Source: an optimization exercise on an open RTL-to-GDS flow (aim: small area and a short achievable clock period). Production flows keep margins and buffers that such runs may drop. Where RTL was checked, it was by simulation tests only, not by an equivalence proof against the original. The series may have gaps, and a smaller design here may also do less where the tests do not look. Function not checked in runs 4, 5 and 8: the RTL went through the layout flow alone. Power and IR drop assume default switching activity.

--- flow/design.v ---
module hw_nti (
    input  [1:0] x,
    output reg [1:0] y
);
    always @(*) begin
        case (x)
            2'b00:   y = 2'b10;
            2'b01:   y = 2'b00;
            2'b10:   y = 2'b00;
            default: y = 2'b00;
        endcase
    end
endmodule
module hw_pti (
    input  [1:0] x,
    output reg [1:0] y
);
    always @(*) begin
        case (x)
            2'b00:   y = 2'b10;
            2'b01:   y = 2'b10;
            2'b10:   y = 2'b00;
            default: y = 2'b00;
        endcase
    end
endmodule
module hw_pb (
    input  [1:0] x,
    output reg [1:0] y
);
    always @(*) begin
        case (x)
            2'b00:   y = 2'b00;
            2'b01:   y = 2'b10;
            2'b10:   y = 2'b10;
            default: y = 2'b00;
        endcase
    end
endmodule
module hw_nb (
    input  [1:0] x,
    output reg [1:0] y
);
    always @(*) begin
        case (x)
            2'b00:   y = 2'b00;
            2'b01:   y = 2'b00;
            2'b10:   y = 2'b10;
            default: y = 2'b00;
        endcase
    end
endmodule
module hw_inc (
    input  [1:0] x,
    output reg [1:0] y
);
    always @(*) begin
        case (x)
            2'b00:   y = 2'b01;    
            2'b01:   y = 2'b10;    
            2'b10:   y = 2'b00;    
            default: y = 2'b00;
        endcase
    end
endmodule
module hw_dec (
    input  [1:0] x,
    output reg [1:0] y
);
    always @(*) begin
        case (x)
            2'b00:   y = 2'b10;    
            2'b01:   y = 2'b00;    
            2'b10:   y = 2'b01;    
            default: y = 2'b00;
        endcase
    end
endmodule
module hw_tsum (
    input  [1:0] a,
    input  [1:0] b,
    output reg [1:0] s
);
    wire [1:0] nti_a;      
    wire [1:0] pti_a;      
    wire [1:0] nti2_pti;   
    wire [1:0] inc_b;      
    wire [1:0] dec_b;      
    hw_nti u_nti1   (.x(a),     .y(nti_a));
    hw_pti u_pti    (.x(a),     .y(pti_a));
    hw_nti u_nti2   (.x(pti_a), .y(nti2_pti));
    hw_inc u_inc_b  (.x(b),     .y(inc_b));
    hw_dec u_dec_b  (.x(b),     .y(dec_b));
    wire a_is_0 = (nti_a == 2'b10);
    wire a_is_2 = (nti2_pti == 2'b10);
    wire a_is_1 = ~a_is_0 & ~a_is_2;
    always @(*) begin
        if (a_is_0)
            s = b;           
        else if (a_is_1)
            s = inc_b;       
        else
            s = dec_b;       
    end
endmodule
module hw_carry (
    input  [1:0] a,
    input  [1:0] b,
    output reg [1:0] c
);
    wire [1:0] pb_a, nb_a, pb_b, nb_b;
    hw_pb u_pb_a (.x(a), .y(pb_a));
    hw_nb u_nb_a (.x(a), .y(nb_a));
    hw_pb u_pb_b (.x(b), .y(pb_b));
    hw_nb u_nb_b (.x(b), .y(nb_b));
    always @(*) begin
        if ((nb_a == 2'b10 && pb_b == 2'b10) ||
            (pb_a == 2'b10 && nb_b == 2'b10))
            c = 2'b01;   
        else
            c = 2'b00;   
    end
endmodule
module hw_tha (
    input  [1:0] a,
    input  [1:0] b,
    output [1:0] sum,
    output [1:0] carry
);
    hw_tsum u_tsum  (.a(a), .b(b), .s(sum));
    hw_carry u_carry (.a(a), .b(b), .c(carry));
endmodule
module hw_tfa (
    input  [1:0] a,
    input  [1:0] b,
    input  [1:0] cin,
    output [1:0] sum,
    output reg [1:0] carry
);
    wire [1:0] sum_ab, carry_ab;
    wire [1:0] sum_abc, carry_sum;
    hw_tha u_tha1 (.a(a), .b(b), .sum(sum_ab), .carry(carry_ab));
    hw_tha u_tha2 (.a(sum_ab), .b(cin), .sum(sum_abc), .carry(carry_sum));
    assign sum = sum_abc;
    always @(*) begin
        if (carry_ab != 2'b00 || carry_sum != 2'b00)
            carry = 2'b01;
        else
            carry = 2'b00;
    end
endmodule
module hw_tmul (
    input  [1:0] a,
    input  [1:0] b,
    output reg [1:0] product,
    output reg [1:0] carry
);
    always @(*) begin
        case ({a, b})
            {2'b00, 2'b00}: begin product = 2'b00; carry = 2'b00; end
            {2'b00, 2'b01}: begin product = 2'b00; carry = 2'b00; end
            {2'b00, 2'b10}: begin product = 2'b00; carry = 2'b00; end
            {2'b01, 2'b00}: begin product = 2'b00; carry = 2'b00; end
            {2'b01, 2'b01}: begin product = 2'b01; carry = 2'b00; end
            {2'b01, 2'b10}: begin product = 2'b10; carry = 2'b00; end
            {2'b10, 2'b00}: begin product = 2'b00; carry = 2'b00; end
            {2'b10, 2'b01}: begin product = 2'b10; carry = 2'b00; end
            {2'b10, 2'b10}: begin product = 2'b01; carry = 2'b01; end  
            default:         begin product = 2'b00; carry = 2'b00; end
        endcase
    end
endmodule
module hw_atmul (
    input  [1:0] a,
    input  [1:0] b,
    output reg [1:0] product,
    output reg [1:0] carry
);
    always @(*) begin
        case ({a, b})
            {2'b00, 2'b00}: begin product = 2'b00; carry = 2'b00; end
            {2'b00, 2'b01}: begin product = 2'b00; carry = 2'b00; end
            {2'b00, 2'b10}: begin product = 2'b00; carry = 2'b00; end
            {2'b01, 2'b00}: begin product = 2'b00; carry = 2'b00; end
            {2'b01, 2'b01}: begin product = 2'b01; carry = 2'b00; end
            {2'b01, 2'b10}: begin product = 2'b10; carry = 2'b00; end
            {2'b10, 2'b00}: begin product = 2'b00; carry = 2'b00; end
            {2'b10, 2'b01}: begin product = 2'b10; carry = 2'b00; end
            {2'b10, 2'b10}: begin product = 2'b01; carry = 2'b00; end  
            default:         begin product = 2'b00; carry = 2'b00; end
        endcase
    end
endmodule
module hw_comp6 (
    input  [1:0] p1_in,    
    output [1:0] p1_out    
);
    hw_tsum u_add (.a(p1_in), .b(2'b10), .s(p1_out));
endmodule
module hw_comp9 (
    input  [1:0] p2_in,    
    output [1:0] p2_out    
);
    hw_tsum u_add (.a(p2_in), .b(2'b01), .s(p2_out));
endmodule
module hw_mul2x2 (
    input  [3:0] a,        
    input  [3:0] b,        
    input  [1:0] comp,     
    output [7:0] p         
);
    wire [1:0] a0 = a[1:0];
    wire [1:0] a1 = a[3:2];
    wire [1:0] b0 = b[1:0];
    wire [1:0] b1 = b[3:2];
    wire [1:0] pp_a0b0_prod, pp_a0b0_carry;   
    wire [1:0] pp_a0b1_prod, pp_a0b1_carry;   
    wire [1:0] pp_a1b0_prod, pp_a1b0_carry;   
    wire [1:0] pp_a1b1_prod, pp_a1b1_carry;   
    hw_tmul  u_pp00 (.a(a0), .b(b0), .product(pp_a0b0_prod), .carry(pp_a0b0_carry));
    hw_atmul u_pp01 (.a(a0), .b(b1), .product(pp_a0b1_prod), .carry(pp_a0b1_carry));
    hw_atmul u_pp10 (.a(a1), .b(b0), .product(pp_a1b0_prod), .carry(pp_a1b0_carry));
    hw_atmul u_pp11 (.a(a1), .b(b1), .product(pp_a1b1_prod), .carry(pp_a1b1_carry));
    wire [1:0] p0 = pp_a0b0_prod;
    wire [1:0] t1;    
    hw_tsum u_t1 (.a(pp_a0b1_prod), .b(pp_a1b0_prod), .s(t1));
    wire [1:0] p1_raw, c1;
    hw_tha u_tha1 (.a(t1), .b(pp_a0b0_carry), .sum(p1_raw), .carry(c1));
    wire [1:0] p1_comp6;
    hw_comp6 u_comp6 (.p1_in(p1_raw), .p1_out(p1_comp6));
    wire [1:0] p1 = (comp == 2'b01) ? p1_comp6 : p1_raw;
    wire [1:0] p2_raw, c2;
    hw_tha u_tha2 (.a(pp_a1b1_prod), .b(c1), .sum(p2_raw), .carry(c2));
    wire [1:0] p2_comp9;
    hw_comp9 u_comp9 (.p2_in(p2_raw), .p2_out(p2_comp9));
    wire [1:0] p2 = (comp == 2'b10) ? p2_comp9 : p2_raw;
    wire [1:0] p3_sum;
    hw_tsum u_p3 (.a(pp_a1b1_carry), .b(c2), .s(p3_sum));
    wire [1:0] p3 = p3_sum;
    assign p = {p3, p2, p1, p0};
endmodule
module hw_word_adder #(
    parameter WIDTH = 6
)(
    input  [2*WIDTH-1:0] a,
    input  [2*WIDTH-1:0] b,
    input  [1:0]         cin,
    output [2*WIDTH-1:0] sum,
    output [1:0]         cout
);
    wire [1:0] carry [0:WIDTH];
    assign carry[0] = cin;
    genvar i;
    generate
        for (i = 0; i < WIDTH; i = i + 1) begin : adder_chain
            hw_tfa u_tfa (
                .a(a[2*i+1 : 2*i]),
                .b(b[2*i+1 : 2*i]),
                .cin(carry[i]),
                .sum(sum[2*i+1 : 2*i]),
                .carry(carry[i+1])
            );
        end
    endgenerate
    assign cout = carry[WIDTH];
endmodule
module hw_mul6x6 (
    input  [11:0] a,        
    input  [11:0] b,        
    input  [1:0]  comp,     
    output [23:0] p         
);
    wire [3:0] a_l = a[3:0];     
    wire [3:0] a_m = a[7:4];     
    wire [3:0] a_h = a[11:8];    
    wire [3:0] b_l = b[3:0];
    wire [3:0] b_m = b[7:4];
    wire [3:0] b_h = b[11:8];
    wire [7:0] pp_ll, pp_lm, pp_lh;
    wire [7:0] pp_ml, pp_mm, pp_mh;
    wire [7:0] pp_hl, pp_hm, pp_hh;
    hw_mul2x2 u_ll (.a(a_l), .b(b_l), .comp(comp), .p(pp_ll));
    hw_mul2x2 u_lm (.a(a_l), .b(b_m), .comp(comp), .p(pp_lm));
    hw_mul2x2 u_lh (.a(a_l), .b(b_h), .comp(comp), .p(pp_lh));
    hw_mul2x2 u_ml (.a(a_m), .b(b_l), .comp(comp), .p(pp_ml));
    hw_mul2x2 u_mm (.a(a_m), .b(b_m), .comp(comp), .p(pp_mm));
    hw_mul2x2 u_mh (.a(a_m), .b(b_h), .comp(comp), .p(pp_mh));
    hw_mul2x2 u_hl (.a(a_h), .b(b_l), .comp(comp), .p(pp_hl));
    hw_mul2x2 u_hm (.a(a_h), .b(b_m), .comp(comp), .p(pp_hm));
    hw_mul2x2 u_hh (.a(a_h), .b(b_h), .comp(comp), .p(pp_hh));
    wire [23:0] aligned_ll = {16'b0, pp_ll};                                
    wire [23:0] aligned_lm = {12'b0, pp_lm, 4'b0};                          
    wire [23:0] aligned_lh = {8'b0,  pp_lh, 8'b0};                          
    wire [23:0] aligned_ml = {12'b0, pp_ml, 4'b0};                          
    wire [23:0] aligned_mm = {8'b0,  pp_mm, 8'b0};                          
    wire [23:0] aligned_mh = {4'b0,  pp_mh, 12'b0};                         
    wire [23:0] aligned_hl = {8'b0,  pp_hl, 8'b0};                          
    wire [23:0] aligned_hm = {4'b0,  pp_hm, 12'b0};                         
    wire [23:0] aligned_hh = {pp_hh, 16'b0};                                
    wire [23:0] sum_01, sum_23, sum_45, sum_67;
    wire [1:0]  co_01, co_23, co_45, co_67;
    hw_word_adder #(.WIDTH(12)) u_s1a (.a(aligned_ll), .b(aligned_lm),
                                        .cin(2'b00), .sum(sum_01), .cout(co_01));
    hw_word_adder #(.WIDTH(12)) u_s1b (.a(aligned_lh), .b(aligned_ml),
                                        .cin(2'b00), .sum(sum_23), .cout(co_23));
    hw_word_adder #(.WIDTH(12)) u_s1c (.a(aligned_mm), .b(aligned_mh),
                                        .cin(2'b00), .sum(sum_45), .cout(co_45));
    hw_word_adder #(.WIDTH(12)) u_s1d (.a(aligned_hl), .b(aligned_hm),
                                        .cin(2'b00), .sum(sum_67), .cout(co_67));
    wire [23:0] sum_0123, sum_4567;
    wire [1:0]  co_0123, co_4567;
    hw_word_adder #(.WIDTH(12)) u_s2a (.a(sum_01), .b(sum_23),
                                        .cin(2'b00), .sum(sum_0123), .cout(co_0123));
    hw_word_adder #(.WIDTH(12)) u_s2b (.a(sum_45), .b(sum_67),
                                        .cin(2'b00), .sum(sum_4567), .cout(co_4567));
    wire [23:0] sum_45678;
    wire [1:0]  co_45678;
    hw_word_adder #(.WIDTH(12)) u_s3 (.a(sum_4567), .b(aligned_hh),
                                       .cin(2'b00), .sum(sum_45678), .cout(co_45678));
    wire [1:0] co_final;
    hw_word_adder #(.WIDTH(12)) u_s4 (.a(sum_0123), .b(sum_45678),
                                       .cin(2'b00), .sum(p), .cout(co_final));
endmodule
module hw_cn119652311a_alu (
    input         clk,
    input         rst_n,
    input         wr_en,
    input         rd_en,
    input  [11:0] addr,     
    input  [31:0] wr_data,
    output reg [31:0] rd_data,
    output reg    irq
);
    reg [31:0] chip_id;
    reg [31:0] features;
    reg [31:0] vdd_ctrl;
    reg [31:0] vth_cfg;
    reg [31:0] operand_a;
    reg [31:0] operand_b;
    reg [31:0] operand_c;
    reg [31:0] operand_d;
    reg [31:0] alu_cmd;
    reg [31:0] alu_status;
    reg [31:0] alu_result;
    reg [31:0] gate_op;
    reg [31:0] gate_result;
    reg [31:0] approx_cfg;
    reg [31:0] comp_mode;
    reg [31:0] irq_status;
    reg [31:0] irq_enable;
    reg [31:0] wide_result [0:11];
    wire [1:0] inc_out, dec_out, nti_out, pti_out;
    wire [1:0] tsum_out;
    wire [1:0] tha_sum, tha_carry;
    wire [1:0] tfa_sum, tfa_carry;
    wire [1:0] tmul_prod, tmul_carry;
    wire [1:0] atmul_prod, atmul_carry;
    wire [7:0] mul2x2_out;
    wire [23:0] mul6x6_out;
    hw_inc  u_inc  (.x(operand_a[1:0]), .y(inc_out));
    hw_dec  u_dec  (.x(operand_a[1:0]), .y(dec_out));
    hw_nti  u_nti  (.x(operand_a[1:0]), .y(nti_out));
    hw_pti  u_pti  (.x(operand_a[1:0]), .y(pti_out));
    hw_tsum  u_tsum  (.a(operand_a[1:0]), .b(operand_b[1:0]), .s(tsum_out));
    hw_tha   u_tha   (.a(operand_a[1:0]), .b(operand_b[1:0]),
                      .sum(tha_sum), .carry(tha_carry));
    hw_tfa   u_tfa   (.a(operand_a[1:0]), .b(operand_b[1:0]),
                      .cin(operand_c[1:0]), .sum(tfa_sum), .carry(tfa_carry));
    hw_tmul  u_tmul  (.a(operand_a[1:0]), .b(operand_b[1:0]),
                      .product(tmul_prod), .carry(tmul_carry));
    hw_atmul u_atmul (.a(operand_a[1:0]), .b(operand_b[1:0]),
                      .product(atmul_prod), .carry(atmul_carry));
    hw_mul2x2 u_mul2x2 (.a(operand_a[3:0]), .b(operand_b[3:0]),
                         .comp(comp_mode[1:0]), .p(mul2x2_out));
    hw_mul6x6 u_mul6x6 (.a(operand_a[11:0]), .b(operand_b[11:0]),
                         .comp(comp_mode[1:0]), .p(mul6x6_out));
    localparam A_CHIP_ID    = 12'h000;
    localparam A_FEATURES   = 12'h004;
    localparam A_VDD_CTRL   = 12'h010;
    localparam A_VTH_CFG    = 12'h014;
    localparam A_GATE_OP    = 12'h020;
    localparam A_GATE_RESULT= 12'h024;
    localparam A_GATE_STATUS= 12'h028;
    localparam A_OP_A       = 12'h040;
    localparam A_OP_B       = 12'h044;
    localparam A_OP_C       = 12'h048;
    localparam A_OP_D       = 12'h04C;
    localparam A_ALU_CMD    = 12'h080;
    localparam A_ALU_STATUS = 12'h084;
    localparam A_ALU_RESULT = 12'h088;
    localparam A_APPROX_CFG = 12'h0C0;
    localparam A_COMP_MODE  = 12'h0C4;
    localparam A_IRQ_STATUS = 12'h200;
    localparam A_IRQ_ENABLE = 12'h204;
    localparam A_IRQ_CLEAR  = 12'h208;
    localparam OP_TSUM  = 4'd1;
    localparam OP_THA   = 4'd2;
    localparam OP_TFA   = 4'd3;
    localparam OP_TMUL  = 4'd4;
    localparam OP_ATMUL = 4'd5;
    localparam OP_WMUL2 = 4'd6;
    localparam OP_WMUL6 = 4'd7;
    localparam OP_COMP6 = 4'd8;
    localparam OP_COMP9 = 4'd9;
    integer j;
    always @(posedge clk or negedge rst_n) begin
        if (!rst_n) begin
            chip_id    <= 32'h48570001;   
            features   <= 32'h000001FF;   
            vdd_ctrl   <= 32'd1000;       
            vth_cfg    <= {8'd65, 8'd40, 8'd25, 8'd0};
            alu_status <= 32'h00000001;   
            alu_result <= 32'h0;
            gate_result<= 32'h0;
            irq_status <= 32'h0;
            irq_enable <= 32'h0;
            irq        <= 1'b0;
            approx_cfg <= 32'h0;
            comp_mode  <= 32'h0;
            operand_a  <= 32'h0;
            operand_b  <= 32'h0;
            operand_c  <= 32'h0;
            operand_d  <= 32'h0;
            alu_cmd    <= 32'h0;
            gate_op    <= 32'h0;
            for (j = 0; j < 12; j = j + 1)
                wide_result[j] <= 32'h0;
        end else begin
            if (wr_en) begin
                case (addr)
                    A_VDD_CTRL:  vdd_ctrl  <= wr_data;
                    A_VTH_CFG:   vth_cfg   <= wr_data;
                    A_OP_A:      operand_a <= wr_data;
                    A_OP_B:      operand_b <= wr_data;
                    A_OP_C:      operand_c <= wr_data;
                    A_OP_D:      operand_d <= wr_data;
                    A_APPROX_CFG:approx_cfg<= wr_data;
                    A_COMP_MODE: comp_mode <= wr_data;
                    A_IRQ_ENABLE:irq_enable<= wr_data;
                    A_IRQ_CLEAR: irq_status<= irq_status & ~wr_data;
                    A_GATE_OP: begin
                        gate_op <= wr_data;
                        case (wr_data[7:4])
                            4'h1: gate_result <= {30'b0, inc_out};
                            4'h2: gate_result <= {30'b0, dec_out};
                            4'h3: gate_result <= {30'b0, nti_out};
                            4'h4: gate_result <= {30'b0, pti_out};
                            default: gate_result <= 32'h0;
                        endcase
                    end
                    A_ALU_CMD: begin
                        alu_cmd <= wr_data;
                        alu_status <= 32'h00000002;  
                        case (wr_data[3:0])
                            OP_TSUM: begin
                                alu_result <= {30'b0, tsum_out};
                                alu_status <= 32'h00000001;
                            end
                            OP_THA: begin
                                alu_result <= {28'b0, tha_carry, tha_sum};
                                alu_status <= 32'h00000001;
                            end
                            OP_TFA: begin
                                alu_result <= {28'b0, tfa_carry, tfa_sum};
                                alu_status <= 32'h00000001;
                            end
                            OP_TMUL: begin
                                alu_result <= {28'b0, tmul_carry, tmul_prod};
                                alu_status <= 32'h00000001;
                            end
                            OP_ATMUL: begin
                                alu_result <= {28'b0, atmul_carry, atmul_prod};
                                alu_status <= 32'h00000001;
                            end
                            OP_WMUL2: begin
                                alu_result <= {24'b0, mul2x2_out};
                                alu_status <= 32'h00000001;
                            end
                            OP_WMUL6: begin
                                wide_result[0] <= {30'b0, mul6x6_out[1:0]};
                                wide_result[1] <= {30'b0, mul6x6_out[3:2]};
                                wide_result[2] <= {30'b0, mul6x6_out[5:4]};
                                wide_result[3] <= {30'b0, mul6x6_out[7:6]};
                                wide_result[4] <= {30'b0, mul6x6_out[9:8]};
                                wide_result[5] <= {30'b0, mul6x6_out[11:10]};
                                wide_result[6] <= {30'b0, mul6x6_out[13:12]};
                                wide_result[7] <= {30'b0, mul6x6_out[15:14]};
                                wide_result[8] <= {30'b0, mul6x6_out[17:16]};
                                wide_result[9] <= {30'b0, mul6x6_out[19:18]};
                                wide_result[10]<= {30'b0, mul6x6_out[21:20]};
                                wide_result[11]<= {30'b0, mul6x6_out[23:22]};
                                alu_result <= {8'b0, mul6x6_out};  
                                alu_status <= 32'h00000001;
                            end
                            default: begin
                                alu_result <= 32'h0;
                                alu_status <= 32'h00000001;
                            end
                        endcase
                        if (irq_enable[0]) begin
                            irq_status[0] <= 1'b1;
                            irq <= 1'b1;
                        end
                    end
                endcase
            end
            if (irq_status == 32'h0)
                irq <= 1'b0;
        end
    end
    always @(*) begin
        rd_data = 32'h0;
        if (rd_en) begin
            case (addr)
                A_CHIP_ID:    rd_data = chip_id;
                A_FEATURES:   rd_data = features;
                A_VDD_CTRL:   rd_data = vdd_ctrl;
                A_VTH_CFG:    rd_data = vth_cfg;
                A_GATE_OP:    rd_data = gate_op;
                A_GATE_RESULT:rd_data = gate_result;
                A_GATE_STATUS:rd_data = 32'h00000001;   
                A_OP_A:       rd_data = operand_a;
                A_OP_B:       rd_data = operand_b;
                A_OP_C:       rd_data = operand_c;
                A_OP_D:       rd_data = operand_d;
                A_ALU_CMD:    rd_data = alu_cmd;
                A_ALU_STATUS: rd_data = alu_status;
                A_ALU_RESULT: rd_data = alu_result;
                A_APPROX_CFG: rd_data = approx_cfg;
                A_COMP_MODE:  rd_data = comp_mode;
                A_IRQ_STATUS: rd_data = irq_status;
                A_IRQ_ENABLE: rd_data = irq_enable;
                12'h090: rd_data = wide_result[0];
                12'h094: rd_data = wide_result[1];
                12'h098: rd_data = wide_result[2];
                12'h09C: rd_data = wide_result[3];
                12'h0A0: rd_data = wide_result[4];
                12'h0A4: rd_data = wide_result[5];
                12'h0A8: rd_data = wide_result[6];
                12'h0AC: rd_data = wide_result[7];
                12'h0B0: rd_data = wide_result[8];
                12'h0B4: rd_data = wide_result[9];
                12'h0B8: rd_data = wide_result[10];
                12'h0BC: rd_data = wide_result[11];
                default:      rd_data = 32'h0;
            endcase
        end
    end
endmodule
--- flow/constraint.sdc ---
create_clock -name core_clock -period 10.0 [get_ports {clk}]
set_input_delay 2.0000 -clock core_clock [delete_from_list [all_inputs] [get_ports {clk}]]
set_output_delay 2.0000 -clock core_clock [all_outputs]
set_load 0.01 [all_outputs]
--- flow/run.sh ---
#!/bin/bash
# synth_recipe.tcl (not shown) runs the flow's synth.tcl, then flattens the netlist and writes it again
# the make line also repeats each setting of config.mk as NAME=value (left out here)
make -C /OpenROAD-flow-scripts/flow DESIGN_CONFIG=/design/flow/config.mk WORK_HOME=/design/flow/orfs CLKGATE_MAP_FILE= SYNTH_SCRIPT=/design/flow/synth_recipe.tcl finish
--- flow/config.mk ---
export PLATFORM = sky130hd
export DESIGN_NAME = hw_cn119652311a_alu
export DESIGN_NICKNAME = hw_cn119652311a_alu
export VERILOG_FILES = /design/flow/design.v
export SDC_FILE = /design/flow/constraint.sdc
export NUM_CORES = 4
export LEC_CHECK = 0
export CAP_MARGIN = 20
export CORE_MARGIN = 2
export CORE_UTILIZATION = 40
export SLEW_MARGIN = 20
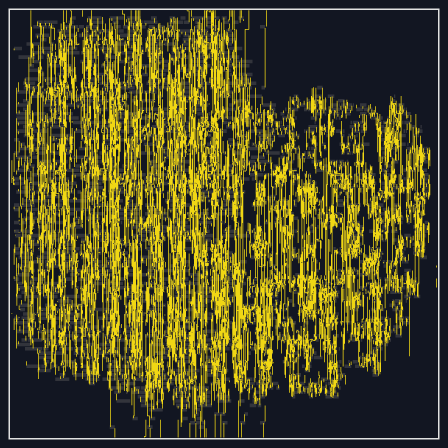
run_1/met2.png
Cells faint in the background.
longest straight run = 87.0 um
wire length on this layer = 43.7 mm
DR vias: 23.1k
global-route met2 utilization: 0.430
routed wire length: 91900 um

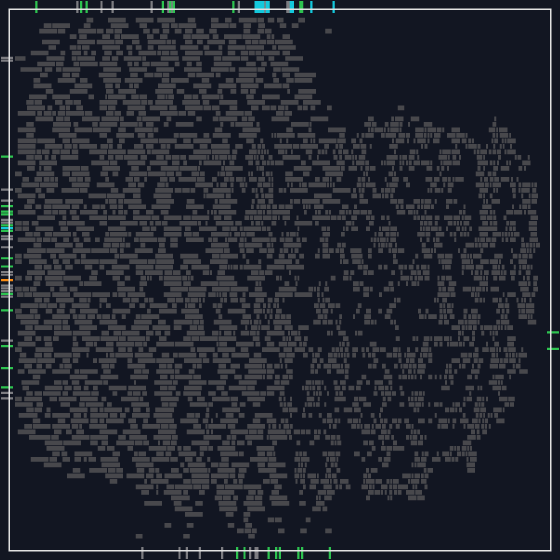
run_1/pins.png
Pins as bars across the die edge, other pins in grey.
`addr` -> cyan  # pins 12, direction input, edge 11 top, 1 left
`wr_data` -> green  # pins 32, direction input, edge 13 left, 9 top, 8 bottom, 2 right
`irq` -> orange  # pins 1, direction output, edge left
all pins by edge = 33 left, 30 top, 16 bottom, 2 right

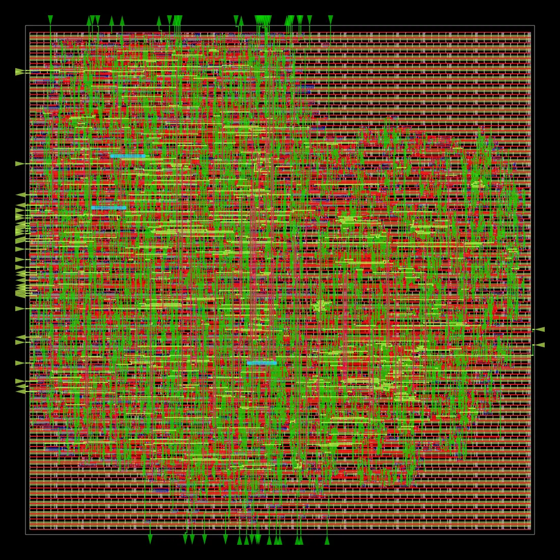
run_1/final_routing.png
WL/cell: 24.6 um
DRT met1 WL: 39100 um

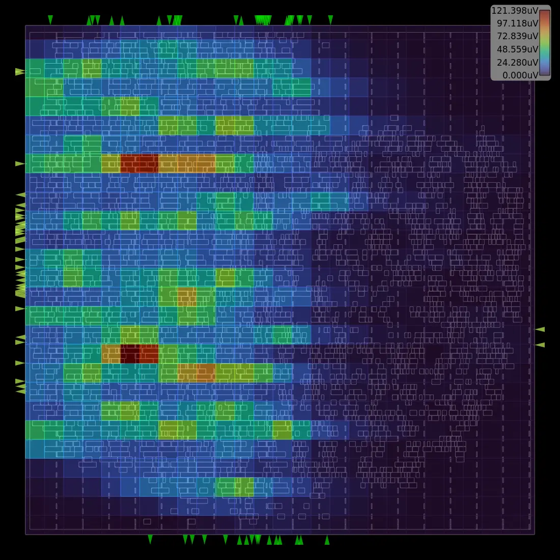
run_1/final_ir_drop.png
Power Internal: 2.77 mW
Tot Pwr: 3.59 mW
power density over cell area: 116 nW/um2
net load switching power: 0.812 mW

==> summary.md, run 1 <==
| Metric | Value |
|---|---|
| Outcome | `finished clean` |
| Finished Core Util | `0.452` |
| Synth Area in Compound Gates | `0.196` |
| Most numerous cell in the Yosys netlist | `sky130_fd_sc_hd__dfrtp_1` |
| Endpoint of the worst hold path | `wide_result[5][1]$_DFFE_PN0P_` |
| Category of the worst setup path launch point | `flop` |
| Power consumed by the clock network | `between 1.5 and 2 mW` |
| Number of buffer and inverter stages on the critical path | `2` |
| Post-Syn Area per Cell | `10.0 um2` |
| Footprint of the multi-input gates | `15800 um2` |
| Sequential cell count | `435` |
| Static power due to leakage | `approximately 14 nW` |
| Number of inserted diodes | `0` |
| Crit-path max FO | `11` |
| Register area | `10900 um2` |
| Number of max-capacitance violations reported | `0` |
| Crit path top cell by count | `sky130_fd_sc_hd__ha_1` |
| Dominant cell type by area after synthesis | `sky130_fd_sc_hd__dfrtp_1` |
| Worst IR Drop VDD | `~0.14 mV` |
| Largest net degree at the start of global routing | `176` |
| Port Buffer Count | `80` |
| Routed wl met3 | `5430 um` |
| Cell area after synthesis | `27800 um2` |
| Root Driver | `sky130_fd_sc_hd__clkbuf_16` |
| Max transition margin | `0.280` |
| Placed Instances | `3656` |
| Xor and xnor area share after synthesis | `0.0123` |
| Top cell category | `multi-input combinational cells` |
| Post-route worst setup slack | `0.696 ns` |
| Critical Path End Type | `flop` |
| Non-clk buf share | `0.0417` |
| Reg-to-reg setup timing slack | `0.70 ns` |
| Io pins | `81` |
| Share of total power consumed by net switching | `0.227` |
| Number of endpoints with negative hold slack in the final report | `0` |
| Wire length of the first global-routing pass | `139000 um` |
| Clock-pin slew on the worst setup and hold paths | `0.07 ns` |
| Worst clock skew on the final layout | `0.0165 ns` |
| Power consumed by sequential cells | `between 1.5 and 2 mW` |
| Clk Latency, worst-skew pair | `0.55 ns` |
| Distinct cell type count after synthesis | `106` |
| Data required, critical path | `roughly 10 ns` |
| Inserted Clock Buffers | `43` |
| Fillers | `6577` |
| Slew at the pin closest to its max-slew limit | `around 1.1 ns` |
| Prevailing post-synth register cell | `sky130_fd_sc_hd__dfrtp_1` |
| Htree depth | `2` |
| Most frequent cells in the layout | `sky130_fd_sc_hd__dfrtp_1 (422), sky130_fd_sc_hd__mux2_2 (370), sky130_fd_sc_hd__nand2_1 (201)` |
| Power dissipated in combinational cells | `0.163 mW` |
| Count of cell instances traversed by the critical path | `42` |
| CTS tree | `done` |
| Delay-heaviest family, CP | `compound AO/OA/AOI/OAI gates` |
| Number of cell rows | `96` |
| Initial DRC Count | `~2.0k` |
| Start of the worst register-to-register path | `operand_b[2]$_DFFE_PN0P_` |
| Area added between synthesis and finish | `11.8%` |
| GRT Resource Usage Total | `0.254` |
| Fraction of met1 tracks used by global routing | `0.334` |
| Vias in the first global route | `roughly 23k` |
| Count of multi-input combinational gates | `between 2k and 2.5k` |
| CTS-repair resized insts | `0` |
| Number of buffers inserted by hold repair at cts | `0` |
| Top area cells in the synthesized netlist | `sky130_fd_sc_hd__dfrtp_1 (38%), sky130_fd_sc_hd__mux2_2 (15%), sky130_fd_sc_hd__ha_1 (6.5%)` |
| EDFF count, synth | `0` |
| Synthesis warning total | `14` |
==> run 2: a larger rewrite; changed files in full <==
==> flow/design.v <==
module hw_mul6x6 (
    input  [11:0] a,
    input  [11:0] b,
    input  [1:0]  comp,
    output [6:0]  pp_ll,    
    output [23:0] p
);
    function [1:0] tm;
        input [1:0] x, y;
        begin
            tm[0] = (x == 2'b01 && y == 2'b01) || (x == 2'b10 && y == 2'b10);
            tm[1] = (x == 2'b01 && y == 2'b10) || (x == 2'b10 && y == 2'b01);
        end
    endfunction
    function [1:0] tadd;
        input [1:0] x, y;
        reg [2:0] s;
        begin
            s = x + y;
            case (s)
                3'd0, 3'd3: tadd = 2'd0;
                3'd1, 3'd4: tadd = 2'd1;
                default:    tadd = 2'd2;
            endcase
        end
    endfunction
    function [6:0] blk;
        input [3:0] x, y;
        input [1:0] cm;
        reg [1:0] p0, t1, p1r, p1, y11, p2r, p2;
        reg c0, c1, c2;
        begin
            p0  = tm(x[1:0], y[1:0]);
            c0  = (x[1:0] == 2'b10) && (y[1:0] == 2'b10);
            t1  = tadd(tm(x[1:0], y[3:2]), tm(x[3:2], y[1:0]));
            p1r = tadd(t1, {1'b0, c0});
            c1  = c0 && (t1 == 2'b10);
            p1  = (cm == 2'b01) ? tadd(p1r, 2'b10) : p1r;
            y11 = tm(x[3:2], y[3:2]);
            p2r = tadd(y11, {1'b0, c1});
            c2  = c1 && (y11 == 2'b10);
            p2  = (cm == 2'b10) ? tadd(p2r, 2'b01) : p2r;
            blk = {c2, p2, p1, p0};
        end
    endfunction
    function [3:0] tfa3;
        input [1:0] x, y, z;
        reg [2:0] s;
        begin
            s = x + y + z;
            case (s)
                3'd0: tfa3 = {2'd0, 2'd0};
                3'd1: tfa3 = {2'd0, 2'd1};
                3'd2: tfa3 = {2'd0, 2'd2};
                3'd3: tfa3 = {2'd1, 2'd0};
                3'd4: tfa3 = {2'd1, 2'd1};
                3'd5: tfa3 = {2'd1, 2'd2};
                default: tfa3 = {2'd2, 2'd0};
            endcase
        end
    endfunction
    function [3:0] tha2;
        input [1:0] x, y;
        reg [2:0] s;
        begin
            s = x + y;
            case (s)
                3'd0: tha2 = {2'd0, 2'd0};
                3'd1: tha2 = {2'd0, 2'd1};
                3'd2: tha2 = {2'd0, 2'd2};
                3'd3: tha2 = {2'd1, 2'd0};
                default: tha2 = {2'd1, 2'd1};
            endcase
        end
    endfunction
    function tgen;    
        input [1:0] x, y;
        reg [2:0] s;
        begin
            s = x + y;
            tgen = (s >= 3'd3);
        end
    endfunction
    function tprop;   
        input [1:0] x, y;
        reg [2:0] s;
        begin
            s = x + y;
            tprop = (s == 3'd2);
        end
    endfunction
    function [1:0] tdig;   
        input [1:0] x, y;
        input c;
        reg [2:0] s;
        begin
            s = x + y + c;
            case (s)
                3'd0, 3'd3: tdig = 2'd0;
                3'd1, 3'd4: tdig = 2'd1;
                default:    tdig = 2'd2;
            endcase
        end
    endfunction
    wire [6:0] pp_lm, pp_lh, pp_ml, pp_mm, pp_mh, pp_hl, pp_hm, pp_hh;
    assign pp_ll = blk(a[3:0],  b[3:0],  comp);
    assign pp_lm = blk(a[3:0],  b[7:4],  comp);
    assign pp_lh = blk(a[3:0],  b[11:8], comp);
    assign pp_ml = blk(a[7:4],  b[3:0],  comp);
    assign pp_mm = blk(a[7:4],  b[7:4],  comp);
    assign pp_mh = blk(a[7:4],  b[11:8], comp);
    assign pp_hl = blk(a[11:8], b[3:0],  comp);
    assign pp_hm = blk(a[11:8], b[7:4],  comp);
    assign pp_hh = blk(a[11:8], b[11:8], comp);
    wire [1:0] hs1, hc2;
    assign {hc2, hs1} = tha2(pp_lm[1:0], pp_ml[1:0]);
    wire [1:0] ts3, tc4;
    assign {tc4, ts3} = tfa3(pp_lm[3:2], pp_ml[3:2], hc2);
    wire [1:0] ts5, tc6;
    assign {tc6, ts5} = tfa3(pp_lh[1:0], pp_mm[1:0], pp_hl[1:0]);
    wire [1:0] ts7, tc8;
    assign {tc8, ts7} = tfa3(pp_lm[5:4], pp_ml[5:4], ts5);
    wire [1:0] ts9, tc10;
    assign {tc10, ts9} = tfa3(pp_lh[3:2], pp_mm[3:2], pp_hl[3:2]);
    wire [1:0] ts11, tc12;
    assign {tc12, ts11} = tfa3({1'b0, pp_lm[6]}, {1'b0, pp_ml[6]}, tc6);
    wire [1:0] hs13, hc14;
    assign {hc14, hs13} = tha2(ts9, tc8);
    wire [1:0] ts15, tc16;
    assign {tc16, ts15} = tfa3(pp_mh[1:0], pp_hm[1:0], pp_lh[5:4]);
    wire [1:0] ts17, tc18;
    assign {tc18, ts17} = tfa3(pp_mm[5:4], pp_hl[5:4], tc10);
    wire [1:0] ts19, tc20;
    assign {tc20, ts19} = tfa3(tc12, ts15, hc14);
    wire [1:0] ts21, tc22;
    assign {tc22, ts21} = tfa3(pp_mh[3:2], pp_hm[3:2], {1'b0, pp_lh[6]});
    wire [1:0] ts23, tc24;
    assign {tc24, ts23} = tfa3({1'b0, pp_mm[6]}, {1'b0, pp_hl[6]}, tc16);
    wire [1:0] ts25, tc26;
    assign {tc26, ts25} = tfa3(ts21, tc18, ts23);
    wire [1:0] ts27, tc28;
    assign {tc28, ts27} = tfa3(pp_hh[1:0], pp_mh[5:4], pp_hm[5:4]);
    wire [1:0] ts29, tc30;
    assign {tc30, ts29} = tfa3(tc22, ts27, tc24);
    wire [1:0] ts31, tc32;
    assign {tc32, ts31} = tfa3(pp_hh[3:2], {1'b0, pp_mh[6]}, {1'b0, pp_hm[6]});
    wire [1:0] hs33, hc34;
    assign {hc34, hs33} = tha2(tc28, ts31);
    wire [1:0] hs35, hc36;
    assign {hc36, hs35} = tha2(pp_hh[5:4], tc32);
    wire [1:0] x0 = pp_ll[1:0], y0 = 2'b00;   
    wire g0 = tgen(x0, y0);
    wire q0 = tprop(x0, y0);
    wire [1:0] x1 = pp_ll[3:2], y1 = 2'b00;   
    wire g1 = tgen(x1, y1);
    wire q1 = tprop(x1, y1);
    wire [1:0] x2 = pp_ll[5:4], y2 = hs1;   
    wire g2 = tgen(x2, y2);
    wire q2 = tprop(x2, y2);
    wire [1:0] x3 = {1'b0, pp_ll[6]}, y3 = ts3;   
    wire g3 = tgen(x3, y3);
    wire q3 = tprop(x3, y3);
    wire [1:0] x4 = tc4, y4 = ts7;   
    wire g4 = tgen(x4, y4);
    wire q4 = tprop(x4, y4);
    wire [1:0] x5 = ts11, y5 = hs13;   
    wire g5 = tgen(x5, y5);
    wire q5 = tprop(x5, y5);
    wire [1:0] x6 = ts17, y6 = ts19;   
    wire g6 = tgen(x6, y6);
    wire q6 = tprop(x6, y6);
    wire [1:0] x7 = tc20, y7 = ts25;   
    wire g7 = tgen(x7, y7);
    wire q7 = tprop(x7, y7);
    wire [1:0] x8 = tc26, y8 = ts29;   
    wire g8 = tgen(x8, y8);
    wire q8 = tprop(x8, y8);
    wire [1:0] x9 = tc30, y9 = hs33;   
    wire g9 = tgen(x9, y9);
    wire q9 = tprop(x9, y9);
    wire [1:0] x10 = hc34, y10 = hs35;   
    wire g10 = tgen(x10, y10);
    wire q10 = tprop(x10, y10);
    wire [1:0] x11 = {1'b0, pp_hh[6]}, y11 = hc36;   
    wire g11 = tgen(x11, y11);
    wire q11 = tprop(x11, y11);
    wire G37 = g1 | (q1 & g0);
    wire P38 = q1 & q0;
    wire G39 = g3 | (q3 & g2);
    wire P40 = q3 & q2;
    wire G41 = g5 | (q5 & g4);
    wire P42 = q5 & q4;
    wire G43 = g7 | (q7 & g6);
    wire P44 = q7 & q6;
    wire G45 = g9 | (q9 & g8);
    wire P46 = q9 & q8;
    wire G47 = g11 | (q11 & g10);
    wire P48 = q11 & q10;
    wire G49 = g2 | (q2 & G37);
    wire P50 = q2 & P38;
    wire G51 = G39 | (P40 & G37);
    wire P52 = P40 & P38;
    wire G53 = g6 | (q6 & G41);
    wire P54 = q6 & P42;
    wire G55 = G43 | (P44 & G41);
    wire P56 = P44 & P42;
    wire G57 = g10 | (q10 & G45);
    wire P58 = q10 & P46;
    wire G59 = G47 | (P48 & G45);
    wire P60 = P48 & P46;
    wire G61 = g4 | (q4 & G51);
    wire P62 = q4 & P52;
    wire G63 = G41 | (P42 & G51);
    wire P64 = P42 & P52;
    wire G65 = G53 | (P54 & G51);
    wire P66 = P54 & P52;
    wire G67 = G55 | (P56 & G51);
    wire P68 = P56 & P52;
    wire G69 = g8 | (q8 & G67);
    wire P70 = q8 & P68;
    wire G71 = G45 | (P46 & G67);
    wire P72 = P46 & P68;
    wire G73 = G57 | (P58 & G67);
    wire P74 = P58 & P68;
    wire G75 = G59 | (P60 & G67);
    wire P76 = P60 & P68;
    wire cy0 = 1'b0;
    wire cy1 = g0;
    wire cy2 = G37;
    wire cy3 = G49;
    wire cy4 = G51;
    wire cy5 = G61;
    wire cy6 = G63;
    wire cy7 = G65;
    wire cy8 = G67;
    wire cy9 = G69;
    wire cy10 = G71;
    wire cy11 = G73;
    assign p[1:0] = tdig(x0, y0, cy0);
    assign p[3:2] = tdig(x1, y1, cy1);
    assign p[5:4] = tdig(x2, y2, cy2);
    assign p[7:6] = tdig(x3, y3, cy3);
    assign p[9:8] = tdig(x4, y4, cy4);
    assign p[11:10] = tdig(x5, y5, cy5);
    assign p[13:12] = tdig(x6, y6, cy6);
    assign p[15:14] = tdig(x7, y7, cy7);
    assign p[17:16] = tdig(x8, y8, cy8);
    assign p[19:18] = tdig(x9, y9, cy9);
    assign p[21:20] = tdig(x10, y10, cy10);
    assign p[23:22] = tdig(x11, y11, cy11);
endmodule
module hw_cn119652311a_alu (
    input         clk,
    input         rst_n,
    input         wr_en,
    input         rd_en,
    input  [11:0] addr,
    input  [31:0] wr_data,
    output reg [31:0] rd_data,
    output reg    irq
);
    function [1:0] f_inc;
        input [1:0] x;
        case (x)
            2'b00: f_inc = 2'b01;
            2'b01: f_inc = 2'b10;
            default: f_inc = 2'b00;
        endcase
    endfunction
    function [1:0] f_dec;
        input [1:0] x;
        case (x)
            2'b00: f_dec = 2'b10;
            2'b10: f_dec = 2'b01;
            default: f_dec = 2'b00;
        endcase
    endfunction
    function [1:0] f_tsum;
        input [1:0] x, y;
        case (x)
            2'b00: f_tsum = y;
            2'b01: f_tsum = f_inc(y);
            default: f_tsum = f_dec(y);
        endcase
    endfunction
    function f_carry;
        input [1:0] x, y;
        f_carry = (x == 2'b10 && (y == 2'b01 || y == 2'b10)) ||
                  (y == 2'b10 && (x == 2'b01 || x == 2'b10));
    endfunction
    reg [31:0] vdd_ctrl, vth_cfg, gate_op;
    reg [31:0] operand_a, operand_b, operand_c, operand_d;
    reg [31:0] alu_cmd, approx_cfg, comp_mode, irq_enable;
    reg [1:0]  gate_result;
    reg        irq_status;
    reg [23:0] wide_result;   
    reg [6:0]  alu_small;     
    reg        alu_wide;      
    wire [1:0] a0 = operand_a[1:0];
    wire [1:0] b0 = operand_b[1:0];
    wire [1:0] c0 = operand_c[1:0];
    wire [1:0] tsum_ab  = f_tsum(a0, b0);
    wire       carry_ab = f_carry(a0, b0);
    wire [1:0] tfa_sum  = f_tsum(tsum_ab, c0);
    wire       tfa_cy   = carry_ab | f_carry(tsum_ab, c0);
    wire [1:0] tmul_p;
    assign tmul_p[0] = (a0 == 2'b01 && b0 == 2'b01) || (a0 == 2'b10 && b0 == 2'b10);
    assign tmul_p[1] = (a0 == 2'b01 && b0 == 2'b10) || (a0 == 2'b10 && b0 == 2'b01);
    wire       tmul_cy = (a0 == 2'b10 && b0 == 2'b10);
    wire [6:0]  mul2;
    wire [23:0] mul6;
    hw_mul6x6 u_mul6x6 (.a(operand_a[11:0]), .b(operand_b[11:0]),
                        .comp(comp_mode[1:0]), .pp_ll(mul2), .p(mul6));
    reg [6:0] small_res;
    always @(*) begin
        case (wr_data[3:0])
            4'd1: small_res = {5'b0, tsum_ab};
            4'd2: small_res = {4'b0, carry_ab, tsum_ab};
            4'd3: small_res = {4'b0, tfa_cy, tfa_sum};
            4'd4: small_res = {4'b0, tmul_cy, tmul_p};
            4'd5: small_res = {5'b0, tmul_p};
            4'd6: small_res = mul2;
            default: small_res = 7'b0;
        endcase
    end
    reg [1:0] gate_res;
    always @(*) begin
        case (wr_data[7:4])
            4'h1: gate_res = f_inc(a0);
            4'h2: gate_res = f_dec(a0);
            4'h3: gate_res = (a0 == 2'b00) ? 2'b10 : 2'b00;                  
            4'h4: gate_res = (a0 == 2'b00 || a0 == 2'b01) ? 2'b10 : 2'b00;   
            default: gate_res = 2'b00;
        endcase
    end
    wire wr_top  = wr_en && addr[11:8] == 4'h0 && addr[1:0] == 2'b00;
    wire we_vdd  = wr_top && addr[7:2] == 6'h04;
    wire we_vth  = wr_top && addr[7:2] == 6'h05;
    wire we_gate = wr_top && addr[7:2] == 6'h08;
    wire we_a    = wr_top && addr[7:2] == 6'h10;
    wire we_b    = wr_top && addr[7:2] == 6'h11;
    wire we_c    = wr_top && addr[7:2] == 6'h12;
    wire we_d    = wr_top && addr[7:2] == 6'h13;
    wire we_cmd  = wr_top && addr[7:2] == 6'h20;
    wire we_apx  = wr_top && addr[7:2] == 6'h30;
    wire we_comp = wr_top && addr[7:2] == 6'h31;
    wire we_ien  = wr_en && addr == 12'h204;
    wire we_iclr = wr_en && addr == 12'h208;
    always @(posedge clk or negedge rst_n) begin
        if (!rst_n) begin
            vdd_ctrl    <= 32'd1000;
            vth_cfg     <= 32'h41281900;
            gate_op     <= 32'h0;
            operand_a   <= 32'h0;
            operand_b   <= 32'h0;
            operand_c   <= 32'h0;
            operand_d   <= 32'h0;
            alu_cmd     <= 32'h0;
            approx_cfg  <= 32'h0;
            comp_mode   <= 32'h0;
            irq_enable  <= 32'h0;
            gate_result <= 2'b0;
            irq_status  <= 1'b0;
            irq         <= 1'b0;
            wide_result <= 24'h0;
            alu_small   <= 7'h0;
            alu_wide    <= 1'b0;
        end else begin
            if (we_vdd)  vdd_ctrl   <= wr_data;
            if (we_vth)  vth_cfg    <= wr_data;
            if (we_a)    operand_a  <= wr_data;
            if (we_b)    operand_b  <= wr_data;
            if (we_c)    operand_c  <= wr_data;
            if (we_d)    operand_d  <= wr_data;
            if (we_apx)  approx_cfg <= wr_data;
            if (we_comp) comp_mode  <= wr_data;
            if (we_ien)  irq_enable <= wr_data;
            if (we_gate) begin
                gate_op     <= wr_data;
                gate_result <= gate_res;
            end
            if (we_cmd) begin
                alu_cmd  <= wr_data;
                alu_wide <= (wr_data[3:0] == 4'd7);
                if (wr_data[3:0] == 4'd7)
                    wide_result <= mul6;
                else
                    alu_small <= small_res;
            end
            if (we_cmd && irq_enable[0])
                irq_status <= 1'b1;
            else if (we_iclr && wr_data[0])
                irq_status <= 1'b0;
            if (!irq_status)
                irq <= 1'b0;
            else if (we_cmd && irq_enable[0])
                irq <= 1'b1;
        end
    end
    always @(*) begin
        rd_data = 32'h0;
        if (rd_en) begin
            case (addr)
                12'h000: rd_data = 32'h48570001;
                12'h004: rd_data = 32'h000001FF;
                12'h010: rd_data = vdd_ctrl;
                12'h014: rd_data = vth_cfg;
                12'h020: rd_data = gate_op;
                12'h024: rd_data = {30'b0, gate_result};
                12'h028: rd_data = 32'h00000001;
                12'h040: rd_data = operand_a;
                12'h044: rd_data = operand_b;
                12'h048: rd_data = operand_c;
                12'h04C: rd_data = operand_d;
                12'h080: rd_data = alu_cmd;
                12'h084: rd_data = 32'h00000001;
                12'h088: rd_data = alu_wide ? {8'b0, wide_result} : {25'b0, alu_small};
                12'h090: rd_data = {30'b0, wide_result[1:0]};
                12'h094: rd_data = {30'b0, wide_result[3:2]};
                12'h098: rd_data = {30'b0, wide_result[5:4]};
                12'h09C: rd_data = {30'b0, wide_result[7:6]};
                12'h0A0: rd_data = {30'b0, wide_result[9:8]};
                12'h0A4: rd_data = {30'b0, wide_result[11:10]};
                12'h0A8: rd_data = {30'b0, wide_result[13:12]};
                12'h0AC: rd_data = {30'b0, wide_result[15:14]};
                12'h0B0: rd_data = {30'b0, wide_result[17:16]};
                12'h0B4: rd_data = {30'b0, wide_result[19:18]};
                12'h0B8: rd_data = {30'b0, wide_result[21:20]};
                12'h0BC: rd_data = {30'b0, wide_result[23:22]};
                12'h0C0: rd_data = approx_cfg;
                12'h0C4: rd_data = comp_mode;
                12'h200: rd_data = {31'b0, irq_status};
                12'h204: rd_data = irq_enable;
                default: rd_data = 32'h0;
            endcase
        end
    end
endmodule
==> flow/config.mk <==
export PLATFORM = sky130hd
export DESIGN_NAME = hw_cn119652311a_alu
export DESIGN_NICKNAME = hw_cn119652311a_alu
export VERILOG_FILES = /design/flow/design.v
export SDC_FILE = /design/flow/constraint.sdc
export NUM_CORES = 4
export LEC_CHECK = 0
export ABC_CLOCK_PERIOD_IN_PS = 4500
export CAP_MARGIN = 20
export CORE_MARGIN = 2
export CORE_UTILIZATION = 50
export SETUP_SLACK_MARGIN = 4.5
export SLEW_MARGIN = 20
==> run 2 against run 1 <==
Still clean on timing, DRC and antenna; synthesized cell count shrank 21%; utilization grew 19 points; via count shrank 15%; cell count shrank 18%; setup slack gained 0.69 ns; synthesized area shrank 13%; sequential share of layout area shrank 3.4 points; clock power is essentially flat; critical path type unchanged; largest cell class unchanged; highest routed layer unchanged.
==> summary.md, run 2 <==
| Metric | Value |
|---|---|
| Outcome | `finished clean (unchanged)` |
| Xor and xnor area share after synthesis | `0.0242 (was 0.0123)` |
| Reg-to-reg setup timing slack | `1.38 ns (was 0.70 ns)` |
| Critical Path End Type | `flop (unchanged)` |
| Routed wl met3 | `6040 um (was 5430 um)` |
| Category of the worst setup path launch point | `flop (unchanged)` |
| Synthesis warning total | `2 (was 14)` |
| Dominant cell type by area after synthesis | `sky130_fd_sc_hd__dfrtp_1 (unchanged)` |
| Port Buffer Count | `80 (unchanged)` |
| Most numerous cell in the Yosys netlist | `sky130_fd_sc_hd__dfrtp_1 (unchanged)` |
| GRT Resource Usage Total | `0.327 (was 0.254)` |
| Worst clock skew on the final layout | `0.0116 ns (was 0.0165 ns)` |
| Post-route worst setup slack | `1.38 ns (was 0.696 ns)` |
| Placed Instances | `2767 (was 3656)` |
| CTS-repair resized insts | `424 (was 0)` |
| Vias in the first global route | `19.9k (was 22.8k)` |
| Distinct cell type count after synthesis | `78 (was 106)` |
| Count of multi-input combinational gates | `1593 (was 2031)` |
| Share of total power consumed by net switching | `0.226 (was 0.227)` |
| Number of inserted diodes | `2 (was 0)` |
| Largest net degree at the start of global routing | `105 (was 176)` |
| Number of cell rows | `80 (was 96)` |
| Data required, critical path | `10.48 ns (was 10.42 ns)` |
| Static power due to leakage | `14.1 nW (was 13.9 nW)` |
| Number of endpoints with negative hold slack in the final report | `0 (unchanged)` |
| Root Driver | `sky130_fd_sc_hd__clkbuf_16 (unchanged)` |
| Delay-heaviest family, CP | `adder cells (was compound AO/OA/AOI/OAI gates)` |
| Register area | `9750 um2 (was 10900 um2)` |
| CTS tree | `done (unchanged)` |
| Area added between synthesis and finish | `26.7% (was 11.8%)` |
| Prevailing post-synth register cell | `sky130_fd_sc_hd__dfrtp_1 (unchanged)` |
| Crit-path max FO | `4 (was 11)` |
| Sequential cell count | `388 (was 435)` |
| Fillers | `3735 (was 6577)` |
| Top cell category | `multi-input combinational cells (unchanged)` |
| Start of the worst register-to-register path | `operand_a[0]$_DFFE_PN0P_ (was operand_b[2]$_DFFE_PN0P_)` |
| Fraction of met1 tracks used by global routing | `0.418 (was 0.334)` |
| EDFF count, synth | `0 (unchanged)` |
| Number of buffer and inverter stages on the critical path | `5 (was 2)` |
| Clk Latency, worst-skew pair | `0.56 ns (was 0.55 ns)` |
| Power dissipated in combinational cells | `0.153 mW (was 0.163 mW)` |
| Initial DRC Count | `1835 (was 2023)` |
| Number of max-capacitance violations reported | `0 (unchanged)` |
| Count of cell instances traversed by the critical path | `37 (was 42)` |
| Global-route met2 utilization | `0.545 (was 0.430)` |
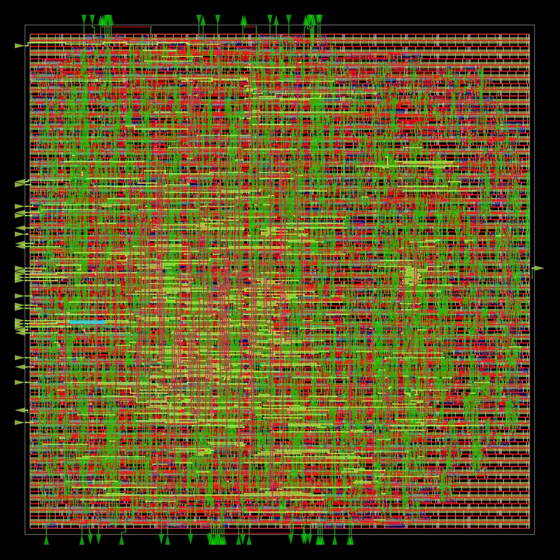
run_2/final_routing.png
routed wire length: 83000 um
DR vias: 19.6k
DRT met1 WL: 33100 um

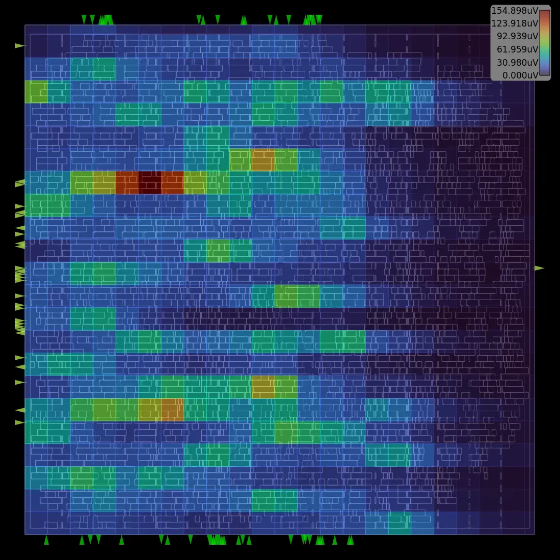
run_2/final_ir_drop.png
Tot Pwr: 3.36 mW
power density over cell area: 109 nW/um2
Power Internal: 2.60 mW
net load switching power: 0.761 mW

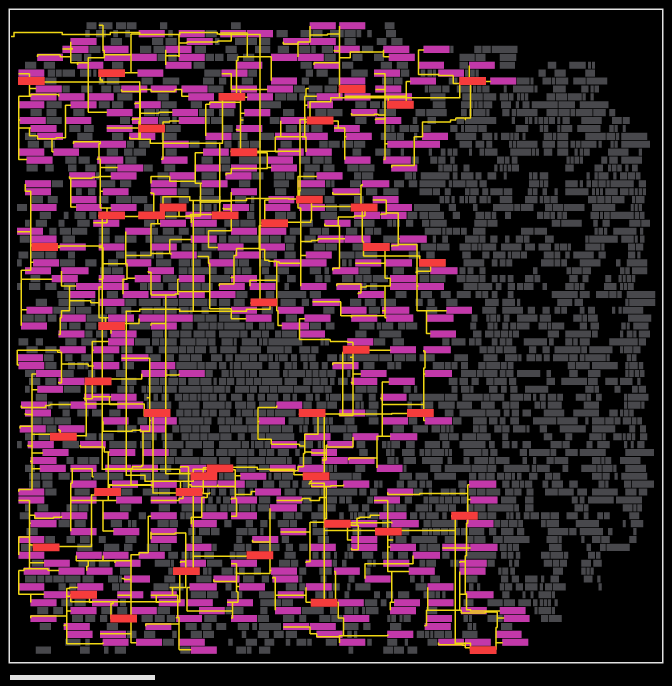
run_2/clock_map.png
Scale bar: 50 um.
flip-flops -> magenta  # count 388
cells driving clock nets -> red  # count 42
clock wires -> yellow  # length 5120 um
routed clock nets = 43

## Run 3: what changed since run 2
==> flow/config.mk (replaced) <==
export PLATFORM = sky130hd
export DESIGN_NAME = hw_cn119652311a_alu
export DESIGN_NICKNAME = hw_cn119652311a_alu
export VERILOG_FILES = /design/flow/design.v
export SDC_FILE = /design/flow/constraint.sdc
export NUM_CORES = 4
export LEC_CHECK = 0
export CAP_MARGIN = 20
export CORE_MARGIN = 2
export CORE_UTILIZATION = 40
export SLEW_MARGIN = 20
==> run 3 against run 2 <==
Setup slack got worse by 0.87 ns; synthesized area did not move; maximum frequency fell by 9.2%; critical path type unchanged; flip-flop and latch count did not move; combinational power fell by 16%.
==> summary.md, run 3 <==
| Metric | Value |
|---|---|
| Outcome | `finished clean (unchanged)` |
| Final Wtd Congestion | `0.922 (was 0.955)` |
| Post-Syn Area per Cell | `11.1 um2 (unchanged)` |
| Max transition margin | `0.216 (was 0.173)` |
| Register area | `9730 um2 (was 9750 um2)` |
| Power Internal | `2.48 mW (was 2.60 mW)` |
| Max frequency | `105 MHz (was 116 MHz)` |
| Yosys reg bits | `388 (unchanged)` |
| Top cell category | `multi-input combinational cells (unchanged)` |
| Total count of max-transition violations in the final report | `0 (unchanged)` |
| DRT met1 WL | `33000 um (was 33100 um)` |
| Initial DRC Count | `1558 (was 1835)` |
| CTS-repair resized insts | `0 (was 424)` |
| Root Driver | `sky130_fd_sc_hd__clkbuf_16 (unchanged)` |
| Most frequent cells in the layout | `sky130_fd_sc_hd__dfrtp_1 (374), sky130_fd_sc_hd__mux2_2 (297), sky130_fd_sc_hd__nand2_1 (125) (was sky130_fd_sc_hd__dfrtp_1 (353), sky130_fd_sc_hd__mux2_2 (294), sky130_fd_sc_hd__buf_4 (173))` |
| Post-route DRC | `0 (unchanged)` |
| Data required, critical path | `10.45 ns (was 10.48 ns)` |
| Xor and xnor area share after synthesis | `0.0242 (unchanged)` |
| Wire length of the first global-routing pass | `116000 um (was 124000 um)` |
| Static power due to leakage | `12.6 nW (was 14.1 nW)` |
| Area share of and/or/nand/nor cells after synthesis | `0.103 (unchanged)` |
| Worst EP arrival | `9.95 ns (was 9.09 ns)` |
| Count of multi-input combinational gates | `1589 (was 1593)` |
| Sequential cell count | `388 (unchanged)` |
| Finished Core Util | `0.452 (was 0.643)` |
| Placed Instances | `2950 (was 2767)` |
| Endpoint of the worst hold path | `approx_cfg[4]$_DFFE_PN0P_ (was irq_enable[4]$_DFFE_PN0P_)` |
| Combinational power share | `0.040 (was 0.046)` |
| Ratio of final minimum period to clock period | `0.949 (was 0.862)` |
| DR vias | `18.4k (was 19.6k)` |
| Hold WC Path Type | `reg2reg (unchanged)` |
| Slew at the pin closest to its max-slew limit | `1.17 ns (was 1.24 ns)` |
| Share of total power consumed by net switching | `0.227 (was 0.226)` |
| Share of synthesized area spent on multiplexers | `0.189 (unchanged)` |
| Synthesis warning total | `2 (unchanged)` |
| Number of endpoints with negative hold slack in the final report | `0 (unchanged)` |
| Routed wire length | `76500 um (was 83000 um)` |
| Non-clock inverter count in the final layout | `53 (unchanged)` |
| Number of cell rows | `90 (was 80)` |
| 1st-pass router iterations | `6 (unchanged)` |
| Aggregate negative setup slack | `0 ns (unchanged)` |
| Width of the chip | `250 um (was 224 um)` |
| Inserted Clock Buffers | `40 (was 42)` |
| Share of final-layout standard cells stronger than drive strength 1 | `0.240 (was 0.426)` |
| Post-route worst setup slack | `0.509 ns (was 1.38 ns)` |
| Global-route met2 utilization | `0.409 (was 0.545)` |
| Number of max-capacitance violations reported | `0 (unchanged)` |
| Critical Path End Type | `flop (unchanged)` |
| Largest net degree at the start of global routing | `82 (was 105)` |
| EDFF count, synth | `0 (unchanged)` |
| Largest stage delay, worst path | `0.60 ns (was 0.63 ns)` |
| # clock sinks | `388 (unchanged)` |
| Master of the slowest instance on the critical path | `sky130_fd_sc_hd__fa_1 (was sky130_fd_sc_hd__fa_2)` |
| Most numerous cell in the Yosys netlist | `sky130_fd_sc_hd__dfrtp_1 (unchanged)` |
| Fraction of met1 tracks used by global routing | `0.319 (was 0.418)` |
| Post-placement setup slack | `0.143 ns (was 0.628 ns)` |
| Non-clk buf share | `0.0462 (was 0.101)` |
| Count of cell instances traversed by the critical path | `38 (was 37)` |
| Worst Hold Path Cells | `2 (unchanged)` |
| Clock-pin slew on the worst setup and hold paths | `0.06 ns (about the same)` |
| Area added between synthesis and finish | `12.0% (was 26.7%)` |
| Depth of the worst register-to-register path | `38 (was 37)` |
| Count of endpoints failing setup in the final report | `0 (unchanged)` |
| Dominant cell type by area after synthesis | `sky130_fd_sc_hd__dfrtp_1 (unchanged)` |
| Dominant combinational cell family by area after synthesis | `multiplexers (unchanged)` |
| Net load switching power | `0.728 mW (was 0.761 mW)` |
| Final cell count without fillers | `3023 (was 3051)` |
| Register share of total power | `0.493 (was 0.470)` |
| Final nets | `2421 (was 2612)` |
| Number of routed nets with antenna violations | `0 (unchanged)` |
| Vias in the first global route | `18.8k (was 19.9k)` |
| Fillers | `5656 (was 3735)` |
| Commonest cells in the synthesized netlist | `sky130_fd_sc_hd__dfrtp_1 (375), sky130_fd_sc_hd__mux2_2 (297), sky130_fd_sc_hd__nand2_1 (133) (unchanged)` |
| Reg-to-reg setup timing slack | `0.51 ns (was 1.38 ns)` |
| Hpwl dp | `52600 um (was 50500 um)` |
| Synth Area in Compound Gates | `0.147 (unchanged)` |
| Footprint of the multi-input gates | `13700 um2 (was 15500 um2)` |
| Power consumed by the clock network | `1.50 mW (was 1.63 mW)` |
| Number of buffer and inverter stages on the critical path | `5 (unchanged)` |
| Distinct cell type count after synthesis | `78 (unchanged)` |
| Cell area after synthesis | `24300 um2 (unchanged)` |
| Prevailing post-synth register cell | `sky130_fd_sc_hd__dfrtp_1 (unchanged)` |
| Most common library cell in the layout ignoring fill and taps | `sky130_fd_sc_hd__dfrtp_1 (unchanged)` |
| Htree depth | `2 (unchanged)` |
| Worst Path Class, Setup | `reg2reg (unchanged)` |
| Share of the final layout cell area in multi-input gates | `0.505 (was 0.504)` |
| Adder-cell share of the synthesized area | `0.0978 (unchanged)` |
| Routed wl met3 | `4430 um (was 6040 um)` |
| Port Buffer Count | `80 (unchanged)` |
| Top area cells in the synthesized netlist | `sky130_fd_sc_hd__dfrtp_1 (39%), sky130_fd_sc_hd__mux2_2 (14%), sky130_fd_sc_hd__ha_1 (5.8%) (unchanged)` |
| Number of setup buffers added after CTS | `0 (was 157)` |
| Grt peak-use layer | `met2 (unchanged)` |
| Max Buffers Root-to-Sink | `3 (unchanged)` |
| Worst IR Drop VDD | `0.147 mV (was 0.160 mV)` |
| Crit-path max FO | `12 (was 4)` |
| Category of the worst setup path launch point | `flop (unchanged)` |
| Power consumed by sequential cells | `1.58 mW (about the same)` |
| CTS tree | `done (unchanged)` |
| Start of the worst register-to-register path | `operand_a[0]$_DFFE_PN0P_ (unchanged)` |
| Number of buffers inserted by hold repair at cts | `0 (unchanged)` |
| Met3 Usage GRT | `0.0323 (was 0.0533)` |
| Delay-heaviest family, CP | `adder cells (unchanged)` |
| Power dissipated in combinational cells | `0.129 mW (was 0.153 mW)` |
| Io pins | `81 (unchanged)` |
| Proportion of synthesized chip area in sequential cells | `0.401 (unchanged)` |
| Number of inserted diodes | `1 (was 2)` |
| Non-clock buffers | `140 (was 325)` |
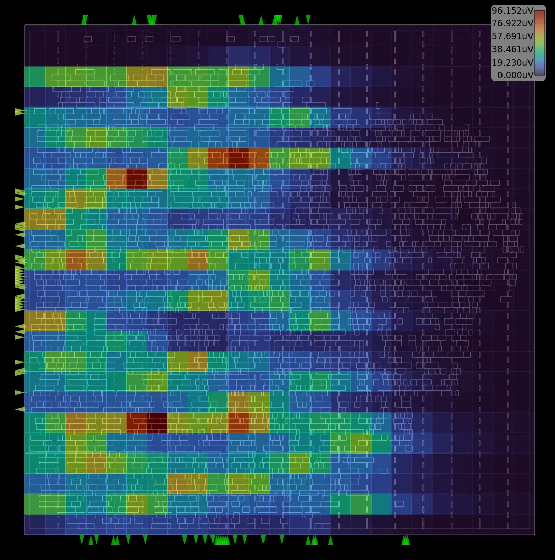
run_3/final_ir_drop.png
power density over cell area: 118 nW/um2
Tot Pwr: 3.21 mW

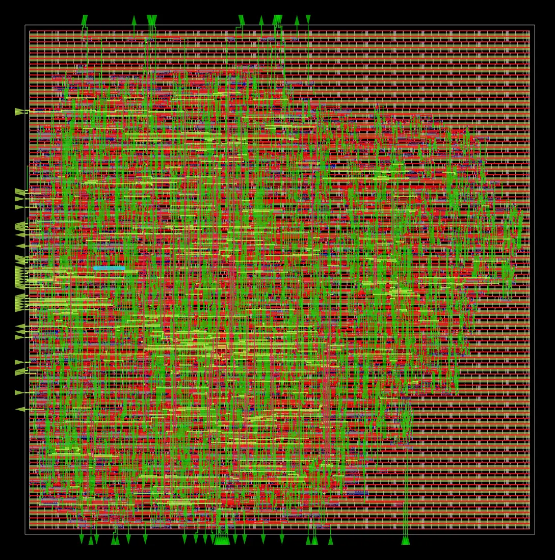
run_3/final_routing.png
WL/cell: 25.3 um
total length of routed met2 wires: 36600 um
top metal layer carrying routed signals: met5
GRT Resource Usage Total: 0.242

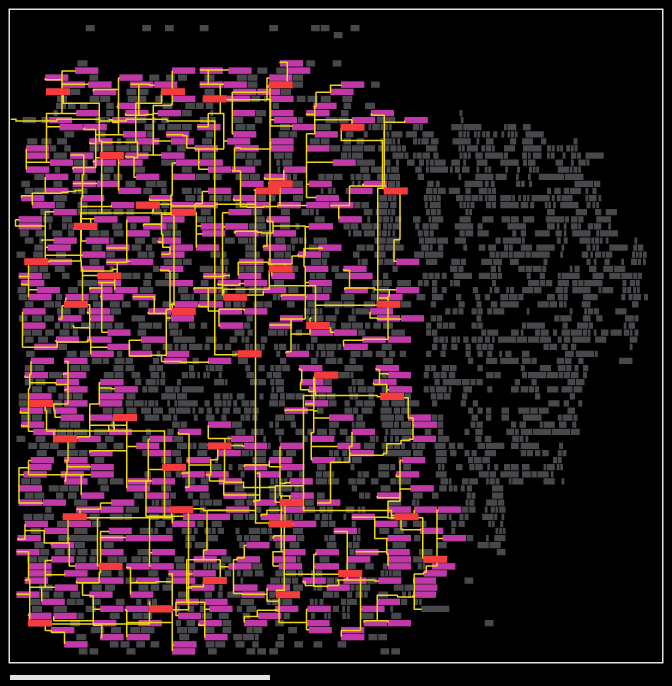
run_3/clock_map.png
Scale bar: 100 um.
clock wires -> yellow  # length 5000 um
flip-flops -> magenta  # count 388
cells driving clock nets -> red  # count 40
routed clock nets = 41
worst clock skew on the final layout: 0.0111 ns
Clk Latency, worst-skew pair: 0.55 ns
clock network fraction of design power: 0.467

## Run 4: what changed since run 3
--- a/flow/design.v
+++ b/flow/design.v
@@ -12,18 +12,6 @@
             tm[1] = (x == 2'b01 && y == 2'b10) || (x == 2'b10 && y == 2'b01);
         end
     endfunction
-    function [1:0] tadd;
-        input [1:0] x, y;
-        reg [2:0] s;
-        begin
-            s = x + y;
-            case (s)
-                3'd0, 3'd3: tadd = 2'd0;
-                3'd1, 3'd4: tadd = 2'd1;
-                default:    tadd = 2'd2;
-            endcase
-        end
-    endfunction
     function [6:0] blk;
         input [3:0] x, y;
         input [1:0] cm;
@@ -43,64 +31,43 @@
             blk = {c2, p2, p1, p0};
         end
     endfunction
-    function [3:0] tfa3;
-        input [1:0] x, y, z;
-        reg [2:0] s;
+    function [1:0] tadd;
+        input [1:0] x, y;
+        reg x0, y0;
         begin
-            s = x + y + z;
-            case (s)
-                3'd0: tfa3 = {2'd0, 2'd0};
-                3'd1: tfa3 = {2'd0, 2'd1};
-                3'd2: tfa3 = {2'd0, 2'd2};
-                3'd3: tfa3 = {2'd1, 2'd0};
-                3'd4: tfa3 = {2'd1, 2'd1};
-                3'd5: tfa3 = {2'd1, 2'd2};
-                default: tfa3 = {2'd2, 2'd0};
-            endcase
+            x0 = ~x[0] & ~x[1];
+            y0 = ~y[0] & ~y[1];
+            tadd[0] = (x0 & y[0]) | (x[0] & y0) | (x[1] & y[1]);
+            tadd[1] = (x0 & y[1]) | (x[1] & y0) | (x[0] & y[0]);
         end
     endfunction
-    function [3:0] tha2;
+    function tgen;
         input [1:0] x, y;
-        reg [2:0] s;
-        begin
-            s = x + y;
-            case (s)
-                3'd0: tha2 = {2'd0, 2'd0};
-                3'd1: tha2 = {2'd0, 2'd1};
-                3'd2: tha2 = {2'd0, 2'd2};
-                3'd3: tha2 = {2'd1, 2'd0};
-                default: tha2 = {2'd1, 2'd1};
-            endcase
-        end
+        tgen = (x[0] & y[1]) | (x[1] & y[0]) | (x[1] & y[1]);
     endfunction
-    function tgen;    
+    function tprop;
         input [1:0] x, y;
-        reg [2:0] s;
-        begin
-            s = x + y;
-            tgen = (s >= 3'd3);
-        end
+        tprop = (x[0] & y[0]) | (x[1] & ~y[0] & ~y[1]) | (y[1] & ~x[0] & ~x[1]);
     endfunction
-    function tprop;   
+    function [3:0] tha2;
         input [1:0] x, y;
-        reg [2:0] s;
+        tha2 = {1'b0, tgen(x, y), tadd(x, y)};
+    endfunction
+    function [3:0] tfa3;
+        input [1:0] x, y, z;
+        reg [1:0] u;
+        reg cu, cz;
         begin
-            s = x + y;
-            tprop = (s == 3'd2);
+            u  = tadd(x, y);
+            cu = tgen(x, y);
+            cz = tgen(u, z);
+            tfa3 = {cu & cz, cu ^ cz, tadd(u, z)};
         end
     endfunction
-    function [1:0] tdig;   
+    function [1:0] tdig;
         input [1:0] x, y;
         input c;
-        reg [2:0] s;
-        begin
-            s = x + y + c;
-            case (s)
-                3'd0, 3'd3: tdig = 2'd0;
-                3'd1, 3'd4: tdig = 2'd1;
-                default:    tdig = 2'd2;
-            endcase
-        end
+        tdig = tadd(tadd(x, y), {1'b0, c});
     endfunction
     wire [6:0] pp_lm, pp_lh, pp_ml, pp_mm, pp_mh, pp_hl, pp_hm, pp_hh;
     assign pp_ll = blk(a[3:0],  b[3:0],  comp);
--- a/flow/config.mk
+++ b/flow/config.mk
@@ -5,7 +5,8 @@
 export SDC_FILE = /design/flow/constraint.sdc
 export NUM_CORES = 4
 export LEC_CHECK = 0
+export ABC_AREA = 1
 export CAP_MARGIN = 20
 export CORE_MARGIN = 2
-export CORE_UTILIZATION = 40
+export CORE_UTILIZATION = 50
 export SLEW_MARGIN = 20
==> run 4 against run 3 <==
Still clean; register-to-register slack improved by 3.5 ns; clock power is 7% higher; first-iteration DRC count increased by 21%; flip-flop and latch count is the same; cell count up 23%; synthesized area decreased by 5.9%; critical path type is now in2out; largest cell class unchanged.
==> summary.md, run 4 <==
| Metric | Value |
|---|---|
| Share of total power consumed by net switching | `0.227 (about the same)` |
| Number of endpoints with negative hold slack in the final report | `0 (unchanged)` |
| Post-route worst setup slack | `1.57 ns (was 0.509 ns)` |
| Wire length of the first global-routing pass | `121000 um (was 116000 um)` |
| Fraction of met1 tracks used by global routing | `0.430 (was 0.319)` |
| CTS tree | `done (unchanged)` |
| Number of buffers inserted by hold repair at cts | `0 (unchanged)` |
| CTS-repair resized insts | `0 (unchanged)` |
| Worst IR Drop VDD | `0.129 mV (was 0.147 mV)` |
| Slew at the pin closest to its max-slew limit | `1.02 ns (was 1.17 ns)` |
| DRT met1 WL | `32600 um (was 33000 um)` |
| Root Driver | `sky130_fd_sc_hd__clkbuf_16 (unchanged)` |
| Top metal layer carrying routed signals | `met4 (was met5)` |
| Share of final-layout standard cells stronger than drive strength 1 | `0.0837 (was 0.240)` |
| Grt peak-use layer | `met2 (unchanged)` |
| Io pins | `81 (unchanged)` |
| # clock sinks | `388 (unchanged)` |
| Delay-heaviest family, CP | `simple AND/OR/NAND/NOR gates (was adder cells)` |
| Final nets | `3180 (was 2421)` |
| Htree depth | `2 (unchanged)` |
| Most common library cell in the layout ignoring fill and taps | `sky130_fd_sc_hd__nand2_1 (was sky130_fd_sc_hd__dfrtp_1)` |
| Number of max-capacitance violations reported | `0 (unchanged)` |
| Net load switching power | `0.750 mW (was 0.728 mW)` |
| EDFF count, synth | `0 (unchanged)` |
| Tot Pwr | `3.30 mW (was 3.21 mW)` |
| Proportion of synthesized chip area in sequential cells | `0.426 (was 0.401)` |
| Non-clock buffers | `112 (was 140)` |
| Hold WC Path Type | `reg2reg (unchanged)` |
| Cell area after synthesis | `22800 um2 (was 24300 um2)` |
| Outcome | `finished clean (unchanged)` |
| Area of the die | `47400 um2 (was 62700 um2)` |
| Area share of and/or/nand/nor cells after synthesis | `0.255 (was 0.103)` |
| Endpoint of the worst hold path | `alu_small[1]$_DFFE_PN0P_ (was approx_cfg[4]$_DFFE_PN0P_)` |
| WL/cell | `21.0 um (was 25.3 um)` |
| Max frequency | `119 MHz (was 105 MHz)` |
| Width of the chip | `218 um (was 250 um)` |
| Count of endpoints failing setup in the final report | `0 (unchanged)` |
| Max transition margin | `0.320 (was 0.216)` |
| Placed Instances | `3642 (was 2950)` |
| Post-route DRC | `0 (unchanged)` |
| Register area | `9730 um2 (about the same)` |
| Category of the worst setup path launch point | `input pin (was flop)` |
| Depth of the worst register-to-register path | `31 (was 38)` |
| Footprint of the multi-input gates | `11400 um2 (was 13700 um2)` |
| Vias in the first global route | `21.2k (was 18.8k)` |
| Count of cell instances traversed by the critical path | `14 (was 38)` |
| Hpwl dp | `53000 um (was 52600 um)` |
| Count of multi-input combinational gates | `2231 (was 1589)` |
| Data required, critical path | `8.00 ns (was 10.45 ns)` |
| Total count of max-transition violations in the final report | `0 (unchanged)` |
| Number of cell rows | `78 (was 90)` |
| Most frequent cells in the layout | `sky130_fd_sc_hd__nand2_1 (924), sky130_fd_sc_hd__o21ai_0 (438), sky130_fd_sc_hd__dfrtp_1 (375) (was sky130_fd_sc_hd__dfrtp_1 (374), sky130_fd_sc_hd__mux2_2 (297), sky130_fd_sc_hd__nand2_1 (125))` |
| Total length of routed met2 wires | `37300 um (was 36600 um)` |
| Initial DRC Count | `1878 (was 1558)` |
| Largest net degree at the start of global routing | `149 (was 82)` |
| Master of the slowest instance on the critical path | `sky130_fd_sc_hd__clkdlybuf4s50_1 (was sky130_fd_sc_hd__fa_1)` |
| Sequential cell count | `388 (unchanged)` |
| Max Buffers Root-to-Sink | `3 (unchanged)` |
| Adder-cell share of the synthesized area | `0.0252 (was 0.0978)` |
| Power dissipated in combinational cells | `0.117 mW (was 0.129 mW)` |
| GRT Resource Usage Total | `0.331 (was 0.242)` |
| Met3 Usage GRT | `0.0384 (was 0.0323)` |
| Number of setup buffers added after CTS | `0 (unchanged)` |
| Share of the final layout cell area in multi-input gates | `0.447 (was 0.505)` |
| Start of the worst register-to-register path | `operand_b[0]$_DFFE_PN0P_ (was operand_a[0]$_DFFE_PN0P_)` |
| Largest stage delay, worst path | `0.61 ns (was 0.60 ns)` |
| Critical Path End Type | `primary output (was flop)` |
| Non-clock inverter count in the final layout | `311 (was 53)` |
| Synth Area in Compound Gates | `0.211 (was 0.147)` |
| Worst Path Class, Setup | `in2out (was reg2reg)` |
| Top cell category | `multi-input combinational cells (unchanged)` |
| Most numerous cell in the Yosys netlist | `sky130_fd_sc_hd__nand2_1 (was sky130_fd_sc_hd__dfrtp_1)` |
| Aggregate negative setup slack | `0 ns (unchanged)` |
| Worst Hold Path Cells | `2 (unchanged)` |
| Finished Core Util | `0.564 (was 0.452)` |
| Power Internal | `2.55 mW (was 2.48 mW)` |
| Crit-path max FO | `11 (was 12)` |
| Routed wl met3 | `5060 um (was 4430 um)` |
| Ratio of final minimum period to clock period | `0.843 (was 0.949)` |
| Dominant combinational cell family by area after synthesis | `simple AND/OR/NAND/NOR gates (was multiplexers)` |
| Area added between synthesis and finish | `11.8% (was 12.0%)` |
| Final Wtd Congestion | `0.945 (was 0.922)` |
| Port Buffer Count | `80 (unchanged)` |
| Commonest cells in the synthesized netlist | `sky130_fd_sc_hd__nand2_1 (933), sky130_fd_sc_hd__o21ai_0 (438), sky130_fd_sc_hd__dfrtp_1 (375) (was sky130_fd_sc_hd__dfrtp_1 (375), sky130_fd_sc_hd__mux2_2 (297), sky130_fd_sc_hd__nand2_1 (133))` |
| Non-clk buf share | `0.0417 (was 0.0462)` |
| Synthesis warning total | `2 (unchanged)` |
| Combinational power share | `0.035 (was 0.040)` |
| 1st-pass router iterations | `6 (unchanged)` |
| Static power due to leakage | `11.7 nW (was 12.6 nW)` |
| Number of buffer and inverter stages on the critical path | `7 (was 5)` |
| Final cell count without fillers | `3719 (was 3023)` |
| Register share of total power | `0.478 (was 0.493)` |
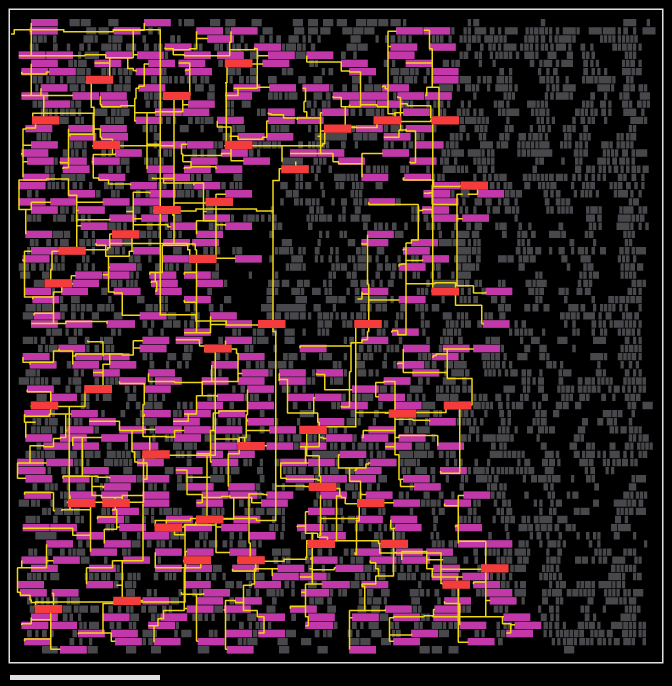
run_4/clock_map.png
Scale bar: 50 um.
clock wires -> yellow  # length 4900 um
cells driving clock nets -> red  # count 42
flip-flops -> magenta  # count 388
routed clock nets = 43
clock network fraction of design power: 0.486
Clk Latency, worst-skew pair: 0.56 ns
power consumed by the clock network: 1.61 mW
worst clock skew on the final layout: 0.0127 ns

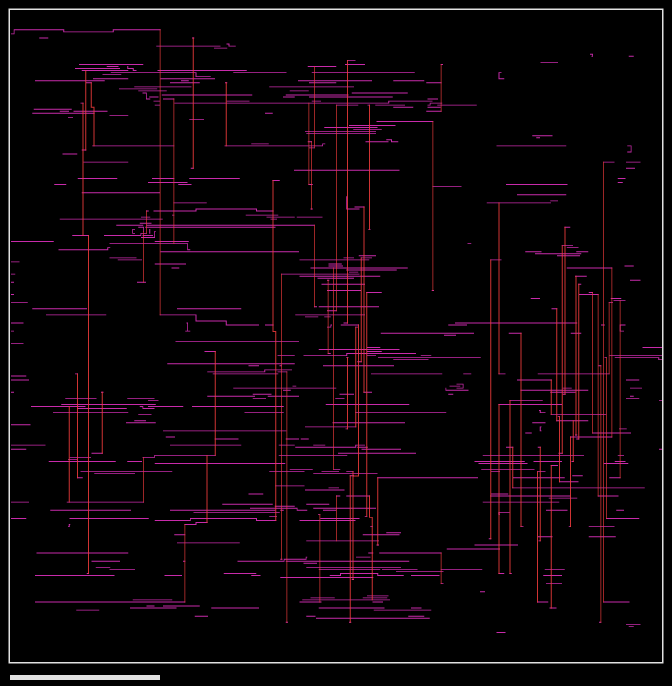
run_4/metal_stack.png
Scale bar: 50 um. Only two layers are drawn.
met4 -> red  # wire length 3210 um
met3 -> magenta  # wire length 5060 um

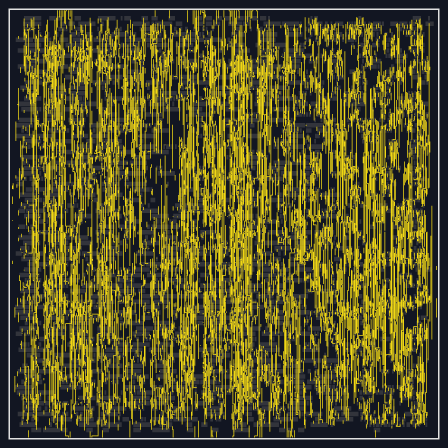
run_4/met2.png
Cells faint in the background.
share of all routed wire = 48%
wire length on this layer = 37.3 mm
nets with wire on the layer = 2526
longest straight run = 83.6 um
routed wire length: 78200 um
global-route met2 utilization: 0.561
DR vias: 21.9k

## Run 5: what changed since run 4
--- a/flow/config.mk
+++ b/flow/config.mk
@@ -9,4 +9,5 @@
 export CAP_MARGIN = 20
 export CORE_MARGIN = 2
 export CORE_UTILIZATION = 50
+export SETUP_SLACK_MARGIN = 4.2
 export SLEW_MARGIN = 20
==> run 5 against run 4 <==
Cell count increased by 3.5%; utilization rose by 5.1 points; synthesized cell count did not move; critical endpoint is now rd_data[5]; via count rose by 5.3%; wire length grew 9.8%; clock power barely moved; setup slack improved by 2.1 ns; worst hold slack worse by 0.0014 ns; maximum frequency rose by 33%; largest power group unchanged.
==> summary.md, run 5 <==
| Metric | Value |
|---|---|
| Outcome | `finished clean (unchanged)` |
| Largest stage delay, worst path | `0.25 ns (was 0.61 ns)` |
| Register area | `9730 um2 (unchanged)` |
| Distinct cell type count after synthesis | `65 (unchanged)` |
| Max Buffers Root-to-Sink | `3 (unchanged)` |
| Max frequency | `158 MHz (was 119 MHz)` |
| Final Wtd Congestion | `0.972 (was 0.945)` |
| Placed Instances | `3639 (was 3642)` |
| Dominant combinational cell family by area after synthesis | `simple AND/OR/NAND/NOR gates (unchanged)` |
| Synthesis warning total | `2 (unchanged)` |
| Post-placement setup slack | `1.96 ns (was 1.68 ns)` |
| Clock network fraction of design power | `0.483 (was 0.486)` |
| Most common library cell in the layout ignoring fill and taps | `sky130_fd_sc_hd__nand2_1 (unchanged)` |
| Top area cells in the synthesized netlist | `sky130_fd_sc_hd__dfrtp_1 (41%), sky130_fd_sc_hd__nand2_1 (15%), sky130_fd_sc_hd__o21ai_0 (9.6%) (unchanged)` |
| Non-clk buf share | `0.0927 (was 0.0417)` |
| Number of buffers inserted by hold repair at cts | `0 (unchanged)` |
| Share of final-layout standard cells stronger than drive strength 1 | `0.177 (was 0.0837)` |
| # clock sinks | `388 (unchanged)` |
| Non-clock buffers | `246 (was 112)` |
| Cell area after synthesis | `22800 um2 (unchanged)` |
| Finished Core Util | `0.615 (was 0.564)` |
| Net load switching power | `0.751 mW (was 0.750 mW)` |
| Area share of and/or/nand/nor cells after synthesis | `0.255 (unchanged)` |
| CTS-repair resized insts | `326 (was 0)` |
| Tot Pwr | `3.31 mW (was 3.30 mW)` |
| Top cell category | `multi-input combinational cells (unchanged)` |
| Wire length of the first global-routing pass | `127000 um (was 121000 um)` |
| Xor and xnor area share after synthesis | `0.000383 (unchanged)` |
| Hpwl dp | `52800 um (was 53000 um)` |
| Power dissipated in combinational cells | `0.132 mW (was 0.117 mW)` |
| Commonest cells in the synthesized netlist | `sky130_fd_sc_hd__nand2_1 (933), sky130_fd_sc_hd__o21ai_0 (438), sky130_fd_sc_hd__dfrtp_1 (375) (unchanged)` |
| Start of the worst register-to-register path | `operand_a[1]$_DFFE_PN0P_ (was operand_b[0]$_DFFE_PN0P_)` |
| CTS tree | `done (unchanged)` |
| Global-route met2 utilization | `0.581 (was 0.561)` |
| Most numerous cell in the Yosys netlist | `sky130_fd_sc_hd__nand2_1 (unchanged)` |
| Htree depth | `2 (unchanged)` |
| Number of endpoints with negative hold slack in the final report | `0 (unchanged)` |
| Root Driver | `sky130_fd_sc_hd__clkbuf_16 (unchanged)` |
| Fraction of met1 tracks used by global routing | `0.450 (was 0.430)` |
| Number of buffer and inverter stages on the critical path | `9 (was 7)` |
| Total length of routed met2 wires | `39800 um (was 37300 um)` |
| Number of setup buffers added after CTS | `89 (was 0)` |
| Worst Hold Path Cells | `2 (unchanged)` |
| Inserted Clock Buffers | `40 (was 42)` |
| Area of the die | `47400 um2 (unchanged)` |
| Share of total power consumed by net switching | `0.227 (about the same)` |
| Worst clock skew on the final layout | `0.0136 ns (was 0.0127 ns)` |
| Post-route DRC | `0 (unchanged)` |
| Yosys reg bits | `388 (unchanged)` |
| Worst EP arrival | `4.32 ns (was 6.43 ns)` |
| Clock-pin slew on the worst setup and hold paths | `0.06 ns (about the same)` |
| Io pins | `81 (unchanged)` |
| Power consumed by sequential cells | `1.58 mW (about the same)` |
| Aggregate negative setup slack | `0 ns (unchanged)` |
| Reg-to-reg setup timing slack | `4.69 ns (was 4.02 ns)` |
| Area added between synthesis and finish | `21.9% (was 11.8%)` |
| Largest net degree at the start of global routing | `169 (was 149)` |
| Power consumed by the clock network | `1.60 mW (was 1.61 mW)` |
| Number of inserted diodes | `0 (was 1)` |
| Static power due to leakage | `12.8 nW (was 11.7 nW)` |
| Max transition margin | `0.289 (was 0.320)` |
| Master of the slowest instance on the critical path | `sky130_fd_sc_hd__nor2_4 (was sky130_fd_sc_hd__clkdlybuf4s50_1)` |
| Critical Path End Type | `primary output (unchanged)` |
| Vias in the first global route | `21.6k (was 21.2k)` |
| Sequential cell count | `388 (unchanged)` |
| Share of the final layout cell area in multi-input gates | `0.438 (was 0.447)` |
| Number of max-capacitance violations reported | `0 (unchanged)` |
| Prevailing post-synth register cell | `sky130_fd_sc_hd__dfrtp_1 (unchanged)` |
| Post-Syn Area per Cell | `7.41 um2 (unchanged)` |
| Proportion of synthesized chip area in sequential cells | `0.426 (unchanged)` |
| Data required, critical path | `8.00 ns (about the same)` |
| Ratio of final minimum period to clock period | `0.632 (was 0.843)` |
| Initial DRC Count | `2628 (was 1878)` |
| Total count of max-transition violations in the final report | `0 (unchanged)` |
| Count of cell instances traversed by the critical path | `18 (was 14)` |
| Synth Area in Compound Gates | `0.211 (unchanged)` |
| Grt peak-use layer | `met2 (unchanged)` |
| Crit-path max FO | `5 (was 11)` |
| Non-clock inverter count in the final layout | `311 (unchanged)` |
| Adder-cell share of the synthesized area | `0.0252 (unchanged)` |
| Worst Path Class, Setup | `in2out (unchanged)` |
| Post-route worst setup slack | `3.68 ns (was 1.57 ns)` |
| EDFF count, synth | `0 (unchanged)` |
| 1st-pass router iterations | `6 (unchanged)` |
| Port Buffer Count | `80 (unchanged)` |
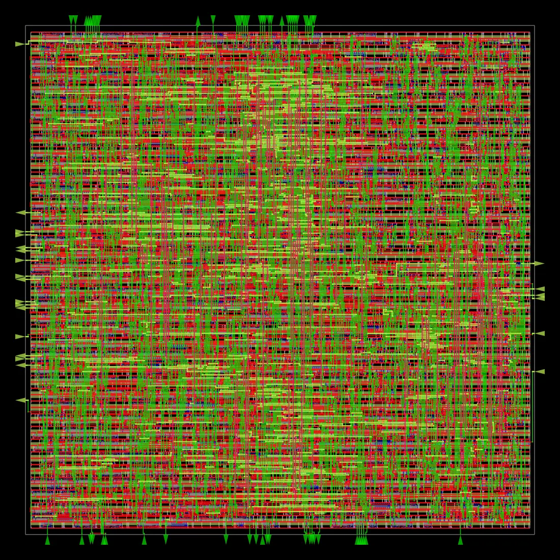
run_5/final_routing.png
DRT met1 WL: 34400 um
top metal layer carrying routed signals: met4
routed wl met3: 6550 um

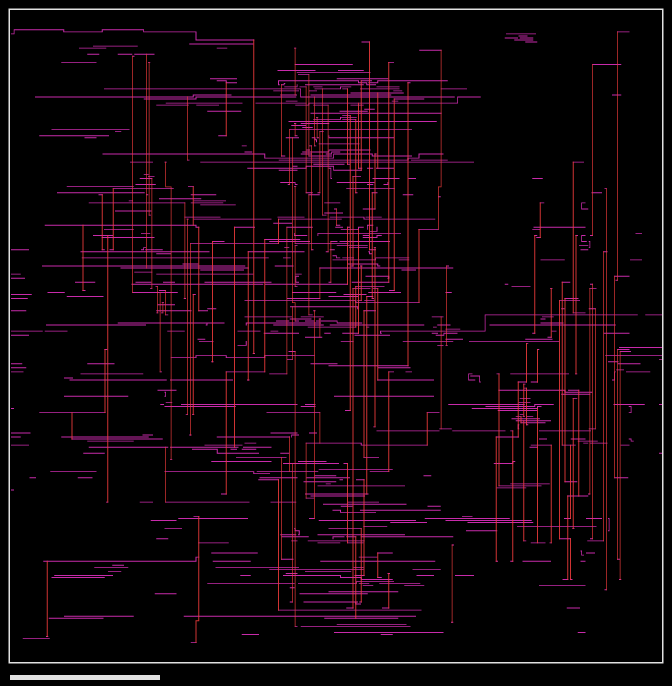
run_5/metal_stack.png
Scale bar: 50 um. Only two layers are drawn.
met3 -> magenta  # wire length 6550 um
met4 -> red  # wire length 5080 um
WL/cell: 22.3 um
routed wire length: 85800 um
GRT Resource Usage Total: 0.351
DR vias: 23.1k

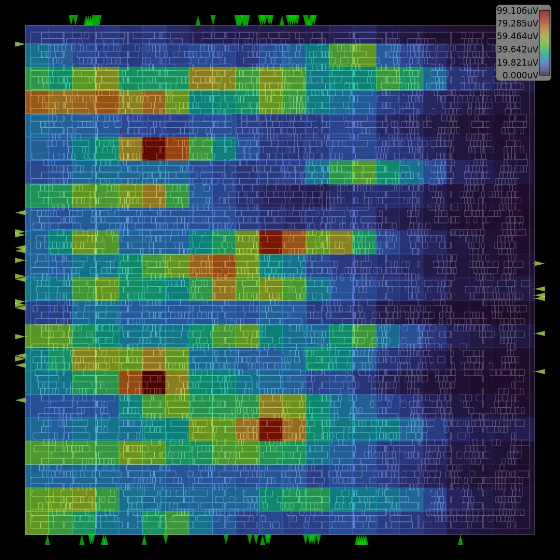
run_5/final_ir_drop.png
Power Internal: 2.56 mW
power density over cell area: 119 nW/um2

## Run 6: what changed since run 5
--- a/flow/design.v
+++ b/flow/design.v
@@ -31,6 +31,19 @@
             blk = {c2, p2, p1, p0};
         end
     endfunction
+    function [4:0] t2oh;
+        input [1:0] x, y;
+        reg x0, y0;
+        begin
+            x0 = ~x[0] & ~x[1];
+            y0 = ~y[0] & ~y[1];
+            t2oh[0] = x0 & y0;
+            t2oh[1] = (x0 & y[0]) | (x[0] & y0);
+            t2oh[2] = (x0 & y[1]) | (x[0] & y[0]) | (x[1] & y0);
+            t2oh[3] = (x[0] & y[1]) | (x[1] & y[0]);
+            t2oh[4] = x[1] & y[1];
+        end
+    endfunction
     function [1:0] tadd;
         input [1:0] x, y;
         reg x0, y0;
@@ -55,19 +68,32 @@
     endfunction
     function [3:0] tfa3;
         input [1:0] x, y, z;
-        reg [1:0] u;
-        reg cu, cz;
+        reg [4:0] u;
+        reg z0, ge3, eq6;
         begin
-            u  = tadd(x, y);
-            cu = tgen(x, y);
-            cz = tgen(u, z);
-            tfa3 = {cu & cz, cu ^ cz, tadd(u, z)};
+            u   = t2oh(x, y);
+            z0  = ~z[0] & ~z[1];
+            tfa3[0] = (u[1] & z0) | (u[0] & z[0]) | (u[4] & z0) | (u[3] & z[0]) | (u[2] & z[1]);
+            tfa3[1] = (u[2] & z0) | (u[1] & z[0]) | (u[0] & z[1]) | (u[4] & z[0]) | (u[3] & z[1]);
+            ge3 = u[3] | u[4] | (u[2] & (z[0] | z[1])) | (u[1] & z[1]);
+            eq6 = u[4] & z[1];
+            tfa3[2] = ge3 & ~eq6;
+            tfa3[3] = eq6;
         end
     endfunction
     function [1:0] tdig;
         input [1:0] x, y;
         input c;
-        tdig = tadd(tadd(x, y), {1'b0, c});
+        reg [4:0] u;
+        reg m0, m1, m2;
+        begin
+            u  = t2oh(x, y);
+            m0 = u[0] | u[3];
+            m1 = u[1] | u[4];
+            m2 = u[2];
+            tdig[0] = c ? m0 : m1;
+            tdig[1] = c ? m1 : m2;
+        end
     endfunction
     wire [6:0] pp_lm, pp_lh, pp_ml, pp_mm, pp_mh, pp_hl, pp_hm, pp_hh;
     assign pp_ll = blk(a[3:0],  b[3:0],  comp);
@@ -364,42 +390,38 @@
                 irq <= 1'b1;
         end
     end
-    always @(*) begin
-        rd_data = 32'h0;
-        if (rd_en) begin
-            case (addr)
-                12'h000: rd_data = 32'h48570001;
-                12'h004: rd_data = 32'h000001FF;
-                12'h010: rd_data = vdd_ctrl;
-                12'h014: rd_data = vth_cfg;
-                12'h020: rd_data = gate_op;
-                12'h024: rd_data = {30'b0, gate_result};
-                12'h028: rd_data = 32'h00000001;
-                12'h040: rd_data = operand_a;
-                12'h044: rd_data = operand_b;
-                12'h048: rd_data = operand_c;
-                12'h04C: rd_data = operand_d;
-                12'h080: rd_data = alu_cmd;
-                12'h084: rd_data = 32'h00000001;
-                12'h088: rd_data = alu_wide ? {8'b0, wide_result} : {25'b0, alu_small};
-                12'h090: rd_data = {30'b0, wide_result[1:0]};
-                12'h094: rd_data = {30'b0, wide_result[3:2]};
-                12'h098: rd_data = {30'b0, wide_result[5:4]};
-                12'h09C: rd_data = {30'b0, wide_result[7:6]};
-                12'h0A0: rd_data = {30'b0, wide_result[9:8]};
-                12'h0A4: rd_data = {30'b0, wide_result[11:10]};
-                12'h0A8: rd_data = {30'b0, wide_result[13:12]};
-                12'h0AC: rd_data = {30'b0, wide_result[15:14]};
-                12'h0B0: rd_data = {30'b0, wide_result[17:16]};
-                12'h0B4: rd_data = {30'b0, wide_result[19:18]};
-                12'h0B8: rd_data = {30'b0, wide_result[21:20]};
-                12'h0BC: rd_data = {30'b0, wide_result[23:22]};
-                12'h0C0: rd_data = approx_cfg;
-                12'h0C4: rd_data = comp_mode;
-                12'h200: rd_data = {31'b0, irq_status};
-                12'h204: rd_data = irq_enable;
-                default: rd_data = 32'h0;
-            endcase
+    wire rd_ok  = rd_en & ~addr[11] & ~addr[10] & ~addr[1] & ~addr[0];
+    wire rd_lo  = rd_ok & ~addr[9] & ~addr[8];
+    wire [7:0] sh;    
+    wire [7:0] sl;    
+    genvar gi;
+    generate
+        for (gi = 0; gi < 8; gi = gi + 1) begin : g_dec
+            assign sh[gi] = rd_lo & (addr[7:5] == gi);
+            assign sl[gi] = (addr[4:2] == gi);
         end
+    endgenerate
+    wire sel_irq = rd_ok & addr[9] & ~addr[8] & (addr[7:4] == 4'h0);
+    wire [31:0] grp0 = ({32{sl[0]}} & 32'h48570001) | ({32{sl[1]}} & 32'h000001FF) |
+                       ({32{sl[4]}} & vdd_ctrl) | ({32{sl[5]}} & vth_cfg);
+    wire [31:0] grp1 = ({32{sl[0]}} & gate_op) | ({32{sl[1]}} & {30'b0, gate_result}) |
+                       ({32{sl[2]}} & 32'h00000001);
+    wire [31:0] grp2 = ({32{sl[0]}} & operand_a) | ({32{sl[1]}} & operand_b) |
+                       ({32{sl[2]}} & operand_c) | ({32{sl[3]}} & operand_d);
+    wire [31:0] alu_res = alu_wide ? {8'b0, wide_result} : {25'b0, alu_small};
+    wire [1:0] wide_lo = ({2{sl[4]}} & wide_result[1:0]) | ({2{sl[5]}} & wide_result[3:2]) |
+                         ({2{sl[6]}} & wide_result[5:4]) | ({2{sl[7]}} & wide_result[7:6]);
+    wire [31:0] grp4 = ({32{sl[0]}} & alu_cmd) | ({32{sl[1]}} & 32'h00000001) |
+                       ({32{sl[2]}} & alu_res) | {30'b0, wide_lo};
+    wire [1:0] grp5 = ({2{sl[0]}} & wide_result[9:8])   | ({2{sl[1]}} & wide_result[11:10]) |
+                      ({2{sl[2]}} & wide_result[13:12]) | ({2{sl[3]}} & wide_result[15:14]) |
+                      ({2{sl[4]}} & wide_result[17:16]) | ({2{sl[5]}} & wide_result[19:18]) |
+                      ({2{sl[6]}} & wide_result[21:20]) | ({2{sl[7]}} & wide_result[23:22]);
+    wire [31:0] grp6 = ({32{sl[0]}} & approx_cfg) | ({32{sl[1]}} & comp_mode);
+    wire [31:0] grpi = ({32{sl[0]}} & {31'b0, irq_status}) | ({32{sl[1]}} & irq_enable);
+    always @(*) begin
+        rd_data = ({32{sh[0]}} & grp0) | ({32{sh[1]}} & grp1) | ({32{sh[2]}} & grp2) |
+                  ({32{sh[4]}} & grp4) | ({32{sh[5]}} & {30'b0, grp5}) |
+                  ({32{sh[6]}} & grp6) | ({32{sel_irq}} & grpi);
     end
 endmodule
--- a/flow/config.mk
+++ b/flow/config.mk
@@ -9,5 +9,7 @@
 export CAP_MARGIN = 20
 export CORE_MARGIN = 2
 export CORE_UTILIZATION = 50
-export SETUP_SLACK_MARGIN = 4.2
+export CTS_BUF_LIST = sky130_fd_sc_hd__clkbuf_4
+export CTS_CLUSTER_SIZE = 20
+export SETUP_SLACK_MARGIN = 4.5
 export SLEW_MARGIN = 20
==> run 6 against run 5 <==
Still clean on timing, DRC and antenna; cell area shrank 4.5%; first-iteration DRC count shrank 19%; synthesized cell count shrank 1.2%; clock power shrank 6%; clock skew grew 0.074 ns; critical path depth shrank 2; flip-flop and latch count is the same; utilization shrank 1.2 points; sequential share of layout area grew 1.6 points; wire length shrank 4.7%; highest routed layer is now met5.
==> summary.md, run 6 <==
| Metric | Value |
|---|---|
| Commonest cells in the synthesized netlist | `sky130_fd_sc_hd__nand2_1 (970), sky130_fd_sc_hd__o21ai_0 (459), sky130_fd_sc_hd__dfrtp_1 (375) (was sky130_fd_sc_hd__nand2_1 (933), sky130_fd_sc_hd__o21ai_0 (438), sky130_fd_sc_hd__dfrtp_1 (375))` |
| Largest stage delay, worst path | `0.29 ns (was 0.25 ns)` |
| Xor and xnor area share after synthesis | `0.000785 (was 0.000383)` |
| Inserted Clock Buffers | `105 (was 40)` |
| Count of multi-input combinational gates | `2231 (was 2232)` |
| Met3 Usage GRT | `0.0669 (was 0.0515)` |
| Dominant combinational cell family by area after synthesis | `simple AND/OR/NAND/NOR gates (unchanged)` |
| Most common library cell in the layout ignoring fill and taps | `sky130_fd_sc_hd__nand2_1 (unchanged)` |
| Final nets | `3275 (was 3313)` |
| Aggregate negative setup slack | `0 ns (unchanged)` |
| Share of total power consumed by net switching | `0.248 (was 0.227)` |
| Hold WC Path Type | `reg2reg (unchanged)` |
| Finished Core Util | `0.603 (was 0.615)` |
| Distinct cell type count after synthesis | `59 (was 65)` |
| Post-Syn Area per Cell | `7.33 um2 (was 7.41 um2)` |
| DR vias | `22.8k (was 23.1k)` |
| Ratio of final minimum period to clock period | `0.606 (was 0.632)` |
| Post-route DRC | `0 (unchanged)` |
| Global-route met2 utilization | `0.562 (was 0.581)` |
| Combinational power share | `0.053 (was 0.040)` |
| Endpoint of the worst hold path | `operand_a[25]$_DFFE_PN0P_ (was alu_cmd[25]$_DFFE_PN0P_)` |
| Number of setup buffers added after CTS | `72 (was 89)` |
| Synthesis warning total | `2 (unchanged)` |
| Cell area after synthesis | `22300 um2 (was 22800 um2)` |
| Area share of and/or/nand/nor cells after synthesis | `0.262 (was 0.255)` |
| Max transition margin | `0.385 (was 0.289)` |
| Non-clock inverter count in the final layout | `266 (was 311)` |
| Count of endpoints failing setup in the final report | `0 (unchanged)` |
| Wire length of the first global-routing pass | `125000 um (was 127000 um)` |
| CTS tree | `done (unchanged)` |
| Data required, critical path | `8.00 ns (about the same)` |
| # clock sinks | `388 (unchanged)` |
| Initial DRC Count | `2121 (was 2628)` |
| Share of synthesized area spent on multiplexers | `0.000505 (was 0.000493)` |
| Most numerous cell in the Yosys netlist | `sky130_fd_sc_hd__nand2_1 (unchanged)` |
| Number of cell rows | `77 (was 78)` |
| Htree depth | `3 (was 2)` |
| Static power due to leakage | `12.5 nW (was 12.8 nW)` |
| Power Internal | `2.45 mW (was 2.56 mW)` |
| Port Buffer Count | `80 (unchanged)` |
| Crit path top cell by count | `sky130_fd_sc_hd__nor2_4` |
| Count of cell instances traversed by the critical path | `16 (was 18)` |
| Fillers | `4030 (was 3998)` |
| Number of inserted diodes | `2 (was 0)` |
| DRT met1 WL | `33500 um (was 34400 um)` |
| Total count of max-transition violations in the final report | `0 (unchanged)` |
| Adder-cell share of the synthesized area | `0.0123 (was 0.0252)` |
| Post-route worst setup slack | `3.94 ns (was 3.68 ns)` |
| Category of the worst setup path launch point | `input pin (unchanged)` |
| Worst Hold Path Cells | `2 (unchanged)` |
| Worst EP arrival | `4.06 ns (was 4.32 ns)` |
| Outcome | `finished clean (unchanged)` |
| Slew at the pin closest to its max-slew limit | `0.923 ns (was 1.07 ns)` |
| Worst clock skew on the final layout | `0.0878 ns (was 0.0136 ns)` |
| Share of final-layout standard cells stronger than drive strength 1 | `0.171 (was 0.177)` |
| Max frequency | `165 MHz (was 158 MHz)` |
| Yosys reg bits | `388 (unchanged)` |
| Most frequent cells in the layout | `sky130_fd_sc_hd__nand2_1 (955), sky130_fd_sc_hd__o21ai_0 (448), sky130_fd_sc_hd__dfrtp_1 (375) (was sky130_fd_sc_hd__nand2_1 (915), sky130_fd_sc_hd__o21ai_0 (433), sky130_fd_sc_hd__dfrtp_1 (375))` |
| Master of the slowest instance on the critical path | `sky130_fd_sc_hd__nor3_4 (was sky130_fd_sc_hd__nor2_4)` |
| Register share of total power | `0.486 (was 0.477)` |
| Top area cells in the synthesized netlist | `sky130_fd_sc_hd__dfrtp_1 (42%), sky130_fd_sc_hd__nand2_1 (16%), sky130_fd_sc_hd__o21ai_0 (10%) (was sky130_fd_sc_hd__dfrtp_1 (41%), sky130_fd_sc_hd__nand2_1 (15%), sky130_fd_sc_hd__o21ai_0 (9.6%))` |
| Final Wtd Congestion | `0.983 (was 0.972)` |
| Reg-to-reg setup timing slack | `5.39 ns (was 4.69 ns)` |
| CTS-repair resized insts | `296 (was 326)` |
| Power consumed by the clock network | `1.50 mW (was 1.60 mW)` |
| Root Driver | `sky130_fd_sc_hd__clkbuf_4 (was sky130_fd_sc_hd__clkbuf_16)` |
| 1st-pass router iterations | `6 (unchanged)` |
| Prevailing post-synth register cell | `sky130_fd_sc_hd__dfrtp_1 (unchanged)` |
| Clk Latency, worst-skew pair | `0.88 ns (was 0.56 ns)` |
| Area added between synthesis and finish | `19.3% (was 21.9%)` |
| Sequential cell count | `388 (unchanged)` |
| Worst Path Class, Setup | `in2out (unchanged)` |
| Placed Instances | `3584 (was 3639)` |
| Power dissipated in combinational cells | `0.172 mW (was 0.132 mW)` |
| Clock-pin slew on the worst setup and hold paths | `0.06 ns (about the same)` |
| Top cell category | `multi-input combinational cells (unchanged)` |
| Number of routed nets with antenna violations | `0 (unchanged)` |
| Synth Area in Compound Gates | `0.214 (was 0.211)` |
| Area of the die | `46300 um2 (was 47400 um2)` |
| Delay-heaviest family, CP | `buffers and inverters (unchanged)` |
| Number of endpoints with negative hold slack in the final report | `0 (unchanged)` |
| Final cell count without fillers | `3884 (was 3850)` |
| Share of the final layout cell area in multi-input gates | `0.433 (was 0.438)` |
| Non-clk buf share | `0.0813 (was 0.0927)` |
| Post-placement setup slack | `2.15 ns (was 1.96 ns)` |
| Vias in the first global route | `21.8k (was 21.6k)` |
| Start of the worst register-to-register path | `operand_a[9]$_DFFE_PN0P_ (was operand_a[1]$_DFFE_PN0P_)` |
| Depth of the worst register-to-register path | `28 (was 31)` |
| Fraction of met1 tracks used by global routing | `0.448 (was 0.450)` |
| Register area | `9730 um2 (unchanged)` |
| Grt peak-use layer | `met2 (unchanged)` |
| Max Buffers Root-to-Sink | `3 (unchanged)` |
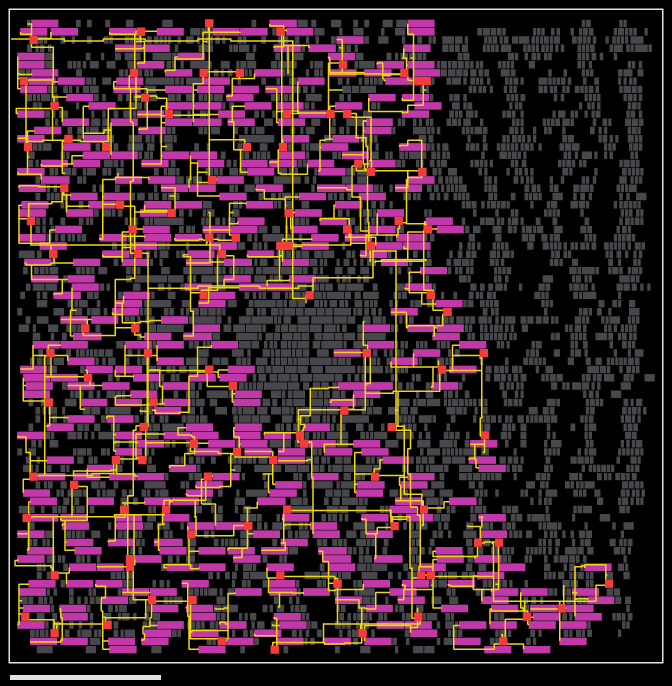
run_6/clock_map.png
Scale bar: 50 um.
cells driving clock nets -> red  # count 105
flip-flops -> magenta  # count 388
clock wires -> yellow  # length 5580 um
routed clock nets = 106

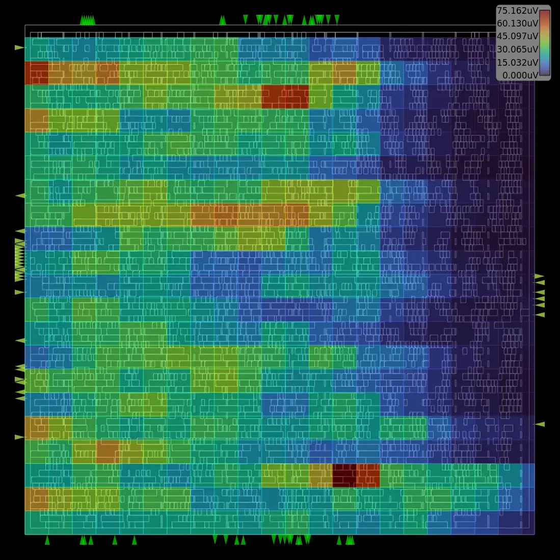
run_6/final_ir_drop.png
power density over cell area: 122 nW/um2
Tot Pwr: 3.25 mW

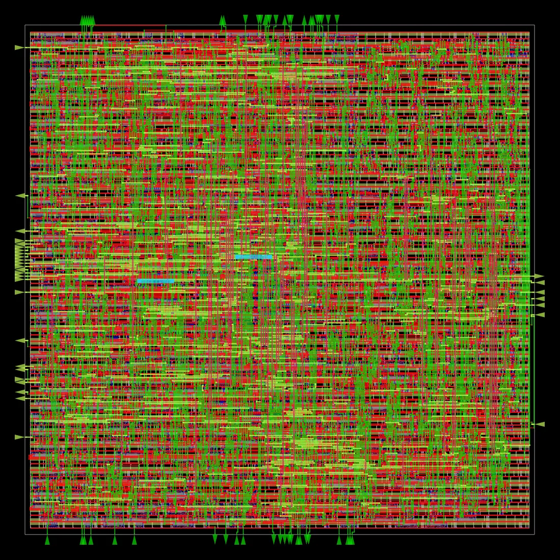
run_6/final_routing.png
WL/cell: 21.1 um
top metal layer carrying routed signals: met5
routed wire length: 81800 um

## Run 7: what changed since run 6
--- a/flow/config.mk
+++ b/flow/config.mk
@@ -9,7 +9,5 @@
 export CAP_MARGIN = 20
 export CORE_MARGIN = 2
 export CORE_UTILIZATION = 50
-export CTS_BUF_LIST = sky130_fd_sc_hd__clkbuf_4
-export CTS_CLUSTER_SIZE = 20
 export SETUP_SLACK_MARGIN = 4.5
 export SLEW_MARGIN = 20
==> run 7 against run 6 <==
Wire length is 0.84% lower; flip-flop and latch count did not move; utilization decreased by 0.14 points; sequential power about the same; setup slack gained 0.086 ns; sequential share of layout area up 0.086 points; first-iteration DRC count rose by 5.5%; clock power up 7%; synthesized area unchanged; largest power group is now the clock network; synthesized cell count stayed put; critical path depth down 2.
==> summary.md, run 7 <==
| Metric | Value |
|---|---|
| Outcome | `finished clean (unchanged)` |
| GRT Resource Usage Total | `0.346 (was 0.348)` |
| Worst clock skew on the final layout | `0.0254 ns (was 0.0878 ns)` |
| Post-Syn Area per Cell | `7.33 um2 (unchanged)` |
| Max frequency | `167 MHz (was 165 MHz)` |
| Area of the die | `46300 um2 (unchanged)` |
| Area added between synthesis and finish | `19.0% (was 19.3%)` |
| Count of endpoints failing setup in the final report | `0 (unchanged)` |
| Worst Path Class, Setup | `in2out (unchanged)` |
| EDFF count, synth | `0 (unchanged)` |
| Power consumed by sequential cells | `1.58 mW (about the same)` |
| Power consumed by the clock network | `1.60 mW (was 1.50 mW)` |
| Max transition margin | `0.393 (was 0.385)` |
| Io pins | `81 (unchanged)` |
| Clk Latency, worst-skew pair | `0.58 ns (was 0.88 ns)` |
| Top metal layer carrying routed signals | `met5 (unchanged)` |
| Share of final-layout standard cells stronger than drive strength 1 | `0.138 (was 0.171)` |
| Footprint of the multi-input gates | `11500 um2 (about the same)` |
| Number of routed nets with antenna violations | `0 (unchanged)` |
| Clock network fraction of design power | `0.477 (was 0.461)` |
| Routed wire length | `81100 um (was 81800 um)` |
| Fillers | `4035 (was 4030)` |
| Synth Area in Compound Gates | `0.214 (unchanged)` |
| Inserted Clock Buffers | `43 (was 105)` |
| Non-clock inverter count in the final layout | `267 (was 266)` |
| Top cell category | `multi-input combinational cells (unchanged)` |
| DR vias | `22.4k (was 22.8k)` |
| Count of cell instances traversed by the critical path | `14 (was 16)` |
| Dominant cell type by area after synthesis | `sky130_fd_sc_hd__dfrtp_1 (unchanged)` |
| # clock sinks | `388 (unchanged)` |
| Number of buffer and inverter stages on the critical path | `6 (was 7)` |
| Total length of routed met2 wires | `37200 um (was 37700 um)` |
| Depth of the worst register-to-register path | `28 (unchanged)` |
| Prevailing post-synth register cell | `sky130_fd_sc_hd__dfrtp_1 (unchanged)` |
| Data required, critical path | `8.00 ns (about the same)` |
| Post-route worst setup slack | `4.02 ns (was 3.94 ns)` |
| Width of the chip | `215 um (unchanged)` |
| Fraction of met1 tracks used by global routing | `0.456 (was 0.448)` |
| Grt peak-use layer | `met2 (unchanged)` |
| Number of inserted diodes | `1 (was 2)` |
| Placed Instances | `3584 (unchanged)` |
| Hpwl dp | `51900 um (unchanged)` |
| Clock-pin slew on the worst setup and hold paths | `0.06 ns (about the same)` |
| Number of setup buffers added after CTS | `73 (was 72)` |
| Distinct cell type count after synthesis | `59 (unchanged)` |
| DRT met1 WL | `33700 um (was 33500 um)` |
| Most frequent cells in the layout | `sky130_fd_sc_hd__nand2_1 (955), sky130_fd_sc_hd__o21ai_0 (444), sky130_fd_sc_hd__dfrtp_1 (375) (was sky130_fd_sc_hd__nand2_1 (955), sky130_fd_sc_hd__o21ai_0 (448), sky130_fd_sc_hd__dfrtp_1 (375))` |
| Category of the worst setup path launch point | `input pin (unchanged)` |
| Most numerous cell in the Yosys netlist | `sky130_fd_sc_hd__nand2_1 (unchanged)` |
| Master of the slowest instance on the critical path | `sky130_fd_sc_hd__nor3_4 (unchanged)` |
| Xor and xnor area share after synthesis | `0.000785 (unchanged)` |
| Largest stage delay, worst path | `0.26 ns (was 0.29 ns)` |
| Synthesis warning total | `2 (unchanged)` |
| Hold WC Path Type | `reg2reg (unchanged)` |
| Crit path top cell by count | `sky130_fd_sc_hd__nor2_4 (unchanged)` |
| Post-route DRC | `0 (unchanged)` |
| Area share of and/or/nand/nor cells after synthesis | `0.262 (unchanged)` |
| Ratio of final minimum period to clock period | `0.598 (was 0.606)` |
| Critical Path End Type | `primary output (unchanged)` |
| Share of the final layout cell area in multi-input gates | `0.432 (was 0.433)` |
| Register area | `9730 um2 (unchanged)` |
| Aggregate negative setup slack | `0 ns (unchanged)` |
| Adder-cell share of the synthesized area | `0.0123 (unchanged)` |
| Share of total power consumed by net switching | `0.233 (was 0.248)` |
| Cell area after synthesis | `22300 um2 (unchanged)` |
| Port Buffer Count | `80 (unchanged)` |
| WL/cell | `21.6 um (was 21.1 um)` |
| Max Buffers Root-to-Sink | `3 (unchanged)` |
| Post-placement setup slack | `2.15 ns (unchanged)` |
| Count of multi-input combinational gates | `2231 (unchanged)` |
| Number of endpoints with negative hold slack in the final report | `0 (unchanged)` |
| Number of cell rows | `77 (unchanged)` |
| Most common library cell in the layout ignoring fill and taps | `sky130_fd_sc_hd__nand2_1 (unchanged)` |
| Net load switching power | `0.781 mW (was 0.807 mW)` |
| Final Wtd Congestion | `0.983 (unchanged)` |
| Worst EP arrival | `3.98 ns (was 4.06 ns)` |
| Dominant combinational cell family by area after synthesis | `simple AND/OR/NAND/NOR gates (unchanged)` |
| Initial DRC Count | `2237 (was 2121)` |
| Endpoint of the worst hold path | `operand_a[25]$_DFFE_PN0P_ (unchanged)` |
| Total count of max-transition violations in the final report | `0 (unchanged)` |
| Final nets | `3209 (was 3275)` |
| Finished Core Util | `0.602 (was 0.603)` |
| Antenna violations before repair | `2 (was 4)` |
| Start of the worst register-to-register path | `operand_a[9]$_DFFE_PN0P_ (unchanged)` |
| Register share of total power | `0.472 (was 0.486)` |
| Vias in the first global route | `21.3k (was 21.8k)` |
| Number of max-capacitance violations reported | `0 (unchanged)` |
| Crit-path max FO | `6 (unchanged)` |
| Largest net degree at the start of global routing | `112 (unchanged)` |
| Share of synthesized area spent on multiplexers | `0.000505 (unchanged)` |
| Wire length of the first global-routing pass | `124000 um (was 125000 um)` |
| Worst IR Drop VDD | `0.155 mV (was 0.108 mV)` |
| Non-clk buf share | `0.0818 (was 0.0813)` |
| CTS tree | `done (unchanged)` |
| Power dissipated in combinational cells | `0.169 mW (was 0.172 mW)` |
| Slew at the pin closest to its max-slew limit | `0.911 ns (was 0.923 ns)` |
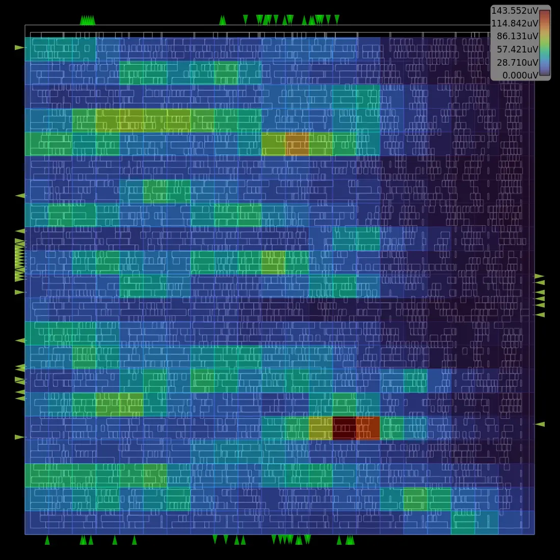
run_7/final_ir_drop.png
Power Internal: 2.57 mW
power density over cell area: 126 nW/um2
Tot Pwr: 3.35 mW

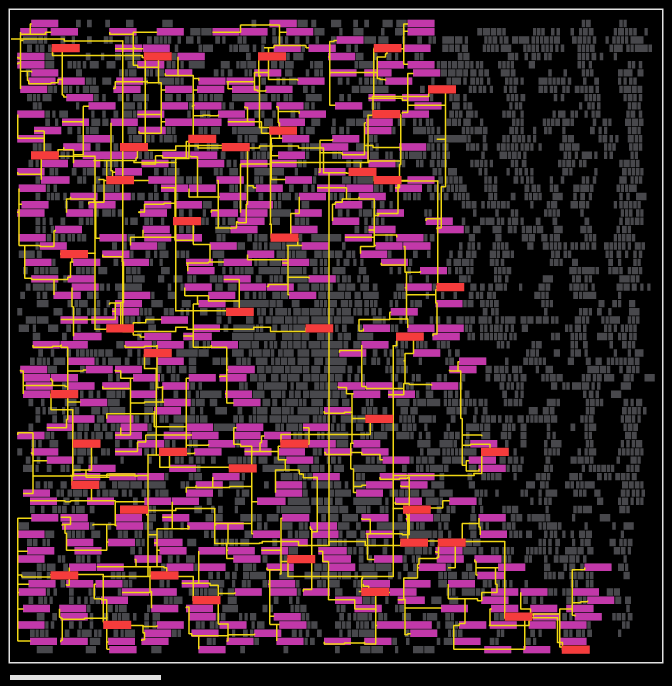
run_7/clock_map.png
Scale bar: 50 um.
flip-flops -> magenta  # count 388
clock wires -> yellow  # length 5020 um
cells driving clock nets -> red  # count 43
routed clock nets = 44

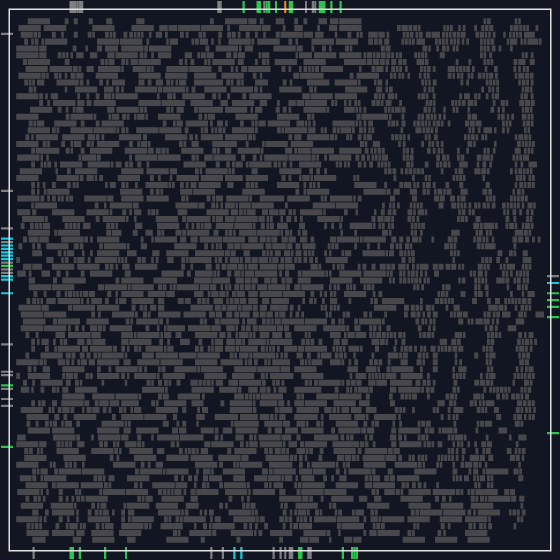
run_7/pins.png
Pins as bars across the die edge, other pins in grey.
`addr` -> cyan  # pins 12, direction input, edge 9 left, 2 bottom, 1 right
`irq` -> orange  # pins 1, direction output, edge top
`wr_data` -> green  # pins 32, direction input, edge 13 top, 11 bottom, 5 right, 3 left
all pins by edge = 26 top, 25 left, 23 bottom, 7 right

--- run 8: outline of the changes from run 7 ---
flow/design.v: 427 -> 468 lines; modules unchanged: 1
  hw_cn119652311a_alu: edited, 183 -> 224 lines
==> run 8 against run 7 <==
Still clean; non-clock buffer count up 45; clock skew down 0.0086 ns; total power is 7.5% lower; synthesized area about the same; sequential power barely moved; register-to-register slack got worse by 0.02 ns; first-iteration DRC count is 5.4% higher; highest routed layer unchanged.
==> summary.md, run 8 <==
| Metric | Value |
|---|---|
| Outcome | `finished clean (unchanged)` |
| Share of total power consumed by net switching | `0.226 (was 0.233)` |
| Number of routed nets with antenna violations | `0 (unchanged)` |
| Finished Core Util | `0.619 (was 0.602)` |
| Max transition margin | `0.267 (was 0.393)` |
| Placed Instances | `3488 (was 3584)` |
| Critical Path End Type | `primary output (unchanged)` |
| Routed wire length | `81500 um (was 81100 um)` |
| Xor and xnor area share after synthesis | `0.000785 (about the same)` |
| Vias in the first global route | `21.3k (about the same)` |
| Dominant cell type by area after synthesis | `sky130_fd_sc_hd__dfrtp_1 (unchanged)` |
| Max frequency | `164 MHz (was 167 MHz)` |
| Htree depth | `2 (unchanged)` |
| Final Wtd Congestion | `0.970 (was 0.983)` |
| Reg-to-reg setup timing slack | `5.46 ns (was 5.48 ns)` |
| Most numerous cell in the Yosys netlist | `sky130_fd_sc_hd__nand2_1 (unchanged)` |
| Most common library cell in the layout ignoring fill and taps | `sky130_fd_sc_hd__nand2_1 (unchanged)` |
| Hold WC Path Type | `reg2reg (unchanged)` |
| GRT Resource Usage Total | `0.347 (was 0.346)` |
| CTS tree | `done (unchanged)` |
| EDFF count, synth | `0 (unchanged)` |
| Post-Syn Area per Cell | `7.58 um2 (was 7.33 um2)` |
| Worst clock skew on the final layout | `0.0168 ns (was 0.0254 ns)` |
| Inserted Clock Buffers | `39 (was 43)` |
| Share of synthesized area spent on multiplexers | `0.00112 (was 0.000505)` |
| Share of the final layout cell area in multi-input gates | `0.436 (was 0.432)` |
| Crit-path max FO | `4 (was 6)` |
| Depth of the worst register-to-register path | `28 (unchanged)` |
| Total count of max-transition violations in the final report | `0 (unchanged)` |
| Combinational power share | `0.042 (was 0.051)` |
| Clock-pin slew on the worst setup and hold paths | `0.06 ns (about the same)` |
| DR vias | `22.3k (was 22.4k)` |
| Hpwl dp | `49900 um (was 51900 um)` |
| Share of final-layout standard cells stronger than drive strength 1 | `0.191 (was 0.138)` |
| Proportion of synthesized chip area in sequential cells | `0.436 (about the same)` |
| Largest stage delay, worst path | `0.44 ns (was 0.26 ns)` |
| Number of inserted diodes | `0 (was 1)` |
| Static power due to leakage | `12.8 nW (was 12.3 nW)` |
| Top cell category | `multi-input combinational cells (unchanged)` |
| CTS-repair resized insts | `417 (was 300)` |
| Power dissipated in combinational cells | `0.131 mW (was 0.169 mW)` |
| Number of endpoints with negative hold slack in the final report | `0 (unchanged)` |
| Top area cells in the synthesized netlist | `sky130_fd_sc_hd__dfrtp_1 (42%), sky130_fd_sc_hd__nand2_1 (14%), sky130_fd_sc_hd__o21ai_0 (9.7%) (was sky130_fd_sc_hd__dfrtp_1 (42%), sky130_fd_sc_hd__nand2_1 (16%), sky130_fd_sc_hd__o21ai_0 (10%))` |
| Distinct cell type count after synthesis | `63 (was 59)` |
| WL/cell | `22.0 um (was 21.6 um)` |
| Delay-heaviest family, CP | `buffers and inverters (unchanged)` |
| Width of the chip | `215 um (about the same)` |
| Crit path top cell by count | `sky130_fd_sc_hd__nor2_1 (was sky130_fd_sc_hd__nor2_4)` |
| 1st-pass router iterations | `6 (unchanged)` |
| # clock sinks | `388 (unchanged)` |
| Yosys reg bits | `388 (unchanged)` |
| Total length of routed met2 wires | `38000 um (was 37200 um)` |
| Cell area after synthesis | `22300 um2 (about the same)` |
| Slew at the pin closest to its max-slew limit | `1.10 ns (was 0.911 ns)` |
| Final nets | `3164 (was 3209)` |
| Commonest cells in the synthesized netlist | `sky130_fd_sc_hd__nand2_1 (861), sky130_fd_sc_hd__o21ai_0 (431), sky130_fd_sc_hd__dfrtp_1 (375) (was sky130_fd_sc_hd__nand2_1 (970), sky130_fd_sc_hd__o21ai_0 (459), sky130_fd_sc_hd__dfrtp_1 (375))` |
| Number of buffer and inverter stages on the critical path | `6 (unchanged)` |
| Power consumed by the clock network | `1.39 mW (was 1.60 mW)` |
| Number of max-capacitance violations reported | `0 (unchanged)` |
| Fillers | `3947 (was 4035)` |
| Root Driver | `sky130_fd_sc_hd__clkbuf_16 (unchanged)` |
| Antenna violations before repair | `2 (unchanged)` |
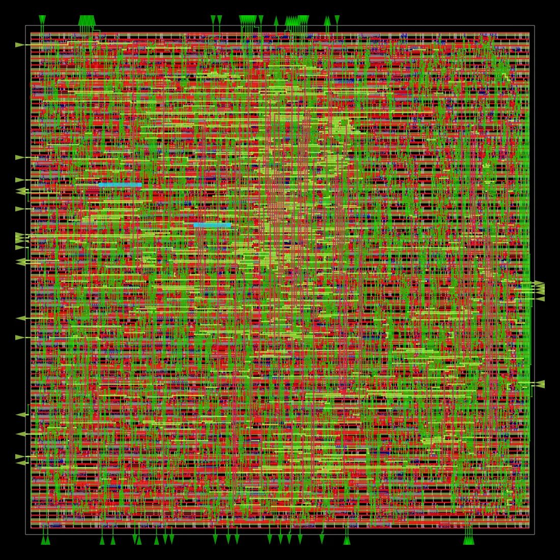
run_8/final_routing.png
routed wl met3: 6420 um
DRT met1 WL: 32400 um

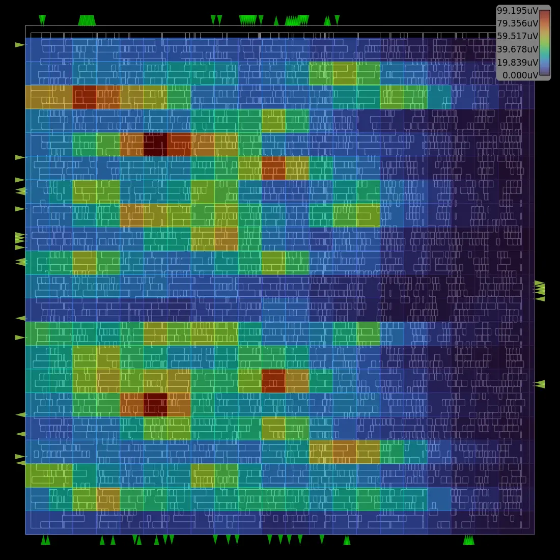
run_8/final_ir_drop.png
power density over cell area: 114 nW/um2
net load switching power: 0.701 mW
Tot Pwr: 3.10 mW
Power Internal: 2.40 mW

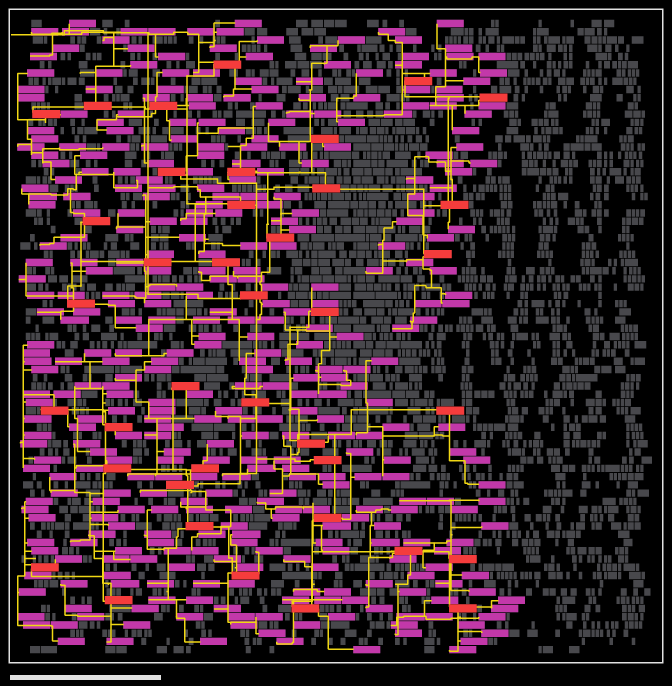
run_8/clock_map.png
Scale bar: 50 um.
cells driving clock nets -> red  # count 39
flip-flops -> magenta  # count 388
clock wires -> yellow  # length 4620 um
routed clock nets = 40


==> layout pictures side by side <==
M2 wires.
Cells faint in the background.
Plate I
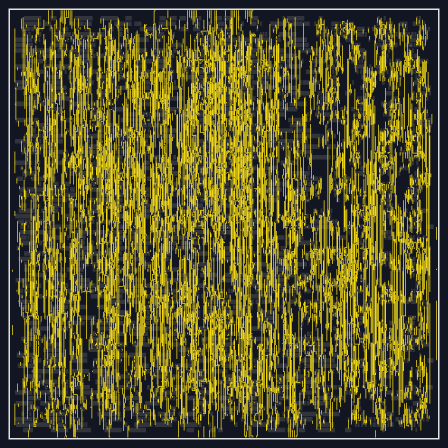
Plate II
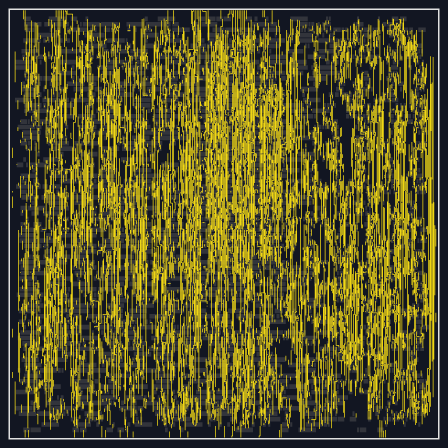
Plate III
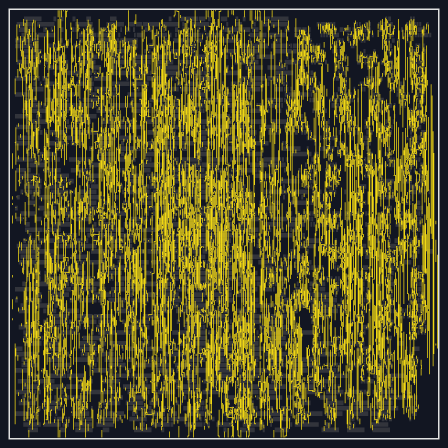
Plate IV
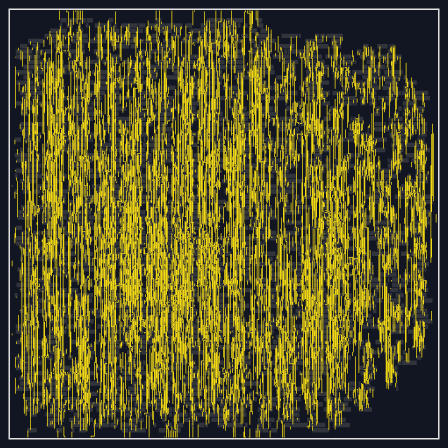
Plate V
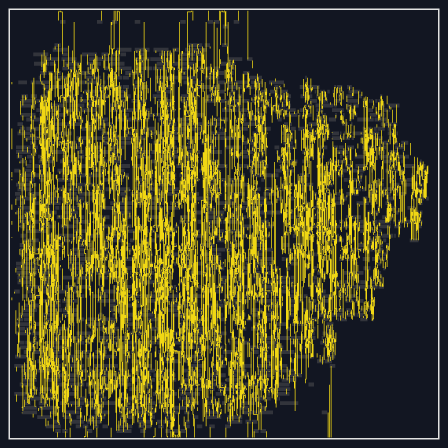
Plate III: run 7
Plate II: run 8
Plate IV: run 2
Plate V: run 3
Plate I: run 5

Key to Plate V:
share of all routed wire = 48%
wire length on this layer = 36.6 mm
longest straight run = 89.8 um
nets with wire on the layer = 2136


==> screenshots <==
I/O pins on the die edge.
Pins as bars across the die edge, other pins in grey.
(a)
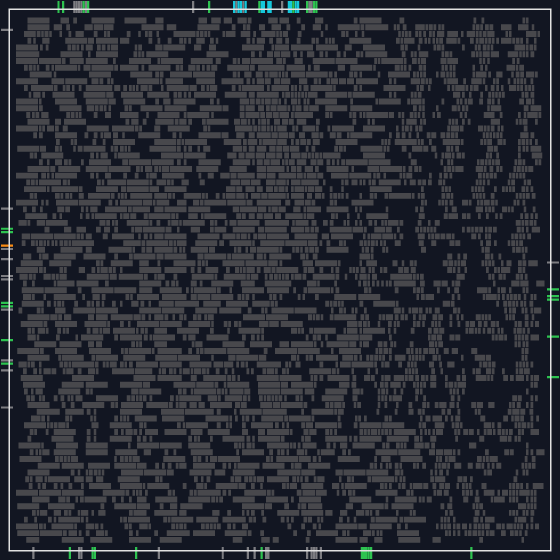
(b)
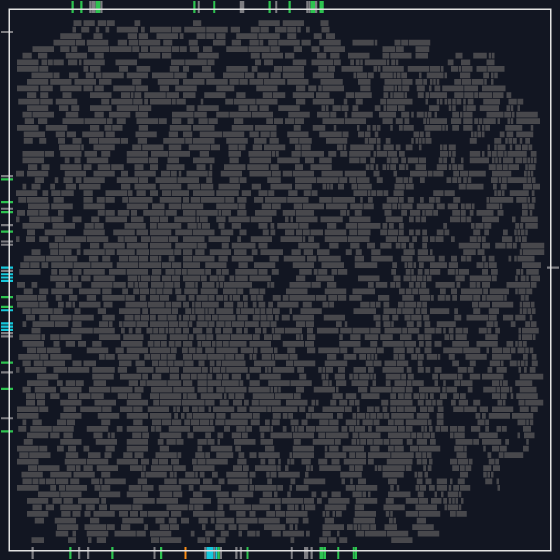
(c)
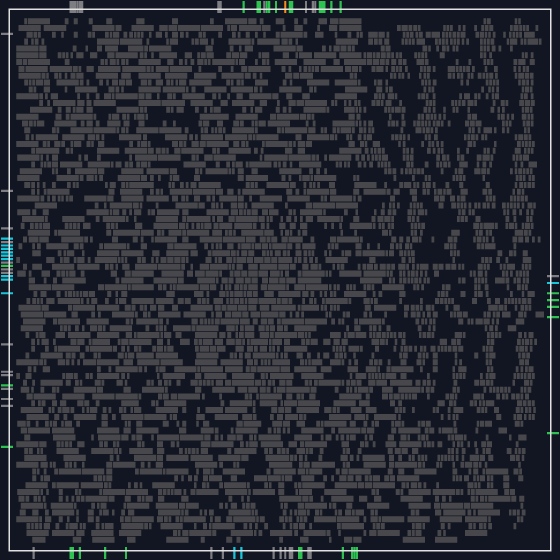
(d)
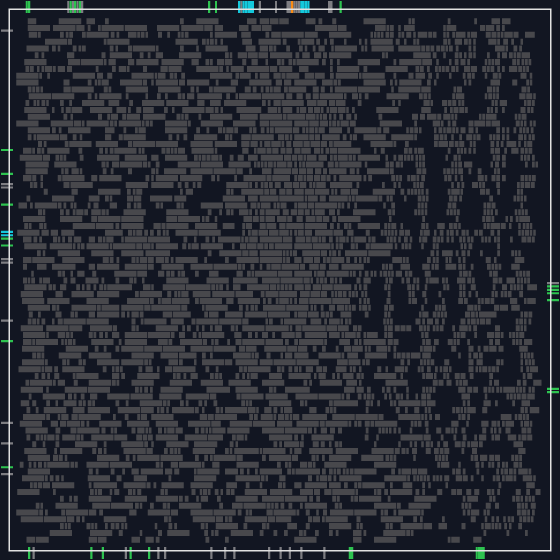
(e)
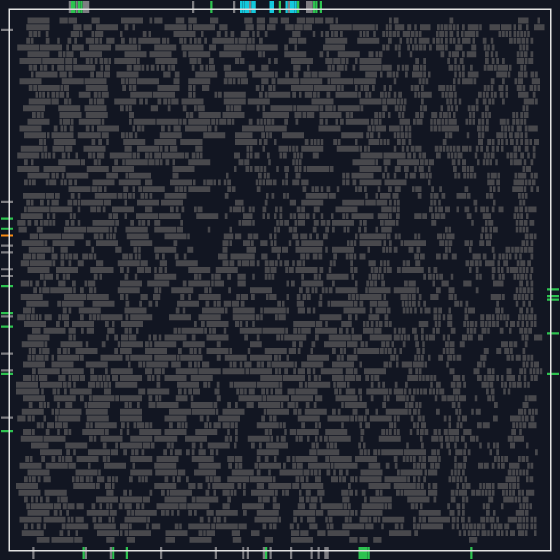
(f)
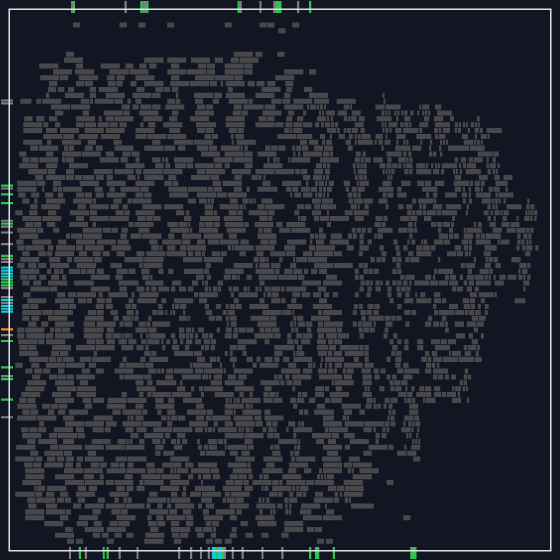
(f) comes from run 3.
(c) comes from run 6.
(e) comes from run 4.
(d) comes from run 8.
(a) comes from run 5.
(b) comes from run 2.

Key to (c):
`addr` -> cyan  # pins 12, direction input, edge 9 left, 2 bottom, 1 right
`irq` -> orange  # pins 1, direction output, edge top
`wr_data` -> green  # pins 32, direction input, edge 13 top, 11 bottom, 5 right, 3 left
all pins by edge = 26 top, 25 left, 23 bottom, 7 right

[afterwards: timing with drivers on the ports]
Ports are ideal in the flow. The routed layouts listed here were re-timed in OpenROAD.
Step 1: set_driving_cell puts a clkbuf_16 on clk and a buf_2 on each other input, an assumption about the parent block.
Step 2 moves the port delays by t, midway between the first and last clock arrival at a register: inputs arrive t later, outputs are due t later. That takes back most of the time a late clock gives input paths.
a / b / c = no drivers / after step 1 / after step 2; a / b = the first two.
run	t, ns	setup WS [ns]	worst setup path at the end	slew at the worst register clock pin (ns)
run 1	0.606	0.696 / 0.696 / 0.696	register to register	0.07 / 0.07
run 2	0.617	1.383 / 1.383 / 1.383	register to register	0.07 / 0.07
run 3	0.595	0.509 / 0.509 / 0.509	register to register	0.07 / 0.07
run 4	0.607	1.566 / 1.541 / 1.541	input to output	0.06 / 0.06
run 5	0.609	3.678 / 3.641 / 3.641	input to output	0.07 / 0.07
run 6	0.887	3.938 / 3.897 / 3.897	input to output	0.07 / 0.07
run 7	0.627	4.025 / 3.974 / 3.974	input to output	0.06 / 0.06
run 8	0.586	3.914 / 3.873 / 3.873	input to output	0.07 / 0.07
After both steps every run listed still meets setup and hold. The setup slack of run 7, which loses most, moves by -0.051 ns with the drivers and by -0.051 ns with both steps.
